Context: an optimization exercise on an open-source flow, tuned for small area, a short achievable clock period and few clock cycles per item. The choices shown serve that exercise and are no tape-out recipe. At most, simulation tests tie the RTL to the original design; equivalence was not proved. Some runs may be left out. An edit can pass the tests and still lose a function that they never use. Only the layout flow was run in runs 3, 4, 9 and 10; the RTL was not checked for function there. No activity file was given, so power comes from the tool's default toggle rates.

<file path="flow/run.sh">
#!/bin/bash
# synth_recipe.tcl (not shown) runs the flow's synth.tcl, then flattens the netlist and writes it again
# the make line also repeats each setting of config.mk as NAME=value (left out here)
make -C /OpenROAD-flow-scripts/flow DESIGN_CONFIG=/design/flow/config.mk WORK_HOME=/design/flow/orfs CLKGATE_MAP_FILE= SYNTH_SCRIPT=/design/flow/synth_recipe.tcl finish
</file>
<file path="flow/config.mk">
export PLATFORM = sky130hd
export DESIGN_NAME = bike_mul
export DESIGN_NICKNAME = bike_mul
export VERILOG_FILES = /design/flow/design.v
export SDC_FILE = /design/flow/constraint.sdc
export NUM_CORES = 4
export LEC_CHECK = 0
export CAP_MARGIN = 20
export CORE_MARGIN = 2
export CORE_UTILIZATION = 40
export PLACE_DENSITY = 0.6
export SLEW_MARGIN = 20
</file>
<file path="flow/constraint.sdc">
create_clock -name core_clock -period 8.0 [get_ports {clk}]
set_input_delay 1.6000 -clock core_clock [delete_from_list [all_inputs] [get_ports {clk}]]
set_output_delay 1.6000 -clock core_clock [all_outputs]
set_load 0.01 [all_outputs]
</file>
<file path="flow/design.v">
`timescale 1ns / 1ps
module mul_ctrl
#(  parameter 					r = 10163,
	parameter					G_DAT_DEP = 159,
	parameter                   G_ADDR_W = 8,
    parameter                   G_DAT_W = 64,
    parameter                   H_ADDR_W = 7,
    parameter                   H_DAT_W = 14,
    parameter					H_DAT_DEP = 71)
(
	input						clk,
	input 						rst_b,
	input 						start,
	output reg 					done,
	output reg [G_ADDR_W-1:0]	g_addra,
	output reg 					g_wea,
	output reg [G_DAT_W-1:0]	g_douta,
	input      [G_DAT_W-1:0]	g_dina, 
	output reg [G_ADDR_W-1:0]	g_addrb,
	output reg 					g_web,
	output reg [G_DAT_W-1:0]	g_doutb,
	input      [G_DAT_W-1:0]	g_dinb,
	output reg [H_ADDR_W-1:0]	h_addra,
	output reg 					h_wea,
	output reg [H_DAT_W-1:0]	h_douta,
	input      [H_DAT_W-1:0]	h_dina, 
	output reg [G_ADDR_W-1:0]	f_addra,
	output reg 					f_wea,
	output reg [G_DAT_W-1:0]	f_douta,
	input      [G_DAT_W-1:0]	f_dina
    );
wire [H_DAT_W-1:0] h_dina_inv;
wire [5:0] offset, offset2;
wire [G_DAT_W-7:0] base;
reg [3:0] cnt;
reg h_flag;
reg [5:0] offset_reg,offset_reg2;
reg [2*G_DAT_W-1:0] rotate;
reg g_rd_done;
reg ld_done;
reg rot_done;
reg [1:0] f_wr_done;
parameter 		INIT = 3'd0,  
				READ_H = 3'd1,  
				READ_G = 3'd2,  
				LOAD = 3'd3,  
				ROTATE = 3'd4,
				ADD = 3'd5,
				WRITE_F = 3'd6;
reg    [2:0]   state, next_state;
always @ (posedge clk)
	  if (!rst_b)            
			state <= INIT;        
	  else                  
			state <= next_state; 
always @(*) begin
    case (state)
        INIT: 
            if (start)
                next_state = READ_H;
            else
                next_state = INIT;  
        READ_H:
        	if (cnt == 2)
                next_state = READ_G;  
            else 
            	next_state = READ_H;          
        READ_G:
        	if (g_rd_done)
        		next_state = LOAD;
        	else 
        		next_state = READ_G;	
        LOAD:	
        	if (ld_done)
        		next_state = ROTATE;
        	else 
        		next_state = LOAD;
        ROTATE:
        	if (rot_done)
        		next_state = ADD;
        	else 
        		next_state = ROTATE;
        ADD:
        	next_state = WRITE_F;
        WRITE_F:
        	if (done)
        		next_state = INIT;
        	else if (h_flag)
        		next_state = READ_H;	
        	else 
        		next_state = ROTATE;
        default:
            next_state = INIT;        
    endcase
end
always @(posedge clk) begin
	case (state)
		INIT: begin
			done <= 0;
			g_rd_done <= 0;
			ld_done <= 0;
			rot_done <= 0;
			f_wr_done <= 0;
			h_flag <= 0;
			cnt <= 0;
			offset_reg <= 0;
			offset_reg2 <= 0;
			rotate <= {2*G_DAT_W{1'b0}};
			g_addra <= 0;
			g_wea <= 0;
			g_douta <= {G_DAT_W{1'b0}};
			g_addrb <= 0;
			g_web <= 0;
			g_doutb <= {G_DAT_W{1'b0}};	
			h_addra <= 0;
			h_wea <= 0;
			h_douta <= {H_DAT_W{1'b0}};
			f_addra <= 0;
			f_wea <= 0;
			f_douta <= {G_DAT_W{1'b0}};
		end
		READ_H: begin
			done <= 0;
			g_rd_done <= 0;
			ld_done <= 0;
			rot_done <= 0;
			f_wr_done <= 0;
			h_flag <= 0;
			if (cnt != 2)
				cnt <= cnt + 1;
			else 
				cnt <= 0;	
			offset_reg <= offset_reg;
			offset_reg2 <= offset_reg2;
			rotate <= {2*G_DAT_W{1'b0}};
			g_addra <= 0;
			g_wea <= 0;
			g_douta <= {G_DAT_W{1'b0}};
			g_addrb <= 0;
			g_web <= 0;
			g_doutb <= {G_DAT_W{1'b0}};	
			h_addra <= h_addra;
			h_wea <= 0;
			h_douta <= {H_DAT_W{1'b0}};
			f_addra <= 0;
			f_wea <= 0;
			f_douta <= {G_DAT_W{1'b0}};			
		end
		READ_G: begin
			done <= 0;
			rot_done <= 0;
			f_wr_done <= 0;
			h_flag <= 0;
			if (!g_rd_done)
				cnt <= cnt + 1'd1;
			else 
				cnt <= 0;	
			offset_reg <= offset;
			offset_reg2 <= offset;
			rotate <= {2*G_DAT_W{1'b0}};
			if (base == G_DAT_DEP - 2 && cnt == 0 && offset_reg > 50) begin  
				g_addra <= base;
				g_addrb <= base + 1'd1;
				g_rd_done <= 0;
				ld_done <= 0;
			end
			else if (base == G_DAT_DEP - 2 && cnt == 1 && offset_reg > 50) begin  
				g_addra <= base + 1'd1;
				g_addrb <= 0;
				g_rd_done <= 1;
				ld_done <= 0;
			end
			else  if (cnt == 0) begin
				g_addra <= base;
				g_addrb <= base == G_DAT_DEP - 1 ? 0 : base + 1'd1;
				g_rd_done <= 0;
				ld_done <= 0;
			end
			else begin
				g_addra <= base;
				g_addrb <= base == G_DAT_DEP - 1 ? 0 : base + 1'd1;
				g_rd_done <= 1;
				ld_done <= 0;
			end
			g_wea <= 0;
			g_douta <= {G_DAT_W{1'b0}};
			g_web <= 0;
			g_doutb <= {G_DAT_W{1'b0}};	
			h_addra <= h_addra;
			h_wea <= 0;
			h_douta <= {H_DAT_W{1'b0}};
			f_addra <= 0;
			f_wea <= 0;
			f_douta <= {G_DAT_W{1'b0}};			
		end
		LOAD: begin
			done <= 0;
			g_rd_done <= 0;
			rot_done <= 0;
			f_wr_done <= 0;
			h_flag <= 0;
			if (ld_done)
				offset_reg <= g_addra == 0 ? offset2 : offset;
			else 
				offset_reg <= offset_reg;	
			offset_reg2 <= offset_reg2;
			if (ld_done)
				cnt <= 0;
			else 
				cnt <= cnt + 1'b1;	
			if (base == G_DAT_DEP - 2 && cnt == 0 && offset_reg > 50) begin
				rotate <= {g_dina,g_dinb[G_DAT_W-1:G_DAT_W-51],13'd0};
				ld_done <= 1;
			end
			else if (base == G_DAT_DEP - 2 && cnt == 1 && offset_reg > 50) begin
				rotate <= {rotate[2*G_DAT_W-1:2*G_DAT_W-115],g_dinb[G_DAT_W-1:G_DAT_W-13]};
				ld_done <= 0;	
			end	
			else if (base == G_DAT_DEP - 1) begin
				rotate <= {g_dina[G_DAT_W-1:G_DAT_W-51],g_dinb,13'b0};
				ld_done <= 1;
			end
			else begin
				rotate <= {g_dina,g_dinb};
				ld_done <= 1;
			end
			if (cnt == 0) begin
				h_addra <= h_addra;	
				g_addra <= g_addra != G_DAT_DEP - 1 ? g_addra + 1'd1 : 0;
				g_addrb <= g_addrb != G_DAT_DEP - 1 ? g_addrb + 1'd1 : 0;
			end
			else begin
				h_addra <= h_addra;
				g_addra <= g_addra;
				g_addrb <= g_addrb;
			end
			g_wea <= 0;
			g_douta <= {G_DAT_W{1'b0}};
			g_web <= 0;
			g_doutb <= {G_DAT_W{1'b0}};	
			h_wea <= 0;
			h_douta <= {H_DAT_W{1'b0}};
			f_addra <= 0;
			f_wea <= 0;
			f_douta <= {G_DAT_W{1'b0}};
		end
		ROTATE: begin
			done <= 0;
			g_rd_done <= 0;
			ld_done <= 0;
			f_wr_done <= 0;
			h_flag <= h_flag;
			if (cnt == 5)
				cnt <= 0;
			else	
				cnt <= cnt + 1;
			if (cnt == 4)
				rot_done <= 1;
			else 
				rot_done <= 0;	
			if (cnt == 0 && offset_reg2[0])
				rotate <= {rotate[2*G_DAT_W-2:0],1'b0};
			else if (cnt == 1 && offset_reg2[1])
				rotate <= {rotate[2*G_DAT_W-3:0],2'b0};
			else if (cnt == 2 && offset_reg2[2])
				rotate <= {rotate[2*G_DAT_W-5:0],4'b0};
			else if (cnt == 3 && offset_reg2[3])
				rotate <= {rotate[2*G_DAT_W-9:0],8'b0};
			else if (cnt == 4 && offset_reg2[4])
				rotate <= {rotate[2*G_DAT_W-17:0],16'b0};
			else if (cnt == 5 && offset_reg2[5])
				rotate <= {rotate[2*G_DAT_W-33:0],32'b0};
			else 
				rotate <= rotate;	
			g_wea <= 0;
			g_douta <= {G_DAT_W{1'b0}};			
			g_web <= 0;
			g_doutb <= {G_DAT_W{1'b0}};	
			if (cnt == 2 && h_flag) begin  
				h_addra <= h_addra;
				g_addra <= base;
				g_addrb <= base + 1'd1 == G_DAT_DEP ? 0 : base + 1'd1;
				offset_reg <= offset; 
				offset_reg2 <= offset_reg2;
			end
			else if (cnt == 3 && base == G_DAT_DEP - 2 && offset_reg > 50 && h_flag) begin  
				h_addra <= h_addra;
				g_addra <= base + 1'b1;
				g_addrb <= 0;
				offset_reg <= offset_reg;
				offset_reg2 <= offset_reg2;
			end
			else if (cnt == 3 && g_addra == G_DAT_DEP - 2 && offset_reg > 50) begin  
				h_addra <= h_addra;
				g_addra <= G_DAT_DEP - 1;
				g_addrb <= 0;
				offset_reg <= offset_reg;
				offset_reg2 <= offset_reg2;
			end
			else begin
				h_addra <= h_addra;
				g_addra <= g_addra;
				g_addrb <= g_addrb;
				offset_reg <= offset_reg;
				offset_reg2 <= offset_reg2;
			end
			h_wea <= 0;
			h_douta <= {H_DAT_W{1'b0}};
			f_addra <= f_addra;
			f_wea <= 0;
			f_douta <= {G_DAT_W{1'b0}};	
		end
		ADD: begin
			if (h_addra == H_DAT_DEP-1'b1 && f_addra == G_DAT_DEP-1'b1) 
				done <= 1;
			else
				done <= 0;	
			g_rd_done <= 0;
			ld_done <= 0;
			rot_done <= 0;
			f_wr_done <= 0;	
			offset_reg <= offset_reg;
			offset_reg2 <= offset_reg2;
			cnt <= 0;
			if (g_addra == G_DAT_DEP-1 && offset_reg > 50)  
				rotate <= {g_dina,g_dinb[G_DAT_W-1:G_DAT_W-51],13'd0};
			else if (g_addra == G_DAT_DEP-1 && (offset_reg < 50 || offset_reg == 50))
				rotate <= {g_dina[G_DAT_W-1:G_DAT_W-51],g_dinb,13'd0};
			else 	
				rotate <= {g_dina,g_dinb};	
			g_addra <= g_addra;
			g_wea <= 0;
			g_douta <= {G_DAT_W{1'b0}};
			g_addrb <= g_addrb;
			g_web <= 0;
			g_doutb <= {G_DAT_W{1'b0}};	
			h_wea <= 0;
			h_douta <= {H_DAT_W{1'b0}};
			if (f_addra == G_DAT_DEP-1) begin
				h_addra <= h_addra + 1;
				h_flag <= 1;  
			end				
			else begin
				h_addra <= h_addra;	
				h_flag <= 0;
			end
			f_addra <= f_addra;
			f_wea <= 1;
			f_douta <= f_addra != G_DAT_DEP-1 ? f_dina ^ rotate[2*G_DAT_W-1:2*G_DAT_W-G_DAT_W] : {f_dina[G_DAT_W-1:G_DAT_W-51] ^ rotate[2*G_DAT_W-1:2*G_DAT_W-51],13'b0};
		end
		WRITE_F: begin	
			done <= 0;	
			g_rd_done <= 0;
			ld_done <= 0;
			rot_done <= 0;
			f_wr_done <= 0;
			if (g_addra == G_DAT_DEP-1) begin
				offset_reg <= offset2;	
				offset_reg2 <= offset_reg;			
			end
			else begin
				offset_reg <= offset_reg;
				offset_reg2 <= offset_reg;
			end	
			cnt <= 0;			
			if (g_addra == G_DAT_DEP-1 && offset_reg > 50) 
				rotate <= {rotate[2*G_DAT_W-1:2*G_DAT_W-115],g_dinb[G_DAT_W-1:G_DAT_W-13]};
			else 
				rotate <= rotate;	
			g_addra <= g_addra != G_DAT_DEP - 1 ? g_addra + 1'd1 : 0;
			g_wea <= 0;
			g_douta <= {G_DAT_W{1'b0}};
			g_addrb <= g_addrb != G_DAT_DEP - 1 ? g_addrb + 1'd1 : 0;
			g_web <= 0;
			g_doutb <= {G_DAT_W{1'b0}};	
			h_wea <= 0;
			h_addra <= h_addra;	
			h_douta <= {H_DAT_W{1'b0}};
			h_flag <= h_flag;
			if (f_addra != G_DAT_DEP-1)
				f_addra <= f_addra + 1'b1;
			else 
				f_addra <= 0;	
			f_wea <= 0;
			f_douta <= {G_DAT_W{1'b0}};	
		end
	endcase
end
assign h_dina_inv = h_dina == 0 ? 0 : r - h_dina;
assign base = h_dina_inv[H_DAT_W-1:6];
assign offset = h_dina_inv[5:0];
assign offset2 = offset > 50 ? offset-51 : offset+13; 
endmodule
`timescale 1ns / 1ps
module bike_mul
#(  parameter               G_ADDR_W = 8,
    parameter               G_DAT_W = 64,
    parameter               H_ADDR_W = 7,
    parameter               H_DAT_W = 14
    )
(
    input                   clk,
    input                   rst_b,
    input                   start,
    output reg              done,
    output reg [G_ADDR_W-1:0] g_addra,
    input      [G_DAT_W-1:0]  g_douta,
    output reg [G_ADDR_W-1:0] g_addrb,
    input      [G_DAT_W-1:0]  g_doutb,
    output reg [H_ADDR_W-1:0] h_addra,
    input      [H_DAT_W-1:0]  h_douta,
    output reg                f_wea,
    output reg [G_ADDR_W-1:0] f_addra,
    output reg [G_DAT_W-1:0]  f_dina,
    input      [G_DAT_W-1:0]  f_douta
    );
wire                    mul_done;
wire                    mul_g_wea, mul_g_web;
wire [G_ADDR_W-1:0]     mul_g_addra, mul_g_addrb;
wire [G_DAT_W-1:0]      mul_g_douta, mul_g_doutb;
wire                    mul_h_wea;
wire [H_ADDR_W-1:0]     mul_h_addra;
wire [H_DAT_W-1:0]      mul_h_douta;
wire                    mul_f_wea;
wire [G_ADDR_W-1:0]     mul_f_addra;
wire [G_DAT_W-1:0]      mul_f_douta;
mul_ctrl mul0_ctrl (
    .clk                    (clk),
    .rst_b                  (rst_b),
    .start                  (start),
    .done                   (mul_done),
    .g_addra                (mul_g_addra),
    .g_wea                  (mul_g_wea),
    .g_douta                (mul_g_douta),
    .g_dina                 (g_douta),
    .g_addrb                (mul_g_addrb),
    .g_web                  (mul_g_web),
    .g_doutb                (mul_g_doutb),
    .g_dinb                 (g_doutb),
    .h_addra                (mul_h_addra),
    .h_wea                  (mul_h_wea),
    .h_douta                (mul_h_douta),
    .h_dina                 (h_douta),
    .f_addra                (mul_f_addra),
    .f_wea                  (mul_f_wea),
    .f_douta                (mul_f_douta),
    .f_dina                 (f_douta)
    );
always @(posedge clk) begin
    if (!rst_b) begin
        done    <= 1'b0;
        g_addra <= 0;
        g_addrb <= 0;
        h_addra <= 0;
        f_wea   <= 1'b0;
        f_addra <= 0;
        f_dina  <= 0;
    end
    else begin
        done    <= mul_done;
        g_addra <= mul_g_addra;
        g_addrb <= mul_g_addrb;
        h_addra <= mul_h_addra;
        f_wea   <= mul_f_wea;
        f_addra <= mul_f_addra;
        f_dina  <= mul_f_douta;
    end
end
endmodule
</file>
==> impl_metrics.yaml, run 1 <==
layout:
  fin_util: 0.491
  clkCellAreaFrac: 0.0479
  nFlopsAndLatches: 345
  multi_input_area_um2: 11900
  max_flop_register: "mul0_ctrl.rotate"
  sh_seq_area: 0.346
  signal_buffers: 336
  largest_class: "multi-input combinational cells"
  drive_above_1_share: 0.0637
  inv_count: 76
  syn2layout_area_growth_pct: 21.3
  multi_input_area_share: 0.439
  fill_cells: 5286
  largest_reg_flops: 128
  top_regs: "mul0_ctrl.rotate: 128 flops, f_dina: 64 flops, mul0_ctrl.f_douta: 64 flops"
  clock_buffers: 62
  finalInstanceArea_um2: 27000
  register_area_um2: 9360
  nets: 2948
  num_antenna_cells: 3
  comb.multi_input.count: 1918
critical_path:
  required_ps: 8310
  cp_cell_sequence: "clkdlybuf4s50_1, inv_1, ha_1, nor4bb_1, and4_1, a21oi_1, inv_1, ha_1, nand3_1, nor4bb_1, nand3_2, buf_4, a21oi_1, o211ai_1"
  cpLargestDelayFamily: "simple AND/OR/NAND/NOR gates"
  cp_slowest_stage_delay_ps: 780
  cp_num_buf_inv: 4
  startpoint: "h_douta[2]"
  r2r-start: "mul0_ctrl.cnt[0]"
  cp_data_arrival_time_ps: 6400
  start_kind: "primary input"
  critical_path_class: "in -> reg"
  critPathCaptureType: "register"
  crit_path_max_fanout: 36
  cpMaxStageDelayCell: "nand3_2"
die:
  die_w_um: 240
  die_y_um: 240
  die-area_um2: 57600
  start_util: 0.404
  tap-cell-count: 748
  core_area_um2: 55100
detailed_routing:
  wl_per_cell_um: 24.3
  drcViolationCount: 0
  totalWireLength_um: 85200
  drtIter0Drc: 2992
  via_per_inst: 6.19
  detail-route-antenna-nets: 0
  first_pass_iters: 6
hold_path:
  hp-class: "reg -> reg"
  hold_start: "mul0_ctrl.f_douta[34]"
yosys:
  synthCells: 2558
  synth_nets: 2788
  synth_edf_count: 245
  synth.top_cells.by_area: "edfxtp_1 (33%), dfxtp_1 (9.0%), a21oi_1 (6.5%)"
  yosys.cell_types.count: 76
  synth-compound-area-share: 0.269
  syn_area_um2: 22300
  yosysMostFrequentCell: "nor2_1"
  synth_xor_area_frac: 0.0400
  synth_top_area_frac: 0.330
  ys_seq_area_frac: 0.420
  synthFlopType: "edfxtp_1"
  yosys_register_bits: 345
  synth_top_family_by_area: "compound AO/OA/AOI/OAI gates"
  synth_commonest_cells: "nor2_1 (297), a21oi_1 (288), edfxtp_1 (245), o21ai_0 (199), clkbuf_1 (158)"
  yosys_warnings: 2
  synth_simple_gate_area_frac: 0.149
  synth_fa_ha_area_frac: 0.0118
  yosysTopAreaCell: "edfxtp_1"
  muxShareOfSynthArea: 0.0560
grt:
  grt_util_all_layers: 0.287
  grt_overflow_total: 0
  grt_pass1_vias: 20060
  antenna_found_initial: 5
  grt_max_degree: 114
  grt_pass1_wl_um: 127000
clock_network:
  clock_sinks: 345
  ctsHtreeMaxLevel: 2
  cts_buffer_depth: 3
  numCtsBuffers: 41
  postCtsSetupRepairBufs: 0
  ctsHoldBuffers: 0
  tritoncts: "yes"
  path_clk_slew_ps: 60
  cts.repair.resized: 0
  clockRootBuffer: "clkbuf_16"
timing:
  setup_tns_ps: 0
  worst_pin_slew_ps: 1110
  slew_headroom: 0.262
  hold_viol_final: 0
  finalWorstPathRequiredPeriod_ps: 6090
  whs_ps: 444
  fmax_ghz: 0.164
  finalCritPeriodShare: 0.761
  grt_setup_unrepaired: "no"
power_and_ir_drop:
  p_leak_nw: 10.0
  p_per_area_nw_per_um2: 159
  irDropWorstVdd_v: 0.000120
flow_run:
  max_cap_viol_count: 0
placed_design:
  placed_area_um2: 25700
outcome:
  outcome: "finished clean"
Testbench counts for the RTL of run 1, summed over its fixed seeds: cycles 1,635,858, mults 18.
[run 1: power by group]
group | internal, W | leakage [nW] | switching, W
logic | 0.000217 | 5.57 | 0.000295
registers | 0.00191 | 3.80 | 0.0000232
clock network | 0.00108 | 0.631 | 0.000771
total | 0.00321 | 10.0 | 0.00109
[run 1: layer usage]
layer | GRT usage | wire length (um) | up-vias
met1 | 0.398 | 35900 | 10313
met4 | 0.118 | 3770 | 6
met5 | 0 | 35 | -
li1 | - | - | 9803
met2 | 0.441 | 37300 | 1336
met3 | 0.0493 | 8140 | 191
[run 1: cells in the final DEF (no fill, tap or decap), drive strengths merged, types with 10 or more instances in the layout]
cell type / netlist / final
mux2: 46 / 46
nand2: 107 / 107
nor3: 22 / 22
nand3: 42 / 42
and2: 148 / 148
xor2: 16 / 16
a22oi: 12 / 12
o22ai: 153 / 153
o311ai: 16 / 16
nor2: 297 / 297
nor4: 10 / 10
and3: 18 / 18
inv: 75 / 77
a22o: 13 / 13
dfxtp: 100 / 100
o21ai: 281 / 281
xnor2: 85 / 85
ha: 21 / 21
a211oi: 56 / 56
o211ai: 52 / 52
a221oi: 31 / 31
a31oi: 12 / 12
o22a: 19 / 19
clkdlybuf4s50: 0 / 304
mux2i: 73 / 73
clkbuf: 158 / 62
buf: 61 / 32
edfxtp: 245 / 245
a21oi: 290 / 290
a21o: 13 / 13
[run 1: through the flow]
stage          setup WS, ps  cells  power (W)
2_1_floorplan           773   2558    0.00224
3_3_place_gp           1660   3423    0.00247
3_5_place_dp           1440   3423    0.00248
4_1_cts                2010   3497    0.00432
5_1_grt                1510   3498    0.00444
6_report               1910   3500    0.00430
[run 1: worst register-to-register path: cells and delay by family (launching register included)]
family	cells	cell delay [ps]
buffers and inverters	3	1550
and+or+nand+nor	2	1070
DFF	1	450
adders and majority gates	1	280
AOI/OAI and AO/OA	1	180
[run 1: cell families (layout without fill, tap and decap cells)]
kind of cell | count (synthesis) | in the layout
compound gates | 991 | 991
xor+xnor | 101 | 101
fa+ha+maj | 21 | 21
buf+inv | 295 | 486
flops | 345 | 345
mux | 119 | 119
other cells | 0 | 3
simple gates | 686 | 686
[run 1: final timing paths]
check	endpoint	slack [ps]	depth (start not counted)
worst max-delay path	mul0_ctrl.rotate[56]	1910	14
worst min-delay path	f_dina[34]	440	1
worst max register to register	mul0_ctrl.rotate[18]	3980	7
worst min register to register	f_dina[34]	440	1
### Clock network drawn from the DEF, run 1

Bar = 50 um.
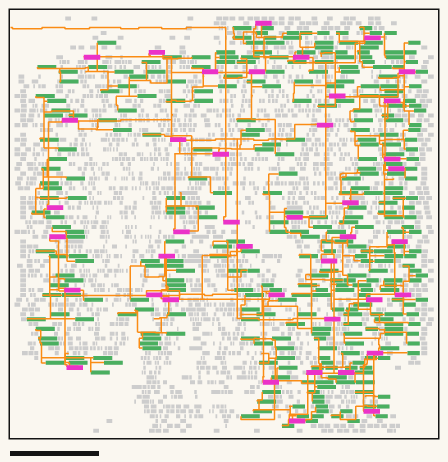
Key: green = flip-flops [count 345]; magenta = clock drivers [count 41]; orange = clock wires [length 5,110 um]
Position of the flops: widely spread. There are 42 routed clock nets.
clk latency of the worst-skew pair: 570 ps
clock network power: 0.00185 W
clk_skew: 21.3 ps

### The metal 2 layer, run 1

Bar = 50 um.
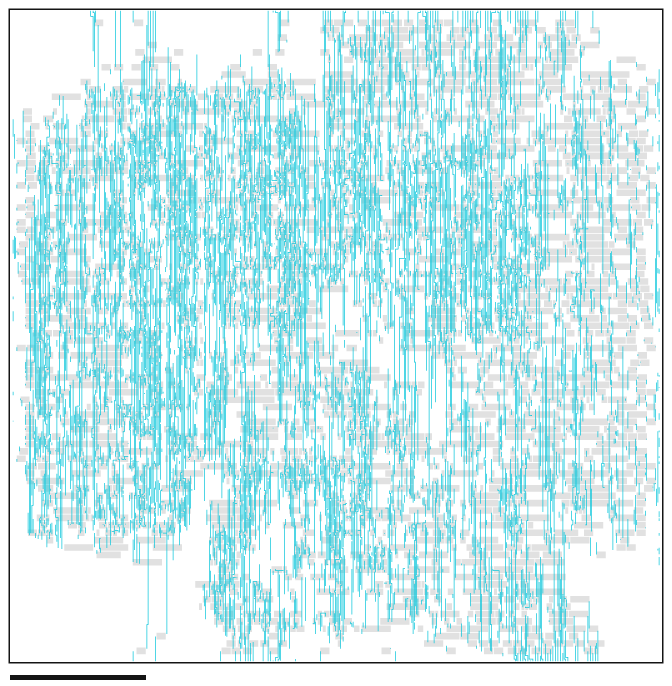
The wires run mostly vertical. The layer carries 37.3 mm of wire. 2,327 nets have wire on it. The layer holds 44% of the routed length.
M2 GR Usage: 0.441
Via Count: 21,649

### Nets reached from selected ports, run 1

Bar = 50 um.
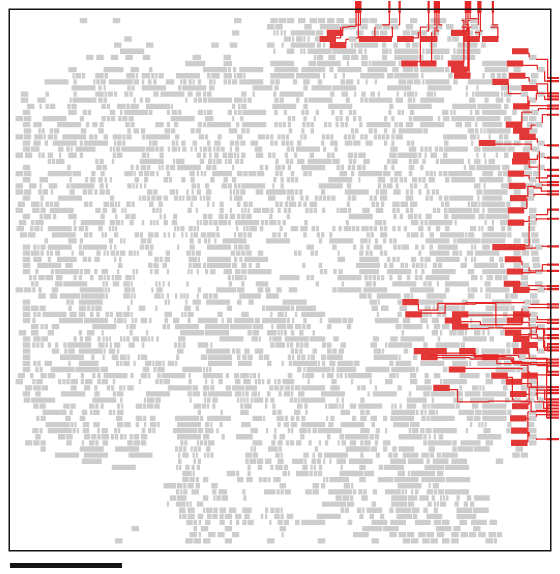
Key: red = f_dina [direction output, end cells 64, buffers 64, wire 1,350 um]
count of input and output buffers: 305
I/O pin count: 306

## Run 2: files that changed since run 1, shown whole
==> flow/design.v <==
`timescale 1ns / 1ps
module mul_ctrl
(
    input               clk,
    input               rst_b,
    input               start,
    output reg          done,
    output reg [7:0]    g_addra,
    input      [63:0]   g_douta,
    output reg [7:0]    g_addrb,
    input      [63:0]   g_doutb,
    output reg [6:0]    h_addra,
    input      [13:0]   h_douta,
    output reg          f_wea,
    output reg [7:0]    f_addra,
    output     [63:0]   f_dina,
    input      [63:0]   f_douta
    );
localparam [2:0] IDLE  = 3'd0,
                 FILL1 = 3'd1,
                 FILL2 = 3'd2,
                 RUN1  = 3'd3,   
                 RUN2  = 3'd4,   
                 RUN3  = 3'd5,   
                 FIN   = 3'd6;   
reg  [2:0]  state;
reg  [7:0]  w;           
reg         type_b;      
reg         nowr;        
reg  [5:0]  off1, off2, off3;
reg         um1, um2, um3;
reg         first1, first2, first3;
reg  [63:0] acc;
wire [7:0]  ph  = h_douta[13:6];
wire [5:0]  pl  = h_douta[5:0];
wire        brw = |pl;
wire [5:0]  ol  = -pl;
wire [8:0]  ah  = {1'b0, w} - {1'b0, ph} - {8'd0, brw};
wire        neg = ah[8];
wire [5:0]  o   = neg ? ol + 6'd51 : ol;
wire [7:0]  a   = neg ? ah[7:0] + 8'd158 + {7'd0, ol >= 6'd13} : ah[7:0];
wire        sp_b = (a == 8'd158);
wire        sp_a = (a == 8'd157) && (o >= 6'd52);
wire        split = sp_a | sp_b;
wire [6:0]  h_inc = (h_addra == 7'd70) ? 7'd0 : h_addra + 7'd1;
wire [6:0]  h_dec = (h_addra == 7'd0) ? 7'd70 : h_addra - 7'd1;
wire        last_term = (h_addra == 7'd1);    
wire        first_term = (h_addra == 7'd2);   
always @(posedge clk) begin
    if (!rst_b) begin
        state   <= IDLE;
        first1  <= 1'b0;
        first2  <= 1'b0;
    end
    else begin
        first2  <= first1;
        case (state)
            IDLE: begin
                first1  <= 1'b0;
                if (start) begin
                    state   <= FILL1;
                    h_addra <= 7'd0;
                    w       <= 8'd0;
                end
            end
            FILL1: begin
                first1  <= 1'b0;
                h_addra <= 7'd1;
                state   <= FILL2;
            end
            FILL2: begin
                first1  <= 1'b0;
                h_addra <= 7'd2;
                state   <= RUN1;
            end
            RUN1: begin
                g_addra <= a;
                g_addrb <= sp_b ? 8'd0 : a + 8'd1;
                off1    <= o;
                um1     <= 1'b0;
                first1  <= first_term;
                type_b  <= sp_b;
                if (split) begin
                    h_addra <= h_dec;
                    state   <= RUN2;
                end
                else begin
                    h_addra <= h_inc;
                    if (last_term) begin
                        w <= w + 8'd1;
                        if (w == 8'd158)
                            state <= FIN;
                    end
                end
            end
            RUN2: begin
                g_addrb <= 8'd0;
                off1    <= off1 + 6'd13;
                um1     <= 1'b1;
                first1  <= 1'b0;
                h_addra <= h_inc;
                state   <= RUN3;
            end
            RUN3: begin
                g_addrb <= 8'd0;
                off1    <= type_b ? off1 + 6'd51 : 6'd0;
                um1     <= 1'b1;
                first1  <= 1'b0;
                h_addra <= h_inc;
                state   <= RUN1;
                if (last_term) begin
                    w <= w + 8'd1;
                    if (w == 8'd158)
                        state <= FIN;
                end
            end
            FIN: begin
                off1    <= 6'd0;
                um1     <= 1'b1;
                first1  <= 1'b1;
                state   <= IDLE;
            end
            default: begin
                first1  <= 1'b0;
                state   <= IDLE;
            end
        endcase
    end
end
always @(posedge clk) begin
    if (!rst_b) begin
        f_wea   <= 1'b0;
        done    <= 1'b0;
    end
    else begin
        f_wea   <= first2 & ~nowr;
        done    <= first2 & ~nowr & (state == IDLE);
        if (state == IDLE && start)
            nowr <= 1'b1;
        else if (first2)
            nowr <= 1'b0;
        if (first2 & ~nowr)
            f_addra <= f_addra - 8'd1;
        else if ((state == RUN1 && first_term) || state == FIN)
            f_addra <= w;
    end
end
wire [127:0] x  = {g_douta & {64{~um3}}, g_doutb};
wire [127:0] xs = x << off3;
always @(posedge clk) begin
    off2    <= off1;
    off3    <= off2;
    um2     <= um1;
    um3     <= um2;
    first3  <= first2;
    acc     <= (first3 ? f_douta : acc) ^ xs[127:64];
end
assign f_dina = {acc[63:13], acc[12:0] & {13{f_addra != 8'd158}}};
endmodule
`timescale 1ns / 1ps
module bike_mul
#(  parameter               G_ADDR_W = 8,
    parameter               G_DAT_W = 64,
    parameter               H_ADDR_W = 7,
    parameter               H_DAT_W = 14
    )
(
    input                   clk,
    input                   rst_b,
    input                   start,
    output                  done,
    output [G_ADDR_W-1:0]   g_addra,
    input  [G_DAT_W-1:0]    g_douta,
    output [G_ADDR_W-1:0]   g_addrb,
    input  [G_DAT_W-1:0]    g_doutb,
    output [H_ADDR_W-1:0]   h_addra,
    input  [H_DAT_W-1:0]    h_douta,
    output                  f_wea,
    output [G_ADDR_W-1:0]   f_addra,
    output [G_DAT_W-1:0]    f_dina,
    input  [G_DAT_W-1:0]    f_douta
    );
mul_ctrl mul0_ctrl (
    .clk        (clk),
    .rst_b      (rst_b),
    .start      (start),
    .done       (done),
    .g_addra    (g_addra),
    .g_douta    (g_douta),
    .g_addrb    (g_addrb),
    .g_doutb    (g_doutb),
    .h_addra    (h_addra),
    .h_douta    (h_douta),
    .f_wea      (f_wea),
    .f_addra    (f_addra),
    .f_dina     (f_dina),
    .f_douta    (f_douta)
    );
endmodule
### Clock network drawn from the DEF, run 2

Bar = 50 um.
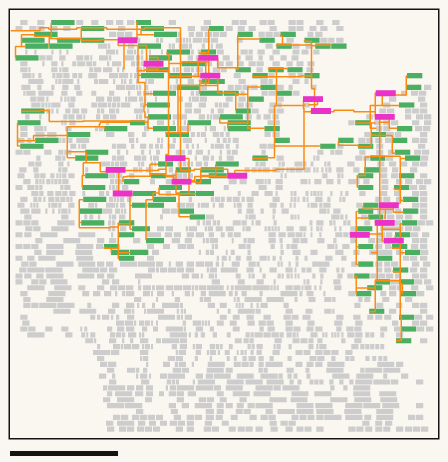
Key: orange = clock wires [length 2,100 um]; green = flip-flops [count 134]; magenta = clock drivers [count 17]
There are 18 routed clock nets.
clk_skew: 13.0 ps
clock network power: 0.000780 W
clk latency of the worst-skew pair: 430 ps
clock power share: 0.237

### Nets reached from selected ports, run 2

Bar = 50 um.
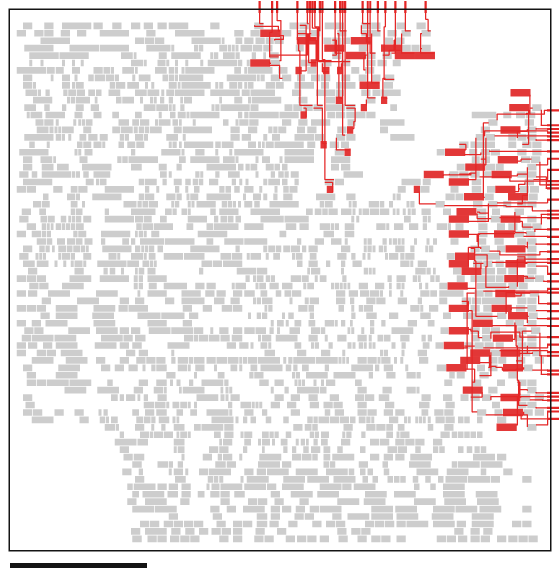
Key: red = f_dina [direction output, end cells 64, buffers 64, wire 1,980 um]
count of input and output buffers: 304

==> impl_metrics.yaml, run 2 <==
critical_path:
  cp_slowest_stage_delay_ps: 570
  critical_path_class: "in -> reg"
  cp_cell_sequence: "clkdlybuf4s50_1, inv_1, ha_1, and3b_1, fa_1, inv_1, ha_1, or2_2, fa_1, nor3b_1, or3_1, nand4_2, a2111oi_2, a2bb2oi_1, and3b_1, o211ai_2, a221oi_1, nor2b_1, buf_4"
  crit_path_max_fanout: 15
  cp_data_arrival_time_ps: 7270
  critPathCaptureType: "register"
  reg2reg_slack_ps: 2770
timing:
  finalCritPeriodShare: 0.884
  grt_setup_unrepaired: "no"
  setup_slack_ps: 925
  slew_headroom: 0.255
  hold_viol_final: 0
  worst_pin_slew_ps: 1120
  setup_tns_ps: 0
  finalWorstPathRequiredPeriod_ps: 7080
detailed_routing:
  first_pass_iters: 5
  detail-route-antenna-nets: 0
  via_per_inst: 5.73
  drtIter0Drc: 1057
  drcViolationCount: 0
yosys:
  synthFlopType: "dfxtp_1"
  ys_seq_area_frac: 0.211
  yosysMostFrequentCell: "mux2i_1"
  yosysTopAreaCell: "mux2i_1"
  synth_commonest_cells: "mux2i_1 (270), nor2_1 (134), mux4_2 (106), nand2_1 (99), dfxtp_1 (86)"
  synth_top_area_frac: 0.180
clock_network:
  cts_buffer_depth: 2
  cts.repair.resized: 0
  clock_sinks: 134
  tritoncts: "yes"
power_and_ir_drop:
  p_per_area_nw_per_um2: 179
  irDropWorstVdd_v: 0.000140
grt:
  grt_overflow_total: 0
  grt_util_met1: 0.326
  grt_util_all_layers: 0.247
  met3_usage: 0.0439
  grt_pass1_wl_um: 73300
  antenna_found_initial: 1
  grt_pass1_vias: 12484
layout:
  mostFrequentLayoutCell: "clkdlybuf4s50_1"
  register_area_um2: 3190
  drive_above_1_share: 0.134
die:
  core_area_um2: 36800
  die_y_um: 198
  die_w_um: 198
  ios: 306
placed_design:
  dp_slack_ps: 532
outcome:
  outcome: "finished clean"
Testbench counts for the RTL of run 2, summed over its fixed seeds: cycles 205,832, mults 18.
### The metal 2 layer, run 2

Bar = 50 um.
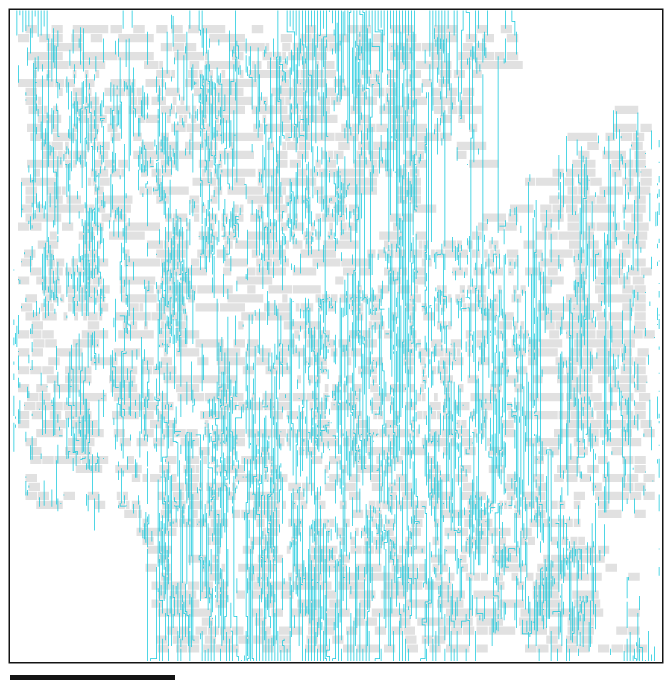
The layer holds 46% of the routed length. The wires run mostly vertical. 1,735 nets have wire on it. The longest straight run is 111 um.
WL final: 48,700 um
Via Count: 12,816
M2 GR Usage: 0.403

run 2: stage by stage:
| stage | instances | total power (W) | util | area, um2 |
|---|---|---|---|---|
| detailed placement | 2203 | 0.00253 | 0.484 | 17800 |
| finish | 2235 | 0.00329 | 0.500 | 18400 |
| floorplan | 1596 | 0.00202 | - | 15000 |
| CTS | 2235 | 0.00332 | 0.500 | 18400 |
| global placement | 2203 | 0.00250 | 0.484 | 17800 |
| global route | 2235 | 0.00349 | 0.500 | 18400 |
run 2: cell families (layout without fill, tap and decap cells):
logic type	count (synthesis)	count (layout)	synth area share
AOI/OAI and AO/OA	253	253	0.109
xor gates and xnor gates	108	108	0.0631
adders and majority gates	33	33	0.0286
buffers and inverters	219	390	0.0718
DFF	134	134	0.211
muxes	431	431	0.381
and+or+nand+nor	418	418	0.135
run 2: layout make-up:
class                           instances  share of cell area
Multi-Input combinational cell       1243               0.584
Sequential cell                       134               0.173
Timing Repair Buffer                  313               0.170
Tap cell                              468              0.0319
Clock buffer                           20              0.0243
Inverter                               45             0.00919
Clock inverter                         12             0.00694
run 2: worst paths after layout:
check                                       start           endpoint  depth (start not counted)
worst min-delay path            mul0_ctrl.off2[5]  mul0_ctrl.off3[5]                          0
worst max register to register     mul0_ctrl.w[0]     mul0_ctrl.w[3]                         15
worst min register to register  mul0_ctrl.off2[5]  mul0_ctrl.off3[5]                          0
worst max-delay path                   h_douta[0]     mul0_ctrl.w[3]                         19
run 2: power by group:
part | internal (W) | switching, W
Sequential | 0.000913 | 0.000115
Combinational | 0.000782 | 0.000704
Clock | 0.000466 | 0.000313
run 2: layer usage:
metal / wire [um] / part of all wire / vias up
li1: - / - / 6146
met1: 21200 / 0.44 / 6101
met2: 22500 / 0.46 / 489
met3: 3200 / 0.066 / 78
met4: 1750 / 0.036 / 2
met5: 13 / 0.00027 / -
run 2: worst max-delay path, delay by kind of cell:
kind | cells | cell delay, ps
AO/OA/AOI/OAI | 4 | 1260
AND/OR/NAND/NOR | 7 | 1990
buffers and inverters | 4 | 890
adder cells (fa/ha/maj) | 4 | 1530
==> run 3: a larger rewrite; changed files in full <==
==> flow/design.v <==
`timescale 1ns / 1ps
module mul_ctrl
(
    input               clk,
    input               rst_b,
    input               start,
    output reg          done,
    output reg [7:0]    g_addra,
    input      [63:0]   g_douta,
    output reg [7:0]    g_addrb,
    input      [63:0]   g_doutb,
    output reg [6:0]    h_addra,
    input      [13:0]   h_douta,
    output reg          f_wea,
    output reg [7:0]    f_addra,
    output     [63:0]   f_dina,
    input      [63:0]   f_douta
    );
localparam [2:0] IDLE  = 3'd0,
                 FILL1 = 3'd1,
                 FILL2 = 3'd2,
                 RUN1  = 3'd3,   
                 RUN2  = 3'd4,   
                 RUN3  = 3'd5,   
                 FIN   = 3'd6;   
reg  [2:0]  state;
reg  [7:0]  w;           
wire [7:0]  ph  = h_douta[13:6];
wire [5:0]  pl  = h_douta[5:0];
wire        nzl = |pl;
wire        split = ((ph == w) & nzl) | ((w == 8'd158) & (ph == 8'd0) & (pl <= 6'd12));
wire [6:0]  h_inc = (h_addra == 7'd70) ? 7'd0 : h_addra + 7'd1;
wire [6:0]  h_dec = (h_addra == 7'd0) ? 7'd70 : h_addra - 7'd1;
wire        last_term  = (h_addra == 7'd1);   
wire        first_term = (h_addra == 7'd2);   
reg  [2:0]  kind;        
reg  [8:0]  dq;          
reg  [5:0]  plq;
reg         firstq;
always @(posedge clk) begin
    if (!rst_b) begin
        state   <= IDLE;
        kind    <= IDLE;
    end
    else begin
        kind    <= state;
        case (state)
            IDLE: begin
                if (start) begin
                    state   <= FILL1;
                    h_addra <= 7'd0;
                    w       <= 8'd0;
                end
            end
            FILL1: begin
                h_addra <= 7'd1;
                state   <= FILL2;
            end
            FILL2: begin
                h_addra <= 7'd2;
                state   <= RUN1;
            end
            RUN1: begin
                if (split) begin
                    h_addra <= h_dec;
                    state   <= RUN2;
                end
                else begin
                    h_addra <= h_inc;
                    if (last_term) begin
                        w <= w + 8'd1;
                        if (w == 8'd158)
                            state <= FIN;
                    end
                end
            end
            RUN2: begin
                h_addra <= h_inc;
                state   <= RUN3;
            end
            RUN3: begin
                h_addra <= h_inc;
                state   <= RUN1;
                if (last_term) begin
                    w <= w + 8'd1;
                    if (w == 8'd158)
                        state <= FIN;
                end
            end
            FIN: begin
                state   <= IDLE;
            end
            default: begin
                state   <= IDLE;
            end
        endcase
    end
end
always @(posedge clk) begin
    dq      <= {1'b0, w} - {1'b0, ph} - {8'd0, nzl};
    plq     <= pl;
    firstq  <= first_term;
end
wire        neg = dq[8];
wire        nzq = |plq;
wire        cc  = nzq & (plq <= 6'd51);
wire [7:0]  a_n = dq[7:0] + 8'd158 + {7'd0, cc};
wire [7:0]  b_n = dq[7:0] + 8'd159 + {7'd0, cc};
wire [7:0]  a   = neg ? a_n : dq[7:0];
wire [7:0]  b   = neg ? b_n : dq[7:0] + 8'd1;
wire        sp_b = neg ? (dq[7:0] + {7'd0, cc} == 8'd0) : (dq[7:0] == 8'd158);
wire [5:0]  o   = neg ? 6'd51 - plq : 6'd0 - plq;
reg         type_b;      
reg         nowr;        
reg  [5:0]  off1, off2, off3;
reg  [3:0]  off4;
reg         um1, um2, um3;
reg         first1, first2, first3, first4;
always @(posedge clk) begin
    if (!rst_b) begin
        first1  <= 1'b0;
    end
    else begin
        case (kind)
            RUN1: begin
                g_addra <= a;
                g_addrb <= sp_b ? 8'd0 : b;
                off1    <= o;
                um1     <= 1'b0;
                first1  <= firstq;
                type_b  <= sp_b;
            end
            RUN2: begin
                g_addrb <= 8'd0;
                off1    <= off1 + 6'd13;
                um1     <= 1'b1;
                first1  <= 1'b0;
            end
            RUN3: begin
                g_addrb <= 8'd0;
                off1    <= type_b ? off1 + 6'd51 : 6'd0;
                um1     <= 1'b1;
                first1  <= 1'b0;
            end
            FIN: begin
                off1    <= 6'd0;
                um1     <= 1'b1;
                first1  <= 1'b1;
            end
            default: begin
                first1  <= 1'b0;
            end
        endcase
    end
end
always @(posedge clk) begin
    if (!rst_b) begin
        first2  <= 1'b0;
        first3  <= 1'b0;
        f_wea   <= 1'b0;
        done    <= 1'b0;
    end
    else begin
        first2  <= first1;
        first3  <= first2;
        f_wea   <= first3 & ~nowr;
        done    <= first3 & ~nowr & (state == IDLE);
        if (state == IDLE && start)
            nowr <= 1'b1;
        else if (first3)
            nowr <= 1'b0;
        if (first3 & ~nowr)
            f_addra <= f_addra - 8'd1;
        else if ((kind == RUN1 && firstq) || kind == FIN)
            f_addra <= w;
    end
end
wire [127:0] x = {g_douta & {64{~um3}}, g_doutb};
wire [94:0]  y5 = off3[5] ? x[95:1]  : x[127:33];
wire [78:0]  y4 = off3[4] ? y5[78:0] : y5[94:16];
reg  [78:0]  ya;
wire [70:0]  y3 = off4[3] ? ya[70:0] : ya[78:8];
wire [66:0]  y2 = off4[2] ? y3[66:0] : y3[70:4];
wire [64:0]  y1 = off4[1] ? y2[64:0] : y2[66:2];
wire [63:0]  y0 = off4[0] ? y1[63:0] : y1[64:1];
reg  [63:0]  acc;
always @(posedge clk) begin
    off2    <= off1;
    off3    <= off2;
    off4    <= off3[3:0];
    um2     <= um1;
    um3     <= um2;
    first4  <= first3;
    ya      <= y4;
    acc     <= (first4 ? f_douta : acc) ^ y0;
end
assign f_dina = {acc[63:13], acc[12:0] & {13{f_addra != 8'd158}}};
endmodule
`timescale 1ns / 1ps
module bike_mul
#(  parameter               G_ADDR_W = 8,
    parameter               G_DAT_W = 64,
    parameter               H_ADDR_W = 7,
    parameter               H_DAT_W = 14
    )
(
    input                   clk,
    input                   rst_b,
    input                   start,
    output                  done,
    output [G_ADDR_W-1:0]   g_addra,
    input  [G_DAT_W-1:0]    g_douta,
    output [G_ADDR_W-1:0]   g_addrb,
    input  [G_DAT_W-1:0]    g_doutb,
    output [H_ADDR_W-1:0]   h_addra,
    input  [H_DAT_W-1:0]    h_douta,
    output                  f_wea,
    output [G_ADDR_W-1:0]   f_addra,
    output [G_DAT_W-1:0]    f_dina,
    input  [G_DAT_W-1:0]    f_douta
    );
mul_ctrl mul0_ctrl (
    .clk        (clk),
    .rst_b      (rst_b),
    .start      (start),
    .done       (done),
    .g_addra    (g_addra),
    .g_douta    (g_douta),
    .g_addrb    (g_addrb),
    .g_doutb    (g_doutb),
    .h_addra    (h_addra),
    .h_douta    (h_douta),
    .f_wea      (f_wea),
    .f_addra    (f_addra),
    .f_dina     (f_dina),
    .f_douta    (f_douta)
    );
endmodule
### Routing congestion map, run 3

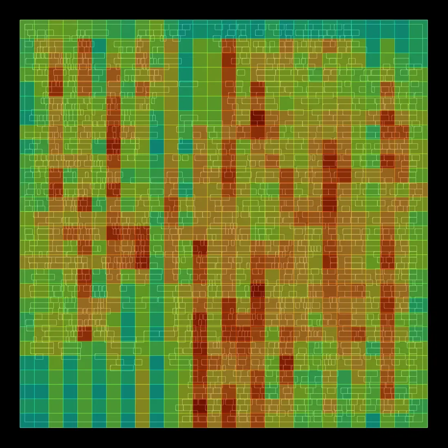
gr busiest metal: met2
M2 GR Usage: 0.389
GRT Total Usage: 0.224

### Nets reached from selected ports, run 3

Bar = 50 um.
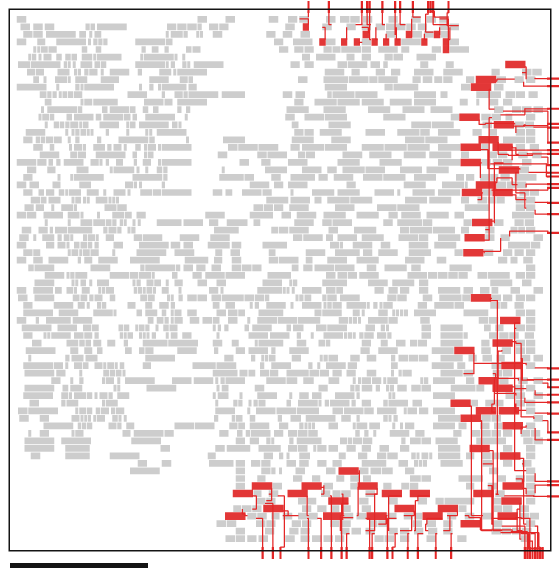
Key: red = f_dina [direction output, end cells 64, buffers 64, wire 1,650 um]

==> impl_metrics.yaml, run 3 <==
outcome:
  outcome: "finished clean"
timing:
  setup_tns_ps: 0
  hold_viol_final: 0
  worst_pin_slew_ps: 1050
  finalWorstPathRequiredPeriod_ps: 4190
  grt_setup_unrepaired: "no"
  slew_violations: 0
  skew_ps: 11.3
  slew_headroom: 0.301
  setup_violations: 0
  whs_ps: 314
  fmax_ghz: 0.238
  finalCritPeriodShare: 0.524
yosys:
  syn_area_um2: 14600
  ys_async_sr_fraction: 0
  synth-compound-area-share: 0.0794
  synth_fa_ha_area_frac: 0.0327
  yosys_register_bits: 237
  yosysMostFrequentCell: "mux2i_1"
  synthCells: 1357
  synth_top_family_by_area: "multiplexers"
  yosys_warnings: 1
  synthFlopType: "dfxtp_1"
  synth_commonest_cells: "mux2i_1 (213), dfxtp_1 (189), mux4_2 (99), nand2_1 (87), nor2_1 (86)"
  synth_nets: 1603
  synth.top_cells.by_area: "dfxtp_1 (26%), mux4_2 (15%), mux2i_1 (15%)"
  syn-mean-instance-area_um2: 10.8
  synth_edf_count: 48
  synth_simple_gate_area_frac: 0.0942
  muxShareOfSynthArea: 0.312
  synth_xor_area_frac: 0.0617
  yosysTopAreaCell: "dfxtp_1"
  synth_top_area_frac: 0.259
  ys_seq_area_frac: 0.357
  yosys.cell_types.count: 65
flow_run:
  max_cap_viol_count: 0
clock_network:
  ctsHoldBuffers: 0
  cts_buffer_depth: 3
  numCtsBuffers: 29
  clock_latency_ps: 550
  clockRootBuffer: "clkbuf_16"
  clock_sinks: 237
  ctsHtreeMaxLevel: 1
  path_clk_slew_ps: 60
  postCtsSetupRepairBufs: 0
  cts.repair.resized: 0
  tritoncts: "yes"
detailed_routing:
  via_per_inst: 5.45
  drtIter0Drc: 801
  first_pass_iters: 6
  drcViolationCount: 0
  detail-route-antenna-nets: 0
  wl_per_cell_um: 21.2
layout:
  largest_reg_flops: 79
  max_flop_register: "mul0_ctrl.ya"
  top_regs: "mul0_ctrl.ya: 79 flops, mul0_ctrl.acc: 64 flops, mul0_ctrl.dq: 9 flops"
  syn2layout_area_growth_pct: 27.0
  nets: 1805
  layout_common_cells: "clkdlybuf4s50_1 (304), mux2i_1 (213), dfxtp_1 (182)"
  mostFrequentLayoutCell: "clkdlybuf4s50_1"
  final_cells: 2066
  fin_util: 0.512
  drive_above_1_share: 0.119
grt:
  grt_max_degree: 83
  grt_util_met1: 0.271
  grt_pass1_vias: 11047
  met3_usage: 0.0637
  antenna_found_initial: 24
  grt_overflow_total: 0
  grt_pass1_wl_um: 65800
placed_design:
  dp_hpwl_um: 34000
  gp_congestion: 0.889
  place_inst: 1996
  port_buffers: 304
critical_path:
  cp_data_arrival_time_ps: 2590
  crit_path_max_fanout: 13
  start_kind: "register"
  critPathCaptureType: "output port"
  required_ps: 6400
  critical_path_class: "reg -> out"
hold_path:
  hp-class: "reg -> reg"
die:
  die-area_um2: 38100
  die_y_um: 195
  ios: 306
  start_util: 0.403
  core_area_um2: 36300
  die_w_um: 195
  rows: 70
power_and_ir_drop:
  irDropWorstVdd_v: 0.000149
  p_per_area_nw_per_um2: 222
  p_leak_nw: 7.02
  power_w: 0.00411
### The metal 2 layer, run 3

Bar = 50 um.
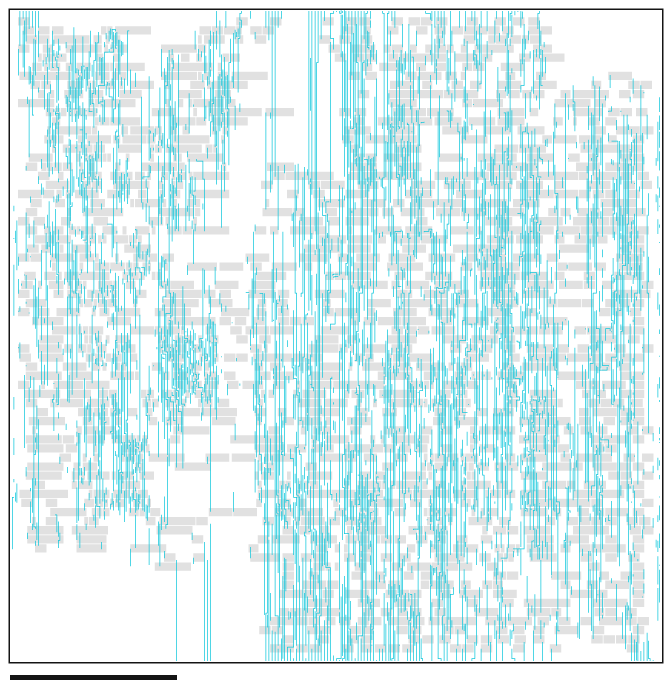
The wires run mostly vertical. 1,556 nets have wire on it. The layer carries 21.4 mm of wire. The layer holds 49% of the routed length.
Via Count: 11,260
WL final: 43,900 um

==> run 3: power by group <==
group | leakage, nW | total [W] | internal, W | switching [W]
combinational | 4.51 | 0.00117 | 0.000694 | 0.000477
clock | 0.466 | 0.00131 | 0.000785 | 0.000528
sequential | 2.03 | 0.00163 | 0.00145 | 0.000175
total | 7.02 | 0.00411 | 0.00293 | 0.00118
==> run 3: final timing paths <==
kind	startpoint	to	slack, ps	cells past startpoint
worst max-delay path	mul0_ctrl.f_addra[0]	f_dina[11]	3810	6
worst min-delay path	mul0_ctrl.off3[1]	mul0_ctrl.off4[1]	310	0
worst max register to register	mul0_ctrl.off4[2]	mul0_ctrl.acc[51]	5110	6
worst min register to register	mul0_ctrl.off3[1]	mul0_ctrl.off4[1]	310	0
==> run 3: cells by family after synthesis <==
family,after synthesis
XOR/XNOR,103
multiplexers,329
adder cells (fa/ha/maj),37
buffers and inverters,182
AO/OA/AOI/OAI,186
flip-flops,237
AND/OR/NAND/NOR,283
==> run 3: per-stage QoR <==
step	cell area (um2)	worst slack [ps]
after floorplan	14600	4480
after global placement	17600	3590
after detailed placement	17600	3750
after CTS	18500	3730
after global routing	18500	3510
final	18600	3810
==> run 3: layer usage <==
layer	share of wire	vias to the layer above	wire length, um
met1	0.40	5426	17700
met4	0.025	18	1080
met3	0.081	70	3570
met5	0.0027	-	118
li1	-	5363	-
met2	0.49	383	21400
==> run 3: final cells by class <==
cell class	instances	area (um2)
Fill cell	3333	17700
Tap cell	468	586
Sequential cell	237	5250
Multi-Input combinational cell	938	8480
Inverter	41	154
Clock inverter	17	174
Timing Repair Buffer	312	3100
Antenna cell	16	40.0
Clock buffer	37	777
==> run 3: critical path, cell delays in order, from the launching register on <==
cell             delay [ps]
edfxtp_1                420
inv_1                   130
ha_1                    150
nand3_1                  70
nor2_1                  640
nor2b_1                 120
clkdlybuf4s50_1         510
==> run 4, diff against run 3 <==
--- a/flow/config.mk
+++ b/flow/config.mk
@@ -6,7 +6,9 @@
 export NUM_CORES = 4
 export LEC_CHECK = 0
+export ABC_CLOCK_PERIOD_IN_PS = 2500
 export CAP_MARGIN = 20
 export CORE_MARGIN = 2
 export CORE_UTILIZATION = 40
 export PLACE_DENSITY = 0.6
+export SETUP_SLACK_MARGIN = 5
 export SLEW_MARGIN = 20
### Wiring by layer, run 4

Only two layers are drawn.
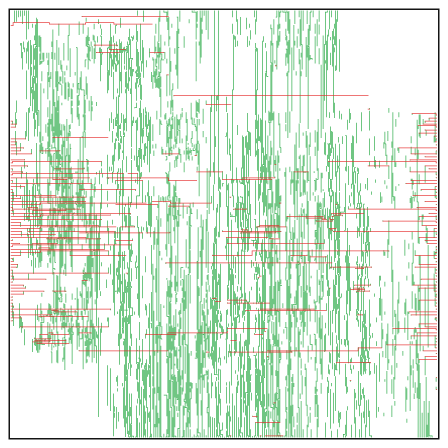
Key: red = metal 3 [wire length 3,190 um]; green = metal 2 [wire length 20.5 mm]
Via Count: 11,322
GRT Total Usage: 0.226
routed wire length per instance: 20.7 um
WL final: 43,500 um

### The metal 2 layer, run 4

Bar = 50 um.
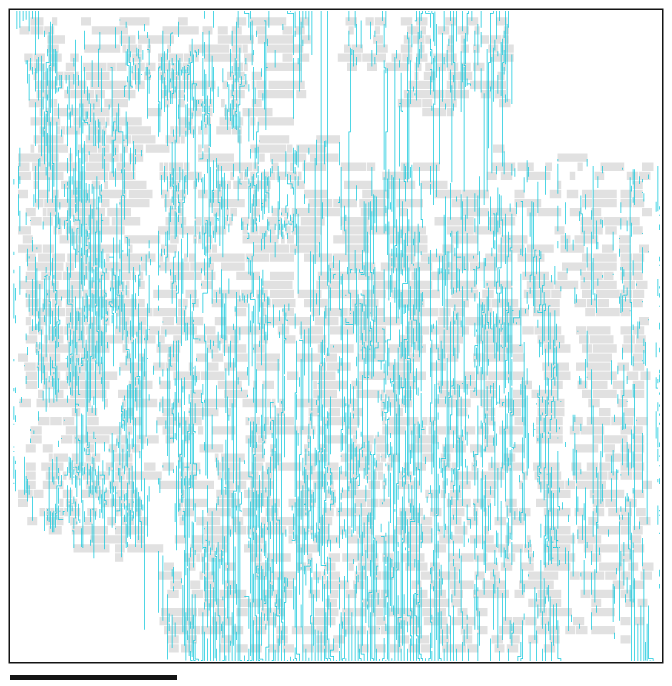
The longest straight run is 82.1 um. The layer carries 20.5 mm of wire. The wires run mostly vertical. 1,572 nets have wire on it.
M2 GR Usage: 0.379

==> impl_metrics.yaml, run 4 <==
outcome:
  outcome: "finished clean"
yosys:
  synth-compound-area-share: 0.0794
  muxShareOfSynthArea: 0.312
  syn_area_um2: 14600
  ys_seq_area_frac: 0.357
  synth_simple_gate_area_frac: 0.0942
  yosys_register_bits: 237
  yosys_warnings: 1
  synthCells: 1357
  synth_top_area_frac: 0.259
  synth_edf_count: 48
  synth_top_family_by_area: "multiplexers"
  synth_commonest_cells: "mux2i_1 (213), dfxtp_1 (189), mux4_2 (99), nand2_1 (87), nor2_1 (86)"
  synth_fa_ha_area_frac: 0.0327
clock_network:
  clock_sinks: 237
  numCtsBuffers: 28
  path_clk_slew_ps: 60
  tritoncts: "yes"
timing:
  slew_violations: 0
  worst_pin_slew_ps: 1020
  fmax_ghz: 0.287
  setup_slack_ps: 4510
  grt_setup_unrepaired: "yes"
placed_design:
  place_inst: 1997
  dp_hpwl_um: 33500
die:
  ios: 306
  rows: 70
critical_path:
  cp_cell_sequence: "inv_2, ha_4, nand3_4, nor2_4, buf_12, buf_6, nor2b_1, buf_2"
  crit_path_max_fanout: 7
  critical_path_class: "reg -> out"
  required_ps: 6400
  cp_data_arrival_time_ps: 1890
  start_kind: "register"
grt:
  met3_usage: 0.0530
  antenna_found_initial: 11
  grt_overflow_total: 0
  grt_pass1_vias: 11484
detailed_routing:
  drtIter0Drc: 653
  first_pass_iters: 4
power_and_ir_drop:
  power_w: 0.00399
hold_path:
  hp-class: "reg -> reg"
layout:
  nets: 1851
flow_run:
  max_cap_viol_count: 0
### Finished layout with every layer on, run 4

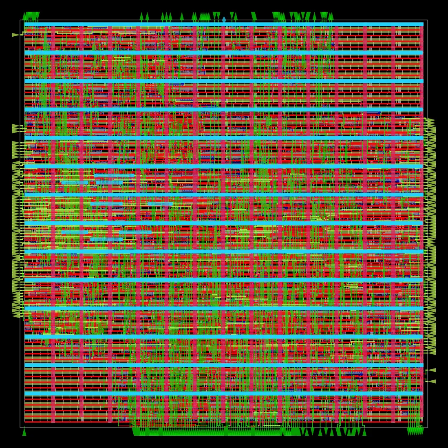
Die ar.: 38,100 um2
design area: 19,000 um2

==> run 4: repair_timing <==
item / 4_1_cts / 5_1_grt
resized for setup: 218 / 23
endpoints found under the setup margin: 137 / 29
buffers inserted: 37 / 9
cloned: 0 / 0
pin swaps: 24 / 16
==> run 4: path summary, 6_finish.rpt <==
check / from / endpoint / slack [ps] / depth (start not counted)
worst min-delay path: mul0_ctrl.off2[4] / mul0_ctrl.off3[4] / 320 / 0
worst min register to register: mul0_ctrl.off2[4] / mul0_ctrl.off3[4] / 320 / 0
worst max register to register: mul0_ctrl.off4[2] / mul0_ctrl.acc[46] / 5330 / 5
worst max-delay path: mul0_ctrl.f_addra[0] / f_dina[12] / 4510 / 8
==> run 4: cells by family (layout without fill, tap and decap cells) <==
| family | count (synthesis) | after routing |
|---|---|---|
| muxes | 329 | 329 |
| and+or+nand+nor | 283 | 283 |
| DFF | 237 | 237 |
| AOI/OAI and AO/OA | 186 | 186 |
| buffers and inverters | 182 | 452 |
| xor gates and xnor gates | 103 | 103 |
| adders and majority gates | 37 | 37 |
| other | 0 | 4 |
==> run 4: critical path, delay by kind of cell, from the launching register on <==
family | cells | cell delay (ps)
buffers and inverters | 4 | 500
DFF | 1 | 420
and+or+nand+nor | 3 | 270
adders and majority gates | 1 | 130
==> run 4: layout make-up <==
class	instances	area, um2
diodes	4	10.0
clock buffers	38	831
clock inverters	14	123
fillers	3348	17200
inverters	41	154
multi-input cells	938	8760
flip-flops and latches	237	5250
well taps	468	586
repair buffers	359	3320
==> run 4: stage by stage <==
step	area, um2	util
2_1_floorplan	14800	-
3_3_place_gp	17700	0.489
3_5_place_dp	17700	0.489
4_1_cts	18900	0.521
5_1_grt	19000	0.525
6_report	19000	0.525
==> run 4: power by group <==
group          switching (W)  internal [W]  total (W)
sequential          0.000155       0.00145    0.00161
combinational       0.000484      0.000590    0.00107
clock               0.000517      0.000788    0.00130
total                0.00116       0.00283    0.00399
==> run 4: routing by layer <==
metal | vias to the layer above | share of wire
li1 | 5429 | -
met1 | 5463 | 0.43
met2 | 352 | 0.47
met3 | 62 | 0.073
met4 | 16 | 0.018
met5 | - | 0.0023
==> run 5, diff against run 4 <==
--- a/flow/design.v
+++ b/flow/design.v
@@ -62,4 +62,6 @@
             end
             RUN1: begin
+                if (last_term)
+                    w <= w + 8'd1;
                 if (split) begin
                     h_addra <= h_dec;
@@ -68,9 +70,6 @@
                 else begin
                     h_addra <= h_inc;
-                    if (last_term) begin
-                        w <= w + 8'd1;
-                        if (w == 8'd158)
-                            state <= FIN;
-                    end
+                    if (last_term && w == 8'd158)
+                        state <= FIN;
                 end
             end
@@ -82,9 +81,6 @@
                 h_addra <= h_inc;
                 state   <= RUN1;
-                if (last_term) begin
-                    w <= w + 8'd1;
-                    if (w == 8'd158)
-                        state <= FIN;
-                end
+                if (last_term && w == 8'd159)
+                    state <= FIN;
             end
             FIN: begin
@@ -114,5 +110,5 @@
 reg         nowr;        
 reg  [5:0]  off1, off2, off3;
-reg  [3:0]  off4;
+reg  [2:0]  off4;
 reg         um1, um2, um3;
 reg         first1, first2, first3, first4;
@@ -179,21 +175,25 @@
 wire [94:0]  y5 = off3[5] ? x[95:1]  : x[127:33];
 wire [78:0]  y4 = off3[4] ? y5[78:0] : y5[94:16];
-reg  [78:0]  ya;
-wire [70:0]  y3 = off4[3] ? ya[70:0] : ya[78:8];
-wire [66:0]  y2 = off4[2] ? y3[66:0] : y3[70:4];
+wire [70:0]  y3 = off3[3] ? y4[70:0] : y4[78:8];
+reg  [70:0]  ya;
+wire [66:0]  y2 = off4[2] ? ya[66:0] : ya[70:4];
 wire [64:0]  y1 = off4[1] ? y2[64:0] : y2[66:2];
 wire [63:0]  y0 = off4[0] ? y1[63:0] : y1[64:1];
 reg  [63:0]  acc;
+reg          m158;
+wire [63:0]  acc_nx = (first4 ? f_douta : acc) ^ y0;
 always @(posedge clk) begin
     off2    <= off1;
     off3    <= off2;
-    off4    <= off3[3:0];
+    off4    <= off3[2:0];
     um2     <= um1;
     um3     <= um2;
     first4  <= first3;
-    ya      <= y4;
-    acc     <= (first4 ? f_douta : acc) ^ y0;
-end
-assign f_dina = {acc[63:13], acc[12:0] & {13{f_addra != 8'd158}}};
+    ya      <= y3;
+    acc     <= acc_nx & {51'h7_ffff_ffff_ffff, {13{~m158}}};
+    if (first3)
+        m158 <= (f_addra == 8'd158);
+end
+assign f_dina = acc;
 endmodule
 `timescale 1ns / 1ps
--- a/flow/config.mk
+++ b/flow/config.mk
@@ -6,5 +6,4 @@
 export NUM_CORES = 4
 export LEC_CHECK = 0
-export ABC_CLOCK_PERIOD_IN_PS = 2500
 export CAP_MARGIN = 20
 export CORE_MARGIN = 2
### Nets reached from selected ports, run 5

Bar = 50 um.
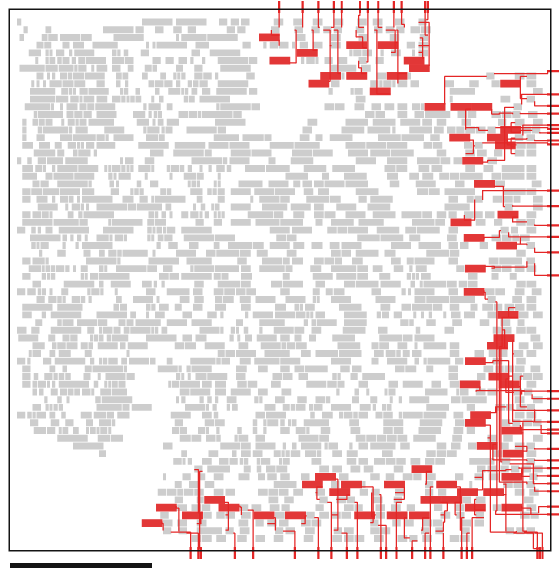
Key: red = f_dina [direction output, end cells 64, buffers 64, wire 1,810 um]

### Routing congestion map, run 5

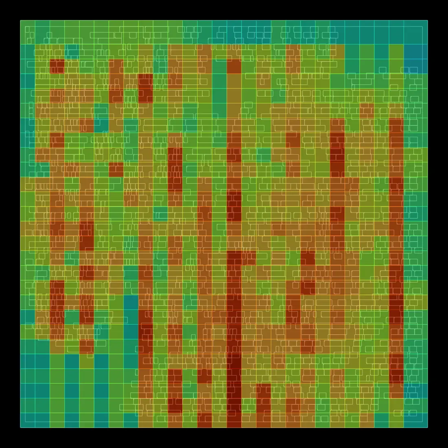
GRT Total Usage: 0.235
utilization after layout: 0.540
routing usage on met3: 0.0567
routing usage on met1: 0.285

==> impl_metrics.yaml, run 5 <==
power_and_ir_drop:
  p_per_area_nw_per_um2: 197
  p_sw_w: 0.00106
  p_leak_nw: 7.44
  irDropWorstVdd_v: 0.000180
  internal_power_w: 0.00260
  p_comb_frac: 0.244
  switching_share: 0.290
  power_w: 0.00366
timing:
  grt_setup_unrepaired: "yes"
  fmax_ghz: 0.298
  setup_violations: 0
  slew_headroom: 0.266
  setup_tns_ps: 0
  whs_ps: 321
  finalCritPeriodShare: 0.419
  hold_viol_final: 0
  finalWorstPathRequiredPeriod_ps: 3350
  slew_violations: 0
placed_design:
  port_buffers: 304
  dp_hpwl_um: 33000
  gp_congestion: 0.884
yosys:
  yosys_register_bits: 229
  synth_commonest_cells: "mux2i_1 (230), dfxtp_1 (180), nor2_1 (91), nand2_1 (79), xor2_1 (69)"
  yosys_warnings: 1
  yosysTopAreaCell: "dfxtp_1"
  syn_area_um2: 13900
  yosys.cell_types.count: 65
  yosysMostFrequentCell: "mux2i_1"
  synthFlopType: "dfxtp_1"
  synth_top_area_frac: 0.259
  ys_seq_area_frac: 0.365
  synth_edf_count: 49
  synth.top_cells.by_area: "dfxtp_1 (26%), mux2i_1 (17%), edfxtp_1 (11%)"
  synthCells: 1319
  ys_async_sr_fraction: 0
  syn-mean-instance-area_um2: 10.6
  synth_nets: 1565
clock_network:
  tritoncts: "yes"
  clockRootBuffer: "clkbuf_16"
  clock_sinks: 229
  path_clk_slew_ps: 60
  numCtsBuffers: 28
  cts_buffer_depth: 3
  ctsHtreeMaxLevel: 1
  ctsHoldBuffers: 0
die:
  ios: 306
  core_area_um2: 34400
  die_y_um: 191
  start_util: 0.405
  die-area_um2: 36300
  rows: 68
  die_w_um: 191
detailed_routing:
  totalWireLength_um: 43500
  via_per_inst: 5.39
  detail-route-antenna-nets: 0
  drtIter0Drc: 658
  first_pass_iters: 5
  wl_per_cell_um: 20.8
critical_path:
  rr_worst_depth: 12
  start_kind: "primary input"
  critical_path_class: "in -> reg"
  cp_data_arrival_time_ps: 3830
  required_ps: 8480
  critPathCaptureType: "register"
  crit_path_max_fanout: 2
grt:
  grt_overflow_total: 0
  grt_pass1_wl_um: 65600
  grt_max_degree: 89
  grt_pass1_vias: 11270
  antenna_found_initial: 16
hold_path:
  hp-class: "reg -> reg"
layout:
  max_flop_register: "mul0_ctrl.ya"
  top_regs: "mul0_ctrl.ya: 71 flops, mul0_ctrl.acc: 64 flops, mul0_ctrl.dq: 9 flops"
  drive_above_1_share: 0.167
  fill_cells: 3087
  mostFrequentLayoutCell: "mux2i_1"
  layout_common_cells: "mux2i_1 (230), clkdlybuf4s50_1 (193), dfxtp_1 (173)"
  nets: 1857
  syn2layout_area_growth_pct: 33.4
  largest_reg_flops: 71
outcome:
  outcome: "finished clean"
Testbench counts for the RTL of run 5, summed over its fixed seeds: cycles 205,868, mults 18.
### Clock network drawn from the DEF, run 5

Bar = 50 um.
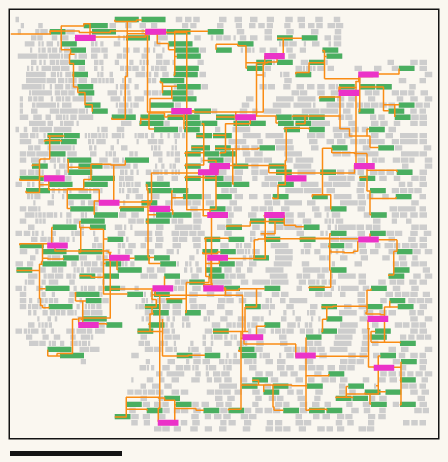
Key: green = flip-flops [count 229]; magenta = clock drivers [count 28]; orange = clock wires [length 3,360 um]
There are 29 routed clock nets.
clk_skew: 9.10 ps
clock power share: 0.348
clk latency of the worst-skew pair: 550 ps
clock network power: 0.00127 W

==> run 5: layout make-up <==
type                    count  area (um2)  share of cell area
diodes                      7        17.5            0.000943
clock buffers              36         783              0.0422
clock inverters            16         141             0.00761
inverters                  47         180             0.00970
multi-input cells         955        8510               0.458
flip-flops and latches    229        5100               0.274
well taps                 455         569              0.0306
repair buffers            350        3270               0.176
==> run 5: path summary, 6_finish.rpt <==
kind	from	slack, ps	endpoint
worst max-delay path	h_douta[1]	4650	mul0_ctrl.dq[7]
worst min-delay path	mul0_ctrl.off3[1]	320	mul0_ctrl.off4[1]
worst max register to register	mul0_ctrl.plq[2]	5270	mul0_ctrl.g_addrb[1]
worst min register to register	mul0_ctrl.off3[1]	320	mul0_ctrl.off4[1]
==> run 5: through the flow <==
step                      utilization  cells  area (um2)  setup slack, ps
after CTS                       0.537   2086       18500             4660
after detailed placement        0.505   1999       17400             3570
after floorplan                     -   1319       14000             4290
after global routing            0.540   2091       18600             4530
after global placement          0.505   1999       17400             3630
final                           0.540   2095       18600             4650
==> run 5: worst max-delay path, stage by stage <==
cell,delay (ps)
buf_8,100
nor4_4,270
nand2_1,120
fa_2,570
inv_2,50
ha_4,150
o21ai_2,120
nand3b_1,120
a21oi_2,170
o21ai_2,100
a2111oi_2,330
nand3b_1,140
==> run 5: cell families (layout without fill, tap and decap cells) <==
family,count (synthesis),after routing,share of synthesized area
buffers and inverters,135,449,0.0392
other,0,7,0
adder cells (fa/ha/maj),37,37,0.0343
AND/OR/NAND/NOR,268,268,0.0904
flip-flops,229,229,0.365
AO/OA/AOI/OAI,190,190,0.0888
XOR/XNOR,109,109,0.0686
multiplexers,351,351,0.314
==> run 5: power groups by stage <==
stage          clock network [W]  logic [W]  registers (W)
3_5_place_dp                   0   0.000954        0.00153
2_1_floorplan                  0   0.000425        0.00155
3_3_place_gp                   0   0.000943        0.00153
6_report                 0.00127   0.000894        0.00150
5_1_grt                  0.00134   0.000979        0.00152
4_1_cts                  0.00130   0.000893        0.00150
==> run 5: layer usage <==
layer,GRT usage,vias up,wire [um]
li1,-,5430,-
met1,0.285,5449,18000
met2,0.412,337,21300
met3,0.0567,68,3060
met4,0.0638,16,1020
met5,0,-,118
==> run 5: repair_timing <==
item	CTS	global route
gates resized for setup	166	17
endpoints found under the setup margin	139	50
pin swaps	22	7
buffers inserted	35	2
==> run 6, diff against run 5 <==
==> flow/flow/run.sh (new file) <==
#!/bin/bash
# The standard layout, with the port buffers made of buf_1 cells instead of
# the clkdlybuf4s50_1 cells buffer_ports picks by default.
set -euo pipefail
bash standard.sh "BUFFER_PORTS_ARGS=-buffer_cell sky130_fd_sc_hd__buf_1" finish > standard_flow.log 2>&1
==> flow/standard.sh (new file) <==
#!/bin/bash
# synth_recipe.tcl (not shown) runs the flow's synth.tcl, then flattens the netlist and writes it again
# the make line also repeats each setting of config.mk as NAME=value (left out here)
make -C /OpenROAD-flow-scripts/flow DESIGN_CONFIG=/design/flow/config.mk WORK_HOME=/design/flow/orfs CLKGATE_MAP_FILE= SYNTH_SCRIPT=/design/flow/synth_recipe.tcl "${@:-finish}"
removed: flow/run.sh
### The metal 2 layer, run 6

Bar = 50 um.
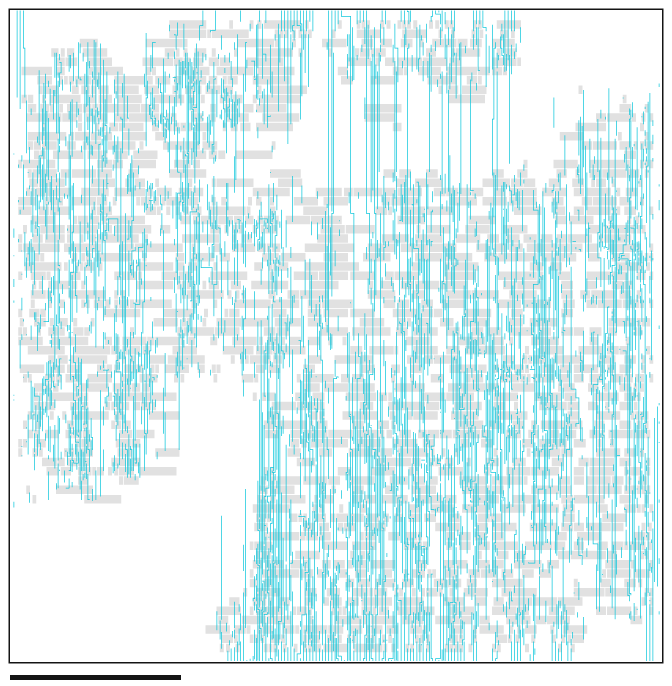
The layer carries 20.2 mm of wire. The layer holds 50% of the routed length. The longest straight run is 96.3 um. The wires run mostly vertical. 1,574 nets have wire on it.
WL final: 40,600 um
Via Count: 11,168
M2 GR Usage: 0.383

### Wiring by layer, run 6

Only two layers are drawn.
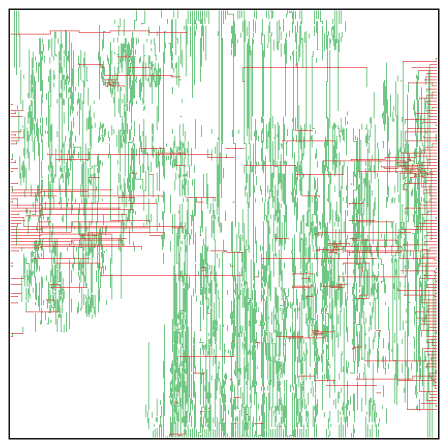
Key: red = metal 3 [wire length 3,090 um]; green = metal 2 [wire length 20.2 mm]
GRT Total Usage: 0.215
routed wire length per instance: 19.6 um

==> impl_metrics.yaml, run 6 <==
outcome:
  outcome: "finished clean"
yosys:
  synth_nets: 1565
  syn_area_um2: 13900
  syn-mean-instance-area_um2: 10.6
  ys_async_sr_fraction: 0
  synth_edf_count: 49
  synth.top_cells.by_area: "dfxtp_1 (26%), mux2i_1 (17%), edfxtp_1 (11%)"
  yosys_warnings: 1
  yosys_register_bits: 229
  yosysTopAreaCell: "dfxtp_1"
  synthFlopType: "dfxtp_1"
  yosysMostFrequentCell: "mux2i_1"
  yosys.cell_types.count: 65
  ys_seq_area_frac: 0.365
  synth_commonest_cells: "mux2i_1 (230), dfxtp_1 (180), nor2_1 (91), nand2_1 (79), xor2_1 (69)"
  synth_top_area_frac: 0.259
  synthCells: 1319
placed_design:
  port_buffers: 304
  placed_area_um2: 15500
  dp_hpwl_um: 31500
  gp_congestion: 0.878
detailed_routing:
  first_pass_iters: 5
  drcViolationCount: 0
  via_per_inst: 5.39
  met1_length_um: 16400
  drtIter0Drc: 626
  wl_met2_um: 20200
  top_layer: "met5"
  detail-route-antenna-nets: 0
  route.met3.wl_um: 3090
layout:
  max_flop_register: "mul0_ctrl.ya"
  fill_cells: 3262
  finalInstanceArea_um2: 16700
  mostFrequentLayoutCell: "buf_1"
  layout_common_cells: "buf_1 (296), mux2i_1 (230), dfxtp_1 (173)"
  fin_util: 0.484
  register_area_um2: 5100
  drive_above_1_share: 0.147
  syn2layout_area_growth_pct: 19.6
  top_regs: "mul0_ctrl.ya: 71 flops, mul0_ctrl.acc: 64 flops, mul0_ctrl.dq: 9 flops"
  multi_input_area_um2: 8470
  largest_reg_flops: 71
  nets: 1834
critical_path:
  reg2reg_slack_ps: 5230
  cp_cell_sequence: "buf_8, nor4_4, nand2_1, fa_2, inv_2, ha_4, o21ai_2, nand3b_1, a21oi_2, o21ai_2, a2111oi_2, nand3b_1"
  cpMaxStageDelayCell: "fa_2"
  r2r-end: "mul0_ctrl.g_addrb[1]"
  crit_path_max_fanout: 3
  required_ps: 8480
  startpoint: "h_douta[2]"
  start_kind: "primary input"
  critPathCaptureType: "register"
  rr_worst_depth: 12
  critical_path_class: "in -> reg"
  cp_slowest_stage_delay_ps: 560
  r2r-start: "mul0_ctrl.plq[2]"
  crit_end: "mul0_ctrl.dq[7]"
  cp_data_arrival_time_ps: 3770
timing:
  skew_ps: 11.4
  finalWorstPathRequiredPeriod_ps: 3290
  slew_violations: 0
  worst_pin_slew_ps: 969
  fmax_ghz: 0.304
  hold_viol_final: 0
  setup_tns_ps: 0
  slew_headroom: 0.354
  grt_setup_unrepaired: "yes"
  whs_ps: 324
  finalCritPeriodShare: 0.412
  setup_violations: 0
clock_network:
  path_clk_slew_ps: 60
  ctsHoldBuffers: 0
  clock_latency_ps: 540
  cts_buffer_depth: 3
  numCtsBuffers: 27
  clock_sinks: 229
  clockRootBuffer: "clkbuf_16"
  ctsHtreeMaxLevel: 1
  tritoncts: "yes"
die:
  start_util: 0.405
  ios: 306
  die_w_um: 191
  core_area_um2: 34400
  rows: 68
  die_y_um: 191
  die-area_um2: 36300
grt:
  antenna_found_initial: 17
  grt_overflow_total: 0
  grt_pass1_wl_um: 60400
  grt_pass1_vias: 10785
  grt_max_degree: 81
power_and_ir_drop:
  p_per_area_nw_per_um2: 212
  irDropWorstVdd_v: 0.000138
  p_leak_nw: 6.34
  power_w: 0.00354
hold_path:
  hp-class: "reg -> reg"
  hold_start: "mul0_ctrl.off3[1]"
flow_run:
  max_cap_viol_count: 0
### Nets reached from selected ports, run 6

Bar = 50 um.
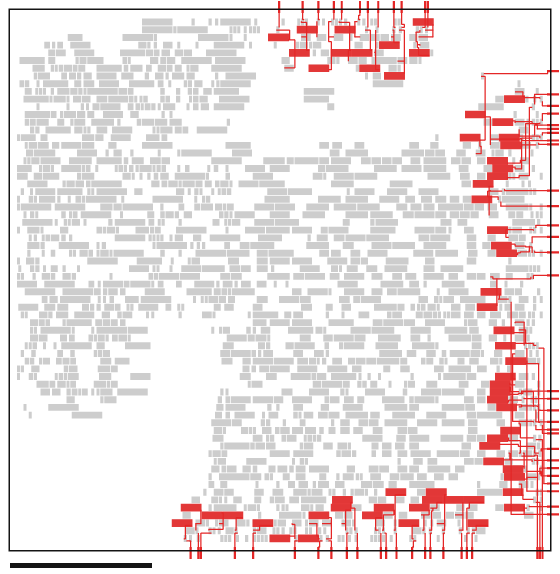
Key: red = f_dina [direction output, end cells 64, buffers 64, wire 1,530 um]

[run 6: cell counts after synthesis]
No cell type changed its count.
[run 6: area by class of cell]
class	count	share of cell area
antenna	9	0.00135
clock buffer	41	0.0480
clock inverter	8	0.00879
inverter	47	0.0106
multi-input combinational	955	0.508
sequential	229	0.306
tap	455	0.0342
timing repair buffer	328	0.0826
[run 6: what timing repair did]
action | in CTS | in global routing
setup endpoints to repair | 11 | 24
setup buffers | 10 | 4
pin swaps | 9 | 20
resized for setup | 16 | 21
[run 6: per-stage QoR]
step | std cells | setup WS [ps]
final | 2072 | 4710
after global routing | 2068 | 4620
after CTS | 2059 | 4680
after detailed placement | 2000 | 3920
after global placement | 2000 | 4010
after floorplan | 1319 | 4290
[run 6: how the worst min path moves through the flow]
stage	to	cells after the start	slack [ps]
6_report	mul0_ctrl.off4[1]	0	320
5_1_grt	mul0_ctrl.off4[1]	0	330
4_1_cts	mul0_ctrl.off4[1]	0	320
3_5_place_dp	mul0_ctrl.off4[1]	0	310
3_3_place_gp	mul0_ctrl.off4[2]	0	310
2_1_floorplan	mul0_ctrl.off3[0]	0	310
[run 6: cell families (layout without fill, tap and decap cells)]
logic type | Yosys count | in the layout | synth area share
simple gates | 268 | 268 | 0.0904
flops | 229 | 229 | 0.365
mux | 351 | 351 | 0.314
buf+inv | 135 | 424 | 0.0392
compound gates | 190 | 190 | 0.0888
fa+ha+maj | 37 | 37 | 0.0343
other cells | 0 | 9 | 0
xor+xnor | 109 | 109 | 0.0686
[run 6: critical path, delay by kind of cell]
kind            cells  cell delay, ps
fa+ha+maj           2             710
compound gates      4             650
simple gates        4             660
buf+inv             2             150
[run 6: metal layers]
metal	track usage	vias up
li1	-	5387
met3	0.0552	68
met2	0.383	398
met5	0	-
met4	0.0540	14
met1	0.258	5301
[run 6: report_power, final]
group	total [W]	internal, W	switching (W)
registers	0.00150	0.00137	0.000133
logic	0.000732	0.000329	0.000403
clock network	0.00130	0.000816	0.000487
==> run 7, diff against run 6 <==
--- a/flow/design.v
+++ b/flow/design.v
@@ -17,24 +17,33 @@
     input      [63:0]   f_douta
     );
-localparam [2:0] IDLE  = 3'd0,
-                 FILL1 = 3'd1,
-                 FILL2 = 3'd2,
-                 RUN1  = 3'd3,   
-                 RUN2  = 3'd4,   
-                 RUN3  = 3'd5,   
-                 FIN   = 3'd6;   
-reg  [2:0]  state;
+localparam [3:0] IDLE  = 4'd0,
+                 FILL1 = 4'd1,
+                 FILL2 = 4'd2,
+                 FILL3 = 4'd3,
+                 RUN1  = 4'd4,   
+                 RUN2  = 4'd5,   
+                 RUN3  = 4'd6,   
+                 RUN4  = 4'd7,   
+                 FIN   = 4'd8;   
+reg  [13:0] hq;
+reg  [3:0]  state;
 reg  [7:0]  w;           
-wire [7:0]  ph  = h_douta[13:6];
-wire [5:0]  pl  = h_douta[5:0];
+wire [7:0]  ph  = hq[13:6];
+wire [5:0]  pl  = hq[5:0];
 wire        nzl = |pl;
-wire        split = ((ph == w) & nzl) | ((w == 8'd158) & (ph == 8'd0) & (pl <= 6'd12));
+wire        eqw = (ph == w);
+wire        w158 = (w == 8'd158);
+wire        p0  = (ph == 8'd0);
+wire        split = (eqw & nzl) | (w158 & p0 & (pl <= 6'd12));
+wire        sp_b  = (eqw & nzl & (pl <= 6'd51)) | (w158 & p0 & ~nzl);
 wire [6:0]  h_inc = (h_addra == 7'd70) ? 7'd0 : h_addra + 7'd1;
-wire [6:0]  h_dec = (h_addra == 7'd0) ? 7'd70 : h_addra - 7'd1;
-wire        last_term  = (h_addra == 7'd1);   
-wire        first_term = (h_addra == 7'd2);   
-reg  [2:0]  kind;        
+wire [6:0]  h_rep = (h_addra < 7'd2) ? h_addra + 7'd69 : h_addra - 7'd2;
+wire        last_term  = (h_addra == 7'd2);   
+wire        first_term = (h_addra == 7'd3);   
+reg  [3:0]  kind;        
 reg  [8:0]  dq;          
 reg  [5:0]  plq;
+reg         ccq;         
+reg         spbq;        
 reg         firstq;
 always @(posedge clk) begin
@@ -59,4 +68,8 @@
             FILL2: begin
                 h_addra <= 7'd2;
+                state   <= FILL3;
+            end
+            FILL3: begin
+                h_addra <= 7'd3;
                 state   <= RUN1;
             end
@@ -65,10 +78,10 @@
                     w <= w + 8'd1;
                 if (split) begin
-                    h_addra <= h_dec;
+                    h_addra <= h_rep;
                     state   <= RUN2;
                 end
                 else begin
                     h_addra <= h_inc;
-                    if (last_term && w == 8'd158)
+                    if (last_term && w158)
                         state <= FIN;
                 end
@@ -80,7 +93,12 @@
             RUN3: begin
                 h_addra <= h_inc;
-                state   <= RUN1;
+                state   <= RUN4;
+            end
+            RUN4: begin
+                h_addra <= h_inc;
                 if (last_term && w == 8'd159)
                     state <= FIN;
+                else
+                    state <= RUN1;
             end
             FIN: begin
@@ -94,16 +112,14 @@
 end
 always @(posedge clk) begin
+    hq      <= h_douta;
     dq      <= {1'b0, w} - {1'b0, ph} - {8'd0, nzl};
     plq     <= pl;
+    ccq     <= nzl & (pl <= 6'd51);
+    spbq    <= sp_b;
     firstq  <= first_term;
 end
 wire        neg = dq[8];
-wire        nzq = |plq;
-wire        cc  = nzq & (plq <= 6'd51);
-wire [7:0]  a_n = dq[7:0] + 8'd158 + {7'd0, cc};
-wire [7:0]  b_n = dq[7:0] + 8'd159 + {7'd0, cc};
-wire [7:0]  a   = neg ? a_n : dq[7:0];
-wire [7:0]  b   = neg ? b_n : dq[7:0] + 8'd1;
-wire        sp_b = neg ? (dq[7:0] + {7'd0, cc} == 8'd0) : (dq[7:0] == 8'd158);
+wire [7:0]  a   = neg ? dq[7:0] + 8'd158 + {7'd0, ccq} : dq[7:0];
+wire [7:0]  b   = neg ? dq[7:0] + 8'd159 + {7'd0, ccq} : dq[7:0] + 8'd1;
 wire [5:0]  o   = neg ? 6'd51 - plq : 6'd0 - plq;
 reg         type_b;      
@@ -114,4 +130,7 @@
 reg         first1, first2, first3, first4;
 always @(posedge clk) begin
+    g_addra <= a;
+    if (kind == RUN1)
+        type_b  <= spbq;
     if (!rst_b) begin
         first1  <= 1'b0;
@@ -120,10 +139,8 @@
         case (kind)
             RUN1: begin
-                g_addra <= a;
-                g_addrb <= sp_b ? 8'd0 : b;
+                g_addrb <= spbq ? 8'd0 : b;
                 off1    <= o;
                 um1     <= 1'b0;
                 first1  <= firstq;
-                type_b  <= sp_b;
             end
             RUN2: begin
@@ -140,4 +157,5 @@
             end
             FIN: begin
+                g_addrb <= 8'd0;
                 off1    <= 6'd0;
                 um1     <= 1'b1;
@@ -145,4 +163,7 @@
             end
             default: begin
+                g_addrb <= 8'd0;
+                off1    <= 6'd0;
+                um1     <= 1'b1;
                 first1  <= 1'b0;
             end
--- a/flow/config.mk
+++ b/flow/config.mk
@@ -8,6 +8,6 @@
 export CAP_MARGIN = 20
 export CORE_MARGIN = 2
-export CORE_UTILIZATION = 40
-export PLACE_DENSITY = 0.6
+export CORE_UTILIZATION = 60
+export PLACE_DENSITY = 0.75
 export SETUP_SLACK_MARGIN = 5
 export SLEW_MARGIN = 20
### Clock network drawn from the DEF, run 7

Bar = 50 um.
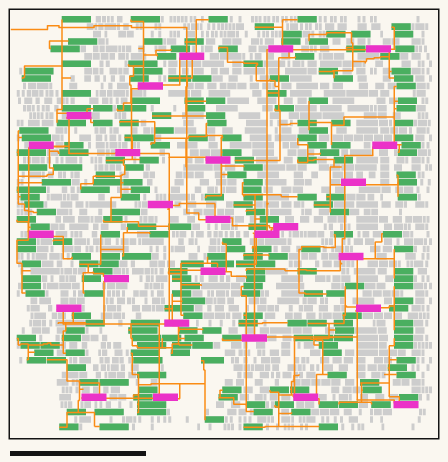
Key: green = flip-flops [count 247]; magenta = clock drivers [count 26]; orange = clock wires [length 2,980 um]
Position of the flops: widely spread. There are 27 routed clock nets.
clock power share: 0.338
clock network power: 0.00129 W
clk latency of the worst-skew pair: 540 ps
clk_skew: 15.0 ps

### The metal 2 layer, run 7

Bar = 50 um.
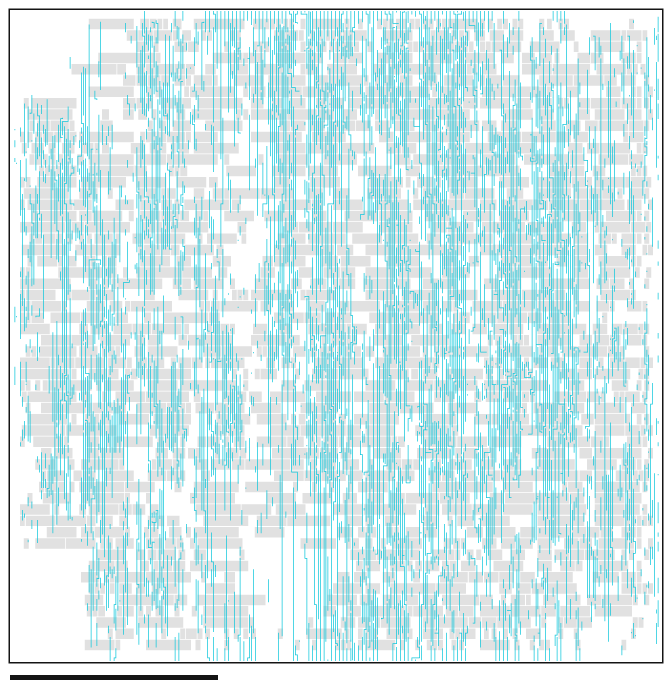
The layer carries 18,900 um of wire. 1,589 nets have wire on it. The layer holds 50% of the routed length. The wires run mostly vertical.
Via Count: 11,172
WL final: 37,400 um

==> impl_metrics.yaml, run 7 <==
grt:
  grt_overflow_total: 0
  grt_max_degree: 89
  grt_pass1_vias: 10753
  grt_pass1_wl_um: 55900
  antenna_found_initial: 12
power_and_ir_drop:
  p_sw_w: 0.00115
  internal_power_w: 0.00268
  seq_power_share: 0.432
  p_leak_nw: 5.99
  p_comb_frac: 0.230
  switching_share: 0.300
  irDropWorstVdd_v: 0.000189
clock_network:
  tritoncts: "yes"
  path_clk_slew_ps: 60
  clock_sinks: 247
  ctsHoldBuffers: 0
  ctsHtreeMaxLevel: 1
  cts_buffer_depth: 3
  numCtsBuffers: 26
  clockRootBuffer: "clkbuf_16"
layout:
  layout_common_cells: "buf_1 (304), mux2i_1 (230), dfxtp_1 (199)"
  largest_reg_flops: 71
  syn2layout_area_growth_pct: 15.9
  max_flop_register: "mul0_ctrl.ya"
  mostFrequentLayoutCell: "buf_1"
  nets: 1805
  drive_above_1_share: 0.125
  top_regs: "mul0_ctrl.ya: 71 flops, mul0_ctrl.acc: 64 flops, mul0_ctrl.hq: 14 flops"
yosys:
  ys_async_sr_fraction: 0
  synth_nets: 1549
  yosys_warnings: 1
  synth_top_area_frac: 0.293
  yosysTopAreaCell: "dfxtp_1"
  syn_area_um2: 14100
  yosys.cell_types.count: 63
  synthCells: 1306
  synth_commonest_cells: "mux2i_1 (230), dfxtp_1 (206), nor2_1 (84), nand2_1 (74), mux4_2 (64)"
  synth_edf_count: 41
  yosysMostFrequentCell: "mux2i_1"
  yosys_register_bits: 247
  ys_seq_area_frac: 0.381
  syn-mean-instance-area_um2: 10.8
placed_design:
  dp_hpwl_um: 28300
  port_buffers: 304
  gp_congestion: 0.925
critical_path:
  rr_worst_depth: 8
  cp_cell_sequence: "inv_1, ha_1, nand4_1, or3_4, o32ai_4, a21o_1, o22ai_1, a211o_1"
  cp_slowest_stage_delay_ps: 450
  cp_data_arrival_time_ps: 3140
  r2r-end: "mul0_ctrl.h_addra[6]"
  cpMaxStageDelayCell: "edfxtp_1"
  reg2reg_slack_ps: 5150
  r2r-start: "mul0_ctrl.w[2]"
  required_ps: 8280
  startpoint: "mul0_ctrl.w[2]"
  critPathCaptureType: "register"
  critical_path_class: "reg -> reg"
  crit_path_max_fanout: 10
die:
  core_area_um2: 23300
  start_util: 0.604
  die_y_um: 157
  rows: 56
  ios: 306
  die-area_um2: 24700
timing:
  slew_headroom: 0.258
  worst_pin_slew_ps: 1110
  fmax_ghz: 0.350
  whs_ps: 320
  setup_violations: 0
  hold_viol_final: 0
  finalWorstPathRequiredPeriod_ps: 2850
  finalCritPeriodShare: 0.357
hold_path:
  hp-class: "reg -> reg"
  holdPathEnd: "mul0_ctrl.off3[5]"
  holdPathStages: 0
detailed_routing:
  drtIter0Drc: 612
  drcViolationCount: 0
  via_per_inst: 5.86
  detail-route-antenna-nets: 0
flow_run:
  max_cap_viol_count: 0
outcome:
  outcome: "finished clean"
Testbench counts for the RTL of run 7, summed over its fixed seeds: cycles 207,147, mults 18.
### Wiring by layer, run 7

Only two layers are drawn.
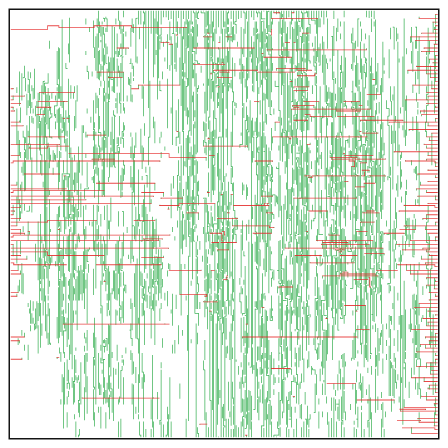
Key: green = metal 2 [wire length 18,900 um]; red = metal 3 [wire length 2,540 um]
routed wire length per instance: 19.6 um
GRT Total Usage: 0.291

[run 7: cell types whose count changed in the layout (fill, tap and decap cells not counted), sizes merged, moves of 7 or more]
cell    previous run  this run
a21oi             37        29
and3               4        15
nand3             24        13
clkbuf            44        32
buf              325       313
xor2              69        62
dfxtp            180       206
edfxtp            49        41
nor2              92        84
[run 7: area by class of cell]
class	instances	area (um2)
antenna	7	17.5
clock buffer	32	703
clock inverter	15	223
fill	1831	6960
inverter	48	180
multi-input combinational	926	8190
sequential	247	5380
tap	319	399
timing repair buffer	313	1210
[run 7: kinds of logic (layout without fill, tap and decap cells)]
| family | count (synthesis) | in the layout | synth area share |
|---|---|---|---|
| adders and majority gates | 34 | 34 | 0.0308 |
| DFF | 247 | 247 | 0.381 |
| other | 0 | 7 | 0 |
| xor gates and xnor gates | 106 | 106 | 0.0660 |
| AOI/OAI and AO/OA | 185 | 185 | 0.0885 |
| and+or+nand+nor | 249 | 249 | 0.0829 |
| muxes | 352 | 352 | 0.313 |
| buffers and inverters | 133 | 408 | 0.0383 |
[run 7: power groups by stage]
stage	Clock [W]	Combinational [W]	Sequential (W)
3_3_place_gp	0	0.000860	0.00167
5_1_grt	0.00136	0.000968	0.00168
6_report	0.00129	0.000881	0.00166
4_1_cts	0.00132	0.000884	0.00166
3_5_place_dp	0	0.000876	0.00168
2_1_floorplan	0	0.000548	0.00170
[run 7: through the flow]
step / area, um2 / power (W) / cells / setup slack [ps]
finish: 16300 / 0.00383 / 1907 / 5150
global placement: 15300 / 0.00253 / 1853 / 4560
detailed placement: 15300 / 0.00256 / 1853 / 4670
floorplan: 14100 / 0.00225 / 1306 / 5040
global route: 16300 / 0.00401 / 1902 / 5020
CTS: 16300 / 0.00386 / 1900 / 5070
[run 7: what timing repair did]
action | CTS | global route
resized for setup | 0 | 4
hold endpoints to repair | 0 | 0
setup buffers | 0 | 0
endpoints found under the setup margin | 0 | 2
[run 7: per-layer routing]
metal,vias up,global-route usage,wire length [um]
met4,10,0.126,1780
li1,5308,-,-
met2,409,0.533,18900
met1,5328,0.325,14100
met5,-,0,63
met3,117,0.0633,2540
[run 7: critical path, delay by kind of cell (launching register included)]
family,cells,cell delay (ps)
and+or+nand+nor,2,470
adders and majority gates,1,370
DFF,1,450
buffers and inverters,1,120
AOI/OAI and AO/OA,4,1180
==> run 8, diff against run 7 <==
--- a/flow/config.mk
+++ b/flow/config.mk
@@ -8,6 +8,6 @@
 export CAP_MARGIN = 20
 export CORE_MARGIN = 2
-export CORE_UTILIZATION = 60
-export PLACE_DENSITY = 0.75
+export CORE_UTILIZATION = 40
+export PLACE_DENSITY = 0.6
 export SETUP_SLACK_MARGIN = 5
 export SLEW_MARGIN = 20
### Routing congestion map, run 8

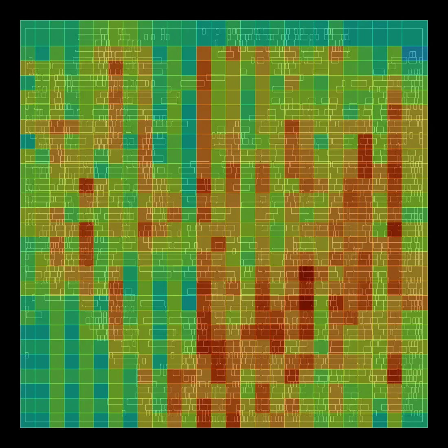
routing usage on met1: 0.248
routing usage on met3: 0.0364
routed wire length per instance: 19.9 um
GRT Total Usage: 0.213
M2 GR Usage: 0.399

### The metal 2 layer, run 8

Bar = 50 um.
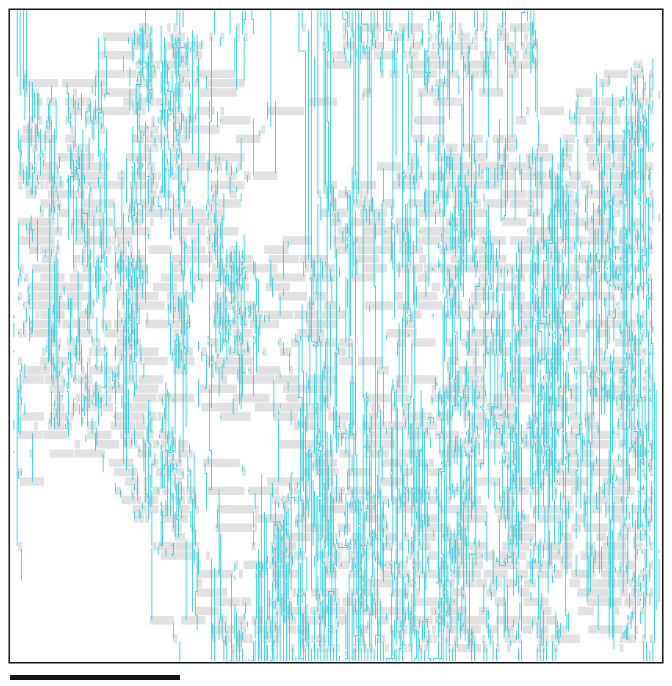
The longest straight run is 114 um. The wires run mostly vertical. 1,560 nets have wire on it. The layer holds 51% of the routed length.
Via Count: 10,956
WL final: 40,700 um

==> impl_metrics.yaml, run 8 <==
layout:
  syn2layout_area_growth_pct: 17.4
  register_area_um2: 5380
  largest_reg_flops: 71
  layout_common_cells: "buf_1 (304), mux2i_1 (230), dfxtp_1 (199)"
  drive_above_1_share: 0.126
  nets: 1808
  multi_input_area_um2: 8190
  fill_cells: 3360
  max_flop_register: "mul0_ctrl.ya"
  mostFrequentLayoutCell: "buf_1"
  top_regs: "mul0_ctrl.ya: 71 flops, mul0_ctrl.acc: 64 flops, mul0_ctrl.hq: 14 flops"
flow_run:
  max_cap_viol_count: 0
detailed_routing:
  first_pass_iters: 5
  via_per_inst: 5.36
  drcViolationCount: 0
  detail-route-antenna-nets: 0
  drtIter0Drc: 596
grt:
  antenna_found_initial: 4
  grt_max_degree: 89
  grt_overflow_total: 0
  grt_pass1_wl_um: 59900
  grt_pass1_vias: 10506
clock_network:
  clockRootBuffer: "clkbuf_16"
  ctsHtreeMaxLevel: 1
  path_clk_slew_ps: 60
  numCtsBuffers: 29
  clock_latency_ps: 550
  tritoncts: "yes"
  cts_buffer_depth: 3
  clock_sinks: 247
  ctsHoldBuffers: 0
yosys:
  synthCells: 1306
  synth_commonest_cells: "mux2i_1 (230), dfxtp_1 (206), nor2_1 (84), nand2_1 (74), mux4_2 (64)"
  yosysTopAreaCell: "dfxtp_1"
  yosys_register_bits: 247
  ys_async_sr_fraction: 0
  synthFlopType: "dfxtp_1"
  synth_top_area_frac: 0.293
  synth_nets: 1549
  synth_edf_count: 41
  syn_area_um2: 14100
  yosys.cell_types.count: 63
  yosysMostFrequentCell: "mux2i_1"
  synth.top_cells.by_area: "dfxtp_1 (29%), mux2i_1 (16%), mux4_2 (10%)"
  syn-mean-instance-area_um2: 10.8
  yosys_warnings: 1
  ys_seq_area_frac: 0.381
critical_path:
  cp_cell_sequence: "buf_1"
  critical_path_class: "reg -> out"
  cp_num_buf_inv: 1
  cpMaxStageDelayCell: "edfxtp_1"
  reg2reg_slack_ps: 5200
  start_kind: "register"
  required_ps: 6400
  cp_slowest_stage_delay_ps: 540
  cpLargestDelayFamily: "flip-flops"
  crit_path_max_fanout: 10
  cp_data_arrival_time_ps: 1270
  critPathCaptureType: "output port"
timing:
  setup_violations: 0
  fmax_ghz: 0.348
  worst_pin_slew_ps: 1110
  finalCritPeriodShare: 0.359
  hold_viol_final: 0
  grt_setup_unrepaired: "yes"
  slew_headroom: 0.262
  finalWorstPathRequiredPeriod_ps: 2870
  setup_tns_ps: 0
  setup_slack_ps: 5130
  skew_ps: 18.6
  slew_violations: 0
placed_design:
  dp_hpwl_um: 31500
  gp_congestion: 0.858
  dp_slack_ps: 4610
  port_buffers: 304
die:
  ios: 306
  start_util: 0.407
  rows: 68
  core_area_um2: 34500
outcome:
  outcome: "finished clean"
hold_path:
  hp-class: "reg -> reg"
power_and_ir_drop:
  p_leak_nw: 6.04
  p_per_area_nw_per_um2: 236
  irDropWorstVdd_v: 0.000174
  power_w: 0.00390
### Finished layout with every layer on, run 8

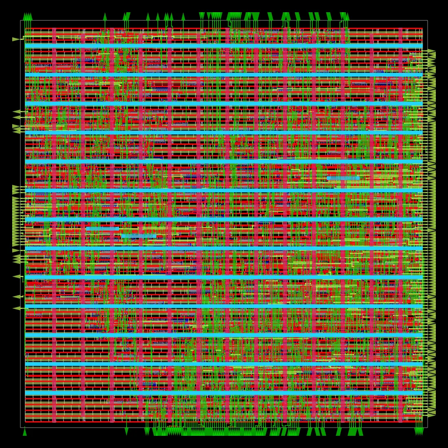
Post-Layout Cell Count: 2,043
die width: 191 um
utilization after layout: 0.478
Die ar.: 36,700 um2
Die H: 191 um

[run 8: changes by cell type in the layout (fill, tap and decap cells not counted), sizes merged]
| cell | delta |
|---|---|
| clkinvlp | -3 |
| inv | +3 |
| clkbuf | +8 |
| bufinv | -2 |
| diode | -6 |
[run 8: through the flow]
| step | instances | hold slack, ps | cell area [um2] | util |
|---|---|---|---|---|
| 2_1_floorplan | 1306 | 310 | 14100 | - |
| 6_report | 2043 | 323 | 16500 | 0.478 |
| 3_5_place_dp | 1989 | 312 | 15500 | 0.449 |
| 3_3_place_gp | 1989 | 310 | 15500 | 0.449 |
| 4_1_cts | 2042 | 325 | 16500 | 0.478 |
| 5_1_grt | 2042 | 329 | 16500 | 0.478 |
[run 8: logic make-up after synthesis]
group / Yosys count / share of synthesized area
xor+xnor: 106 / 0.0660
simple gates: 249 / 0.0829
mux: 352 / 0.313
buf+inv: 133 / 0.0383
flops: 247 / 0.381
compound gates: 185 / 0.0885
fa+ha+maj: 34 / 0.0308
[run 8: metal layers]
layer / vias up / global-route usage / wire (um)
met5: - / 0 / 42
met4: 6 / 0.0607 / 1120
met1: 5220 / 0.248 / 16000
li1: 5304 / - / -
met3: 65 / 0.0364 / 2570
met2: 361 / 0.399 / 20900
[run 8: final timing paths]
path                                           start                end  depth (start not counted)
worst max-delay path            mul0_ctrl.h_addra[3]         h_addra[3]                          1
worst max register to register       mul0_ctrl.hq[1]    mul0_ctrl.dq[8]                         13
worst min-delay path               mul0_ctrl.off2[4]  mul0_ctrl.off3[4]                          0
worst min register to register     mul0_ctrl.off2[4]  mul0_ctrl.off3[4]                          0
[run 8: layout make-up]
type,instances,area share
flip-flops and latches,247,0.326
multi-input cells,926,0.496
clock buffers,40,0.0508
clock inverters,13,0.00864
repair buffers,313,0.0734
well taps,455,0.0345
inverters,48,0.0109
diodes,1,0.000152
[run 8: timing repair]
action / CTS / global route
endpoints found under the setup margin: 0 / 3
buffers inserted: 0 / 0
gates resized for setup: 0 / 3
[run 8: where the power goes]
part	internal (W)	switching [W]	total (W)
Sequential	0.00149	0.000179	0.00167
Combinational	0.000400	0.000480	0.000880
Clock	0.000825	0.000526	0.00135
Total	0.00272	0.00118	0.00390
==> run 9, diff against run 8 <==
--- a/flow/design.v
+++ b/flow/design.v
@@ -56,9 +56,8 @@
         case (state)
             IDLE: begin
-                if (start) begin
+                h_addra <= 7'd0;
+                w       <= 8'd0;
+                if (start)
                     state   <= FILL1;
-                    h_addra <= 7'd0;
-                    w       <= 8'd0;
-                end
             end
             FILL1: begin
@@ -102,8 +101,6 @@
                     state <= RUN1;
             end
-            FIN: begin
-                state   <= IDLE;
-            end
             default: begin
+                h_addra <= 7'd0;
                 state   <= IDLE;
             end
@@ -120,7 +117,7 @@
 end
 wire        neg = dq[8];
-wire [7:0]  a   = neg ? dq[7:0] + 8'd158 + {7'd0, ccq} : dq[7:0];
-wire [7:0]  b   = neg ? dq[7:0] + 8'd159 + {7'd0, ccq} : dq[7:0] + 8'd1;
-wire [5:0]  o   = neg ? 6'd51 - plq : 6'd0 - plq;
+wire [7:0]  a   = dq[7:0] + ({8{neg}} & {7'b1001111, ccq});
+wire [7:0]  b   = a + 8'd1;
+wire [5:0]  o   = ({6{neg}} & 6'd51) - plq;
 reg         type_b;      
 reg         nowr;        
@@ -133,41 +130,16 @@
     if (kind == RUN1)
         type_b  <= spbq;
-    if (!rst_b) begin
+    g_addrb <= (kind == RUN1 && !spbq) ? b : 8'd0;
+    um1     <= (kind != RUN1);
+    case (kind)
+        RUN1:    off1 <= o;
+        RUN2:    off1 <= off1 + 6'd13;
+        RUN3:    off1 <= type_b ? off1 + 6'd51 : 6'd0;
+        default: off1 <= 6'd0;
+    endcase
+    if (!rst_b)
         first1  <= 1'b0;
-    end
-    else begin
-        case (kind)
-            RUN1: begin
-                g_addrb <= spbq ? 8'd0 : b;
-                off1    <= o;
-                um1     <= 1'b0;
-                first1  <= firstq;
-            end
-            RUN2: begin
-                g_addrb <= 8'd0;
-                off1    <= off1 + 6'd13;
-                um1     <= 1'b1;
-                first1  <= 1'b0;
-            end
-            RUN3: begin
-                g_addrb <= 8'd0;
-                off1    <= type_b ? off1 + 6'd51 : 6'd0;
-                um1     <= 1'b1;
-                first1  <= 1'b0;
-            end
-            FIN: begin
-                g_addrb <= 8'd0;
-                off1    <= 6'd0;
-                um1     <= 1'b1;
-                first1  <= 1'b1;
-            end
-            default: begin
-                g_addrb <= 8'd0;
-                off1    <= 6'd0;
-                um1     <= 1'b1;
-                first1  <= 1'b0;
-            end
-        endcase
-    end
+    else
+        first1  <= (kind == RUN1 && firstq) || kind == FIN;
 end
 always @(posedge clk) begin
### Clock network drawn from the DEF, run 9

Bar = 50 um.
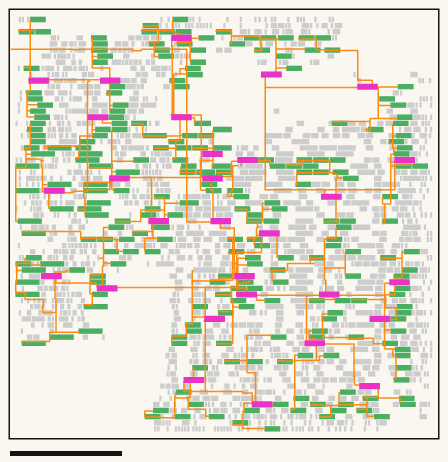
Key: green = flip-flops [count 247]; orange = clock wires [length 3,280 um]; magenta = clock drivers [count 29]
Position of the flops: widely spread. There are 30 routed clock nets.
clock power share: 0.333
clk_skew: 16.1 ps
clk latency of the worst-skew pair: 550 ps

### Routing congestion map, run 9

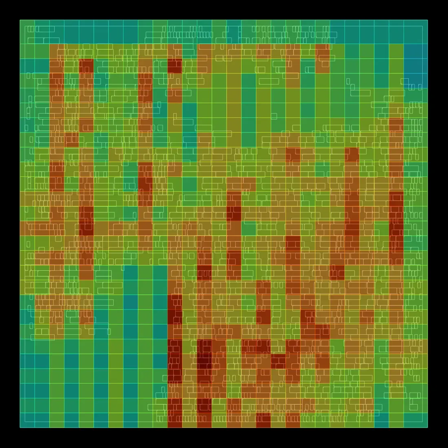
routed wire length per instance: 19.3 um
GRT Total Usage: 0.209
M2 GR Usage: 0.370
routing usage on met1: 0.247
utilization after layout: 0.475

==> impl_metrics.yaml, run 9 <==
outcome:
  outcome: "finished clean"
layout:
  mostFrequentLayoutCell: "buf_1"
  max_flop_register: "mul0_ctrl.ya"
  fill_cells: 3244
  nets: 1806
  largest_reg_flops: 71
placed_design:
  dp_hpwl_um: 30600
  placed_area_um2: 15400
  gp_congestion: 0.887
  port_buffers: 304
timing:
  worst_pin_slew_ps: 1120
  setup_violations: 0
  grt_setup_unrepaired: "no"
  slew_violations: 0
yosys:
  synthCells: 1299
  synth_top_area_frac: 0.318
  synth_commonest_cells: "mux2i_1 (229), dfxtp_1 (221), nor2_1 (82), nand2_1 (66), mux4_2 (64)"
  yosys_register_bits: 247
  syn_area_um2: 13900
  synth_nets: 1546
  synth.top_cells.by_area: "dfxtp_1 (32%), mux2i_1 (16%), mux4_2 (10%)"
grt:
  top_usage_layer: "met2"
  met3_usage: 0.0521
  grt_overflow_total: 0
  antenna_found_initial: 16
  grt_max_degree: 89
  grt_pass1_vias: 10566
die:
  core_area_um2: 34400
  ios: 306
  die_w_um: 191
  rows: 68
critical_path:
  reg2reg_slack_ps: 5200
  r2r-start: "mul0_ctrl.hq[3]"
  cp_cell_sequence: "buf_1"
  cp_num_buf_inv: 1
  rr_worst_depth: 10
  required_ps: 6400
  cp_data_arrival_time_ps: 1290
  crit_path_max_fanout: 10
clock_network:
  clock_sinks: 247
  path_clk_slew_ps: 60
  numCtsBuffers: 29
  clockRootBuffer: "clkbuf_16"
hold_path:
  holdPathEnd: "mul0_ctrl.off3[3]"
  holdPathStages: 0
detailed_routing:
  drcViolationCount: 0
  drtIter0Drc: 628
  first_pass_iters: 4
flow_run:
  max_cap_viol_count: 0
### Finished layout with every layer on, run 9

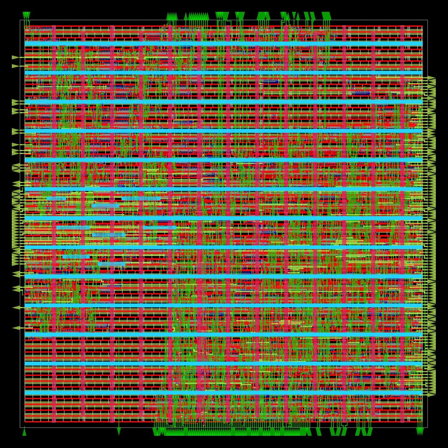
Die ar.: 36,300 um2
design area: 16,300 um2
WL final: 39,400 um
Die H: 191 um

## run 9: cell types whose count changed in the layout (fill, tap and decap cells not counted), moves of 5 or more
cell / delta
diode_2: +5
nor3_1: -7
o21ai_0: +6
nand2_1: -8
dfxtp_1: +14
nand2b_1: +7
edfxtp_1: -15
## run 9: layout make-up
class | instances | area (um2) | area share
antenna | 6 | 15.0 | 0.000919
clock buffer | 39 | 833 | 0.0510
clock inverter | 14 | 110 | 0.00674
tap | 455 | 569 | 0.0348
sequential | 247 | 5230 | 0.320
inverter | 46 | 173 | 0.0106
timing repair buffer | 312 | 1200 | 0.0737
multi-input combinational | 923 | 8210 | 0.502
## run 9: worst max-delay path by stage
stage                           end                 start  slack [ps]
floorplan            mul0_ctrl.w[0]                 rst_b        5390
global placement     mul0_ctrl.w[3]                 rst_b        4550
detailed placement   mul0_ctrl.w[3]                 rst_b        4510
CTS                      h_addra[3]  mul0_ctrl.h_addra[3]        5070
global route        mul0_ctrl.dq[8]       mul0_ctrl.hq[2]        5010
finish                   h_addra[3]  mul0_ctrl.h_addra[3]        5110
## run 9: stage by stage
| stage | hold WS (ps) | utilization | total power, W | std cells | setup WS [ps] |
|---|---|---|---|---|---|
| 2_1_floorplan | 310 | - | 0.00229 | 1299 | 5390 |
| 3_3_place_gp | 310 | 0.447 | 0.00258 | 1983 | 4550 |
| 3_5_place_dp | 312 | 0.447 | 0.00260 | 1983 | 4510 |
| 4_1_cts | 324 | 0.475 | 0.00390 | 2036 | 5070 |
| 5_1_grt | 333 | 0.475 | 0.00407 | 2039 | 5010 |
| 6_report | 324 | 0.475 | 0.00386 | 2042 | 5110 |
## run 9: what timing repair did
action / 4_1_cts / 5_1_grt
setup buffers: 0 / 0
gates resized for setup: 0 / 3
endpoints found under the setup margin: 0 / 10
## run 9: cells by family (layout without fill, tap and decap cells)
kind of cell,count (synthesis),in the layout,synth area share
simple gates,242,242,0.0822
mux,351,351,0.315
other cells,0,6,0
xor+xnor,103,103,0.0648
buf+inv,129,411,0.0369
fa+ha+maj,38,38,0.0363
flops,247,247,0.374
compound gates,189,189,0.0908
## run 9: where the power goes
part / leakage, nW / switching, W / internal (W)
sequential: 2.07 / 0.000163 / 0.00146
combinational: 2.79 / 0.000521 / 0.000431
clock: 0.466 / 0.000525 / 0.000760
total: 5.32 / 0.00121 / 0.00265
==> run 10, diff against run 9 <==
==> flow/flow/run.sh (replaced) <==
#!/bin/bash
# The standard layout, with the port buffers made of buf_1 cells instead of
# the clkdlybuf4s50_1 cells buffer_ports picks by default, and a clock tree
# without dummy loads.
set -euo pipefail
bash standard.sh "BUFFER_PORTS_ARGS=-buffer_cell sky130_fd_sc_hd__buf_1" \
  "CTS_ARGS=-sink_clustering_enable -repair_clock_nets -dont_use_dummy_load" \
  finish > standard_flow.log 2>&1
### Clock network drawn from the DEF, run 10

Bar = 50 um.
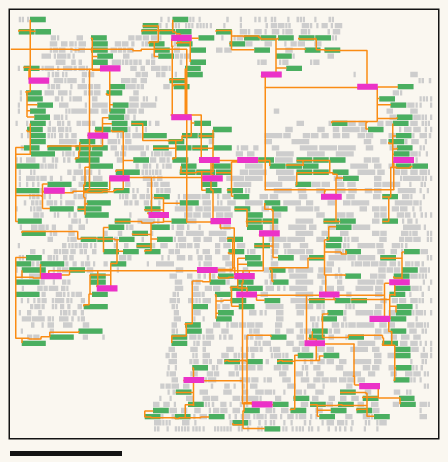
Key: orange = clock wires [length 3,220 um]; magenta = clock drivers [count 29]; green = flip-flops [count 247]
Position of the flops: widely spread. There are 30 routed clock nets.
clock network power: 0.00109 W
clock power share: 0.298

### The metal 2 layer, run 10

Bar = 50 um.
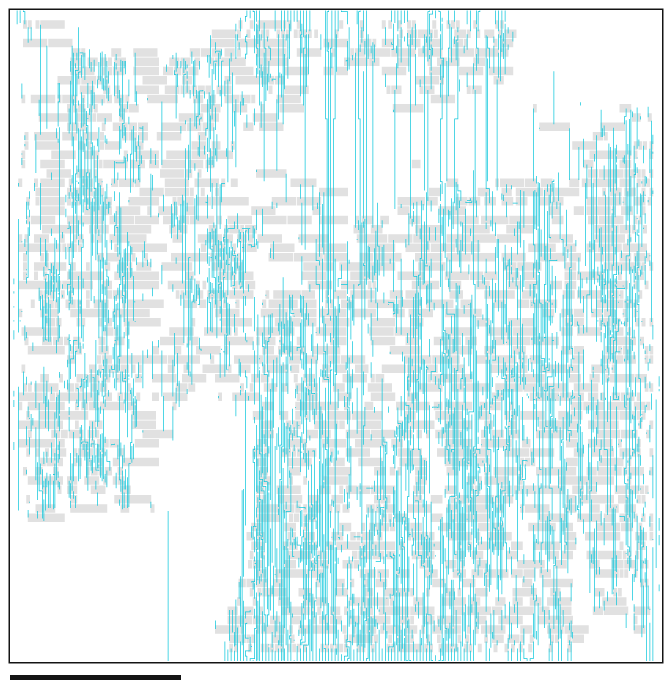
The layer holds 49% of the routed length. The wires run mostly vertical.
M2 GR Usage: 0.370
Via Count: 10,806

==> impl_metrics.yaml, run 10 <==
outcome:
  outcome: "finished clean"
grt:
  grt_max_degree: 89
  grt_pass1_vias: 10513
  grt_util_all_layers: 0.208
  grt_pass1_wl_um: 58600
  antenna_found_initial: 15
  grt_overflow_total: 0
yosys:
  syn_area_um2: 13900
  synthCells: 1299
  ys_seq_area_frac: 0.374
  yosysTopAreaCell: "dfxtp_1"
  syn-mean-instance-area_um2: 10.7
  synth_commonest_cells: "mux2i_1 (229), dfxtp_1 (221), nor2_1 (82), nand2_1 (66), mux4_2 (64)"
  yosys_register_bits: 247
  yosysMostFrequentCell: "mux2i_1"
  synth_edf_count: 26
  synthFlopType: "dfxtp_1"
  yosys.cell_types.count: 64
  yosys_warnings: 1
  synth.top_cells.by_area: "dfxtp_1 (32%), mux2i_1 (16%), mux4_2 (10%)"
  synth_nets: 1546
  ys_async_sr_fraction: 0
  synth_top_area_frac: 0.318
placed_design:
  place_inst: 1983
  port_buffers: 304
  placed_area_um2: 15400
  gp_congestion: 0.887
  dp_hpwl_um: 30600
die:
  die-area_um2: 36300
  core_area_um2: 34400
  start_util: 0.405
  die_y_um: 191
  die_w_um: 191
  ios: 306
  rows: 68
critical_path:
  cp_data_arrival_time_ps: 1260
  cpMaxStageDelayCell: "edfxtp_1"
  required_ps: 6400
  critPathCaptureType: "output port"
  startpoint: "mul0_ctrl.h_addra[3]"
  reg2reg_slack_ps: 5180
  cp_slowest_stage_delay_ps: 510
  r2r-start: "mul0_ctrl.hq[2]"
  cp_num_buf_inv: 1
  cp_cell_sequence: "buf_1"
  cpLargestDelayFamily: "flip-flops"
  crit_path_max_fanout: 10
  start_kind: "register"
  critical_path_class: "reg -> out"
timing:
  grt_setup_unrepaired: "no"
  fmax_ghz: 0.350
  slew_violations: 0
  skew_ps: 32.8
  worst_pin_slew_ps: 1100
  whs_ps: 323
  slew_headroom: 0.265
  setup_violations: 0
  finalWorstPathRequiredPeriod_ps: 2860
  finalCritPeriodShare: 0.358
  setup_tns_ps: 0
  hold_viol_final: 0
power_and_ir_drop:
  p_per_area_nw_per_um2: 227
  irDropWorstVdd_v: 0.000136
  p_leak_nw: 5.21
clock_network:
  path_clk_slew_ps: 50
  tritoncts: "yes"
  cts.repair.resized: 0
  clock_sinks: 247
  clockRootBuffer: "clkbuf_16"
  postCtsSetupRepairBufs: 0
  numCtsBuffers: 29
  cts_buffer_depth: 3
  ctsHtreeMaxLevel: 1
  ctsHoldBuffers: 0
  clock_latency_ps: 550
detailed_routing:
  wl_per_cell_um: 19.5
  first_pass_iters: 5
  via_per_inst: 5.36
  detail-route-antenna-nets: 0
  totalWireLength_um: 39300
  drtIter0Drc: 574
  drcViolationCount: 0
layout:
  register_area_um2: 5230
  mostFrequentLayoutCell: "buf_1"
  drive_above_1_share: 0.114
  top_regs: "mul0_ctrl.ya: 71 flops, mul0_ctrl.acc: 64 flops, mul0_ctrl.hq: 14 flops"
  syn2layout_area_growth_pct: 15.8
  layout_common_cells: "buf_1 (304), mux2i_1 (229), dfxtp_1 (213)"
  max_flop_register: "mul0_ctrl.ya"
  largest_reg_flops: 71
  nets: 1806
  multi_input_area_um2: 8210
  fill_cells: 3271
flow_run:
  max_cap_viol_count: 0
hold_path:
  hp-class: "reg -> reg"
  hold_start: "mul0_ctrl.off2[3]"
### Finished layout with every layer on, run 10

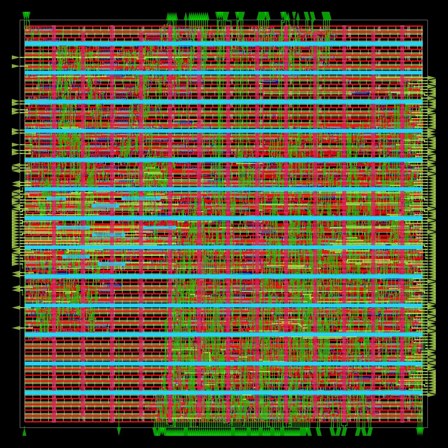
design area: 16,100 um2
utilization after layout: 0.469
Post-Layout Cell Count: 2,017

[run 10: cell count changes in the layout (fill, tap and decap cells not counted), sizes merged]
cell / before / now
diode: 6 / 5
clkinvlp: 3 / 0
clkbuf: 39 / 29
bufinv: 1 / 0
clkinv: 8 / 0
inv: 48 / 46
[run 10: area by class of cell]
type | count | area share
antenna | 5 | 0.000776
clock buffer | 29 | 0.0450
inverter | 46 | 0.0107
multi-input combinational | 923 | 0.509
sequential | 247 | 0.324
tap | 455 | 0.0353
timing repair buffer | 312 | 0.0747
[run 10: metrics by stage]
step / total power [W] / utilization / worst slack (ps)
final: 0.00366 / 0.469 / 5140
after global routing: 0.00387 / 0.469 / 5000
after CTS: 0.00370 / 0.468 / 5090
after detailed placement: 0.00260 / 0.447 / 4510
after global placement: 0.00258 / 0.447 / 4550
after floorplan: 0.00229 / - / 5390
[run 10: cells by family after synthesis]
kind of cell             Yosys count  share of synthesized area
flip-flops                       247                      0.374
XOR/XNOR                         103                     0.0648
multiplexers                     351                      0.315
AO/OA/AOI/OAI                    189                     0.0908
adder cells (fa/ha/maj)           38                     0.0363
AND/OR/NAND/NOR                  242                     0.0822
buffers and inverters            129                     0.0369
[run 10: worst paths after layout]
| kind | cells past startpoint | to |
|---|---|---|
| worst max-delay path | 1 | h_addra[3] |
| worst max register to register | 10 | mul0_ctrl.dq[8] |
| worst min register to register | 0 | mul0_ctrl.off3[3] |
| worst min-delay path | 0 | mul0_ctrl.off3[3] |
[run 10: power by group]
group	switching (W)	internal (W)	leakage [nW]
clock network	0.000463	0.000628	0.357
registers	0.000163	0.00146	2.07
logic	0.000519	0.000430	2.79
[run 10: per-layer routing]
| metal | track usage | routed length [um] | vias to the layer above |
|---|---|---|---|
| li1 | - | - | 5263 |
| met1 | 0.246 | 15800 | 5104 |
| met2 | 0.370 | 19400 | 348 |
| met3 | 0.0530 | 2990 | 75 |
| met4 | 0.0602 | 974 | 16 |
| met5 | 0 | 98 | - |

==> layout pictures side by side <==
Nets reached from selected ports.
Bar = 50 um.
image #1
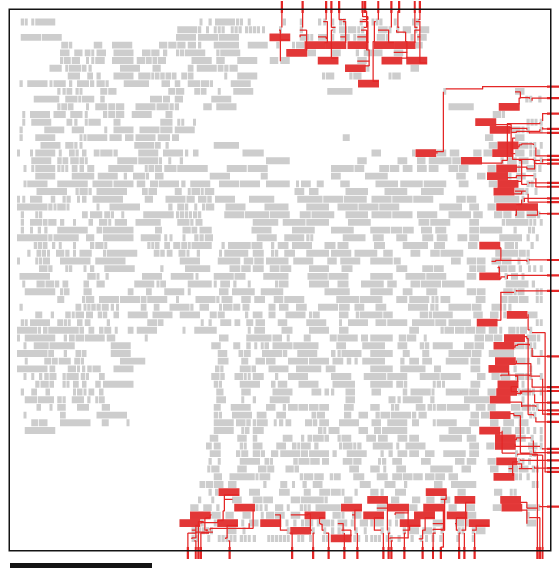
image #2
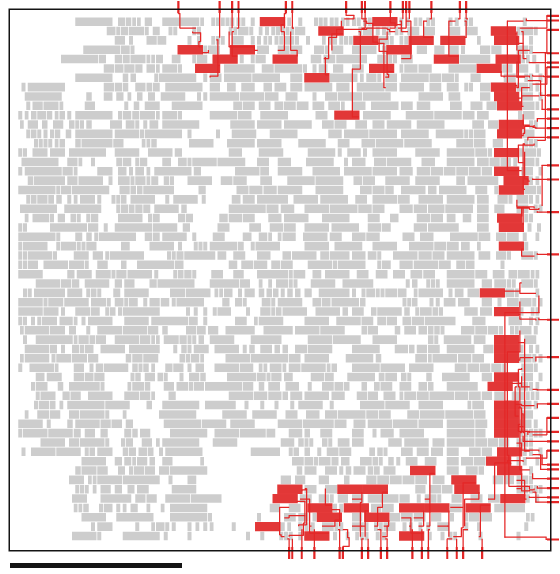
image #1: run 10
image #2: run 7
Of these, largest die: image #1

## what the ideal ports hide
Ports are ideal in the flow. The routed layouts listed here were re-timed in OpenROAD. Step 1, drivers: a clkbuf_16 drives clk and a buf_2 each remaining input, both assumed. Step 2 adds t to the input delays and takes it off the output delays; t is the mean of the earliest and latest rising clock arrival at the registers after step 1. Input paths then give back, and output paths get back, about the clock's delay inside the block. Three values: no drivers, after step 1, after step 2; two values: the first two.
run	shift t [ns]	setup WS [ns]	worst slew at a driven data input, ns
run 1	0.617	1.913 / 1.949 / 1.332	0.13
run 2	0.475	0.925 / 0.953 / 0.478	0.07
run 3	0.591	3.806 / 3.754 / 3.734	0.11
run 4	0.601	4.512 / 4.459 / 4.322	0.10
run 5	0.592	4.650 / 4.662 / 4.070	0.10
run 6	0.583	4.705 / 4.716 / 4.133	0.10
run 7	0.585	5.145 / 5.104 / 4.647	0.08
run 8	0.587	5.130 / 5.080 / 4.610	0.09
run 9	0.593	5.112 / 5.063 / 4.787	0.10
run 10	0.583	5.139 / 5.090 / 4.773	0.10
After both steps every run listed still meets setup and hold. The setup slack of run 1, which loses most, moves by +0.036 ns with the drivers and by -0.581 ns with both steps.
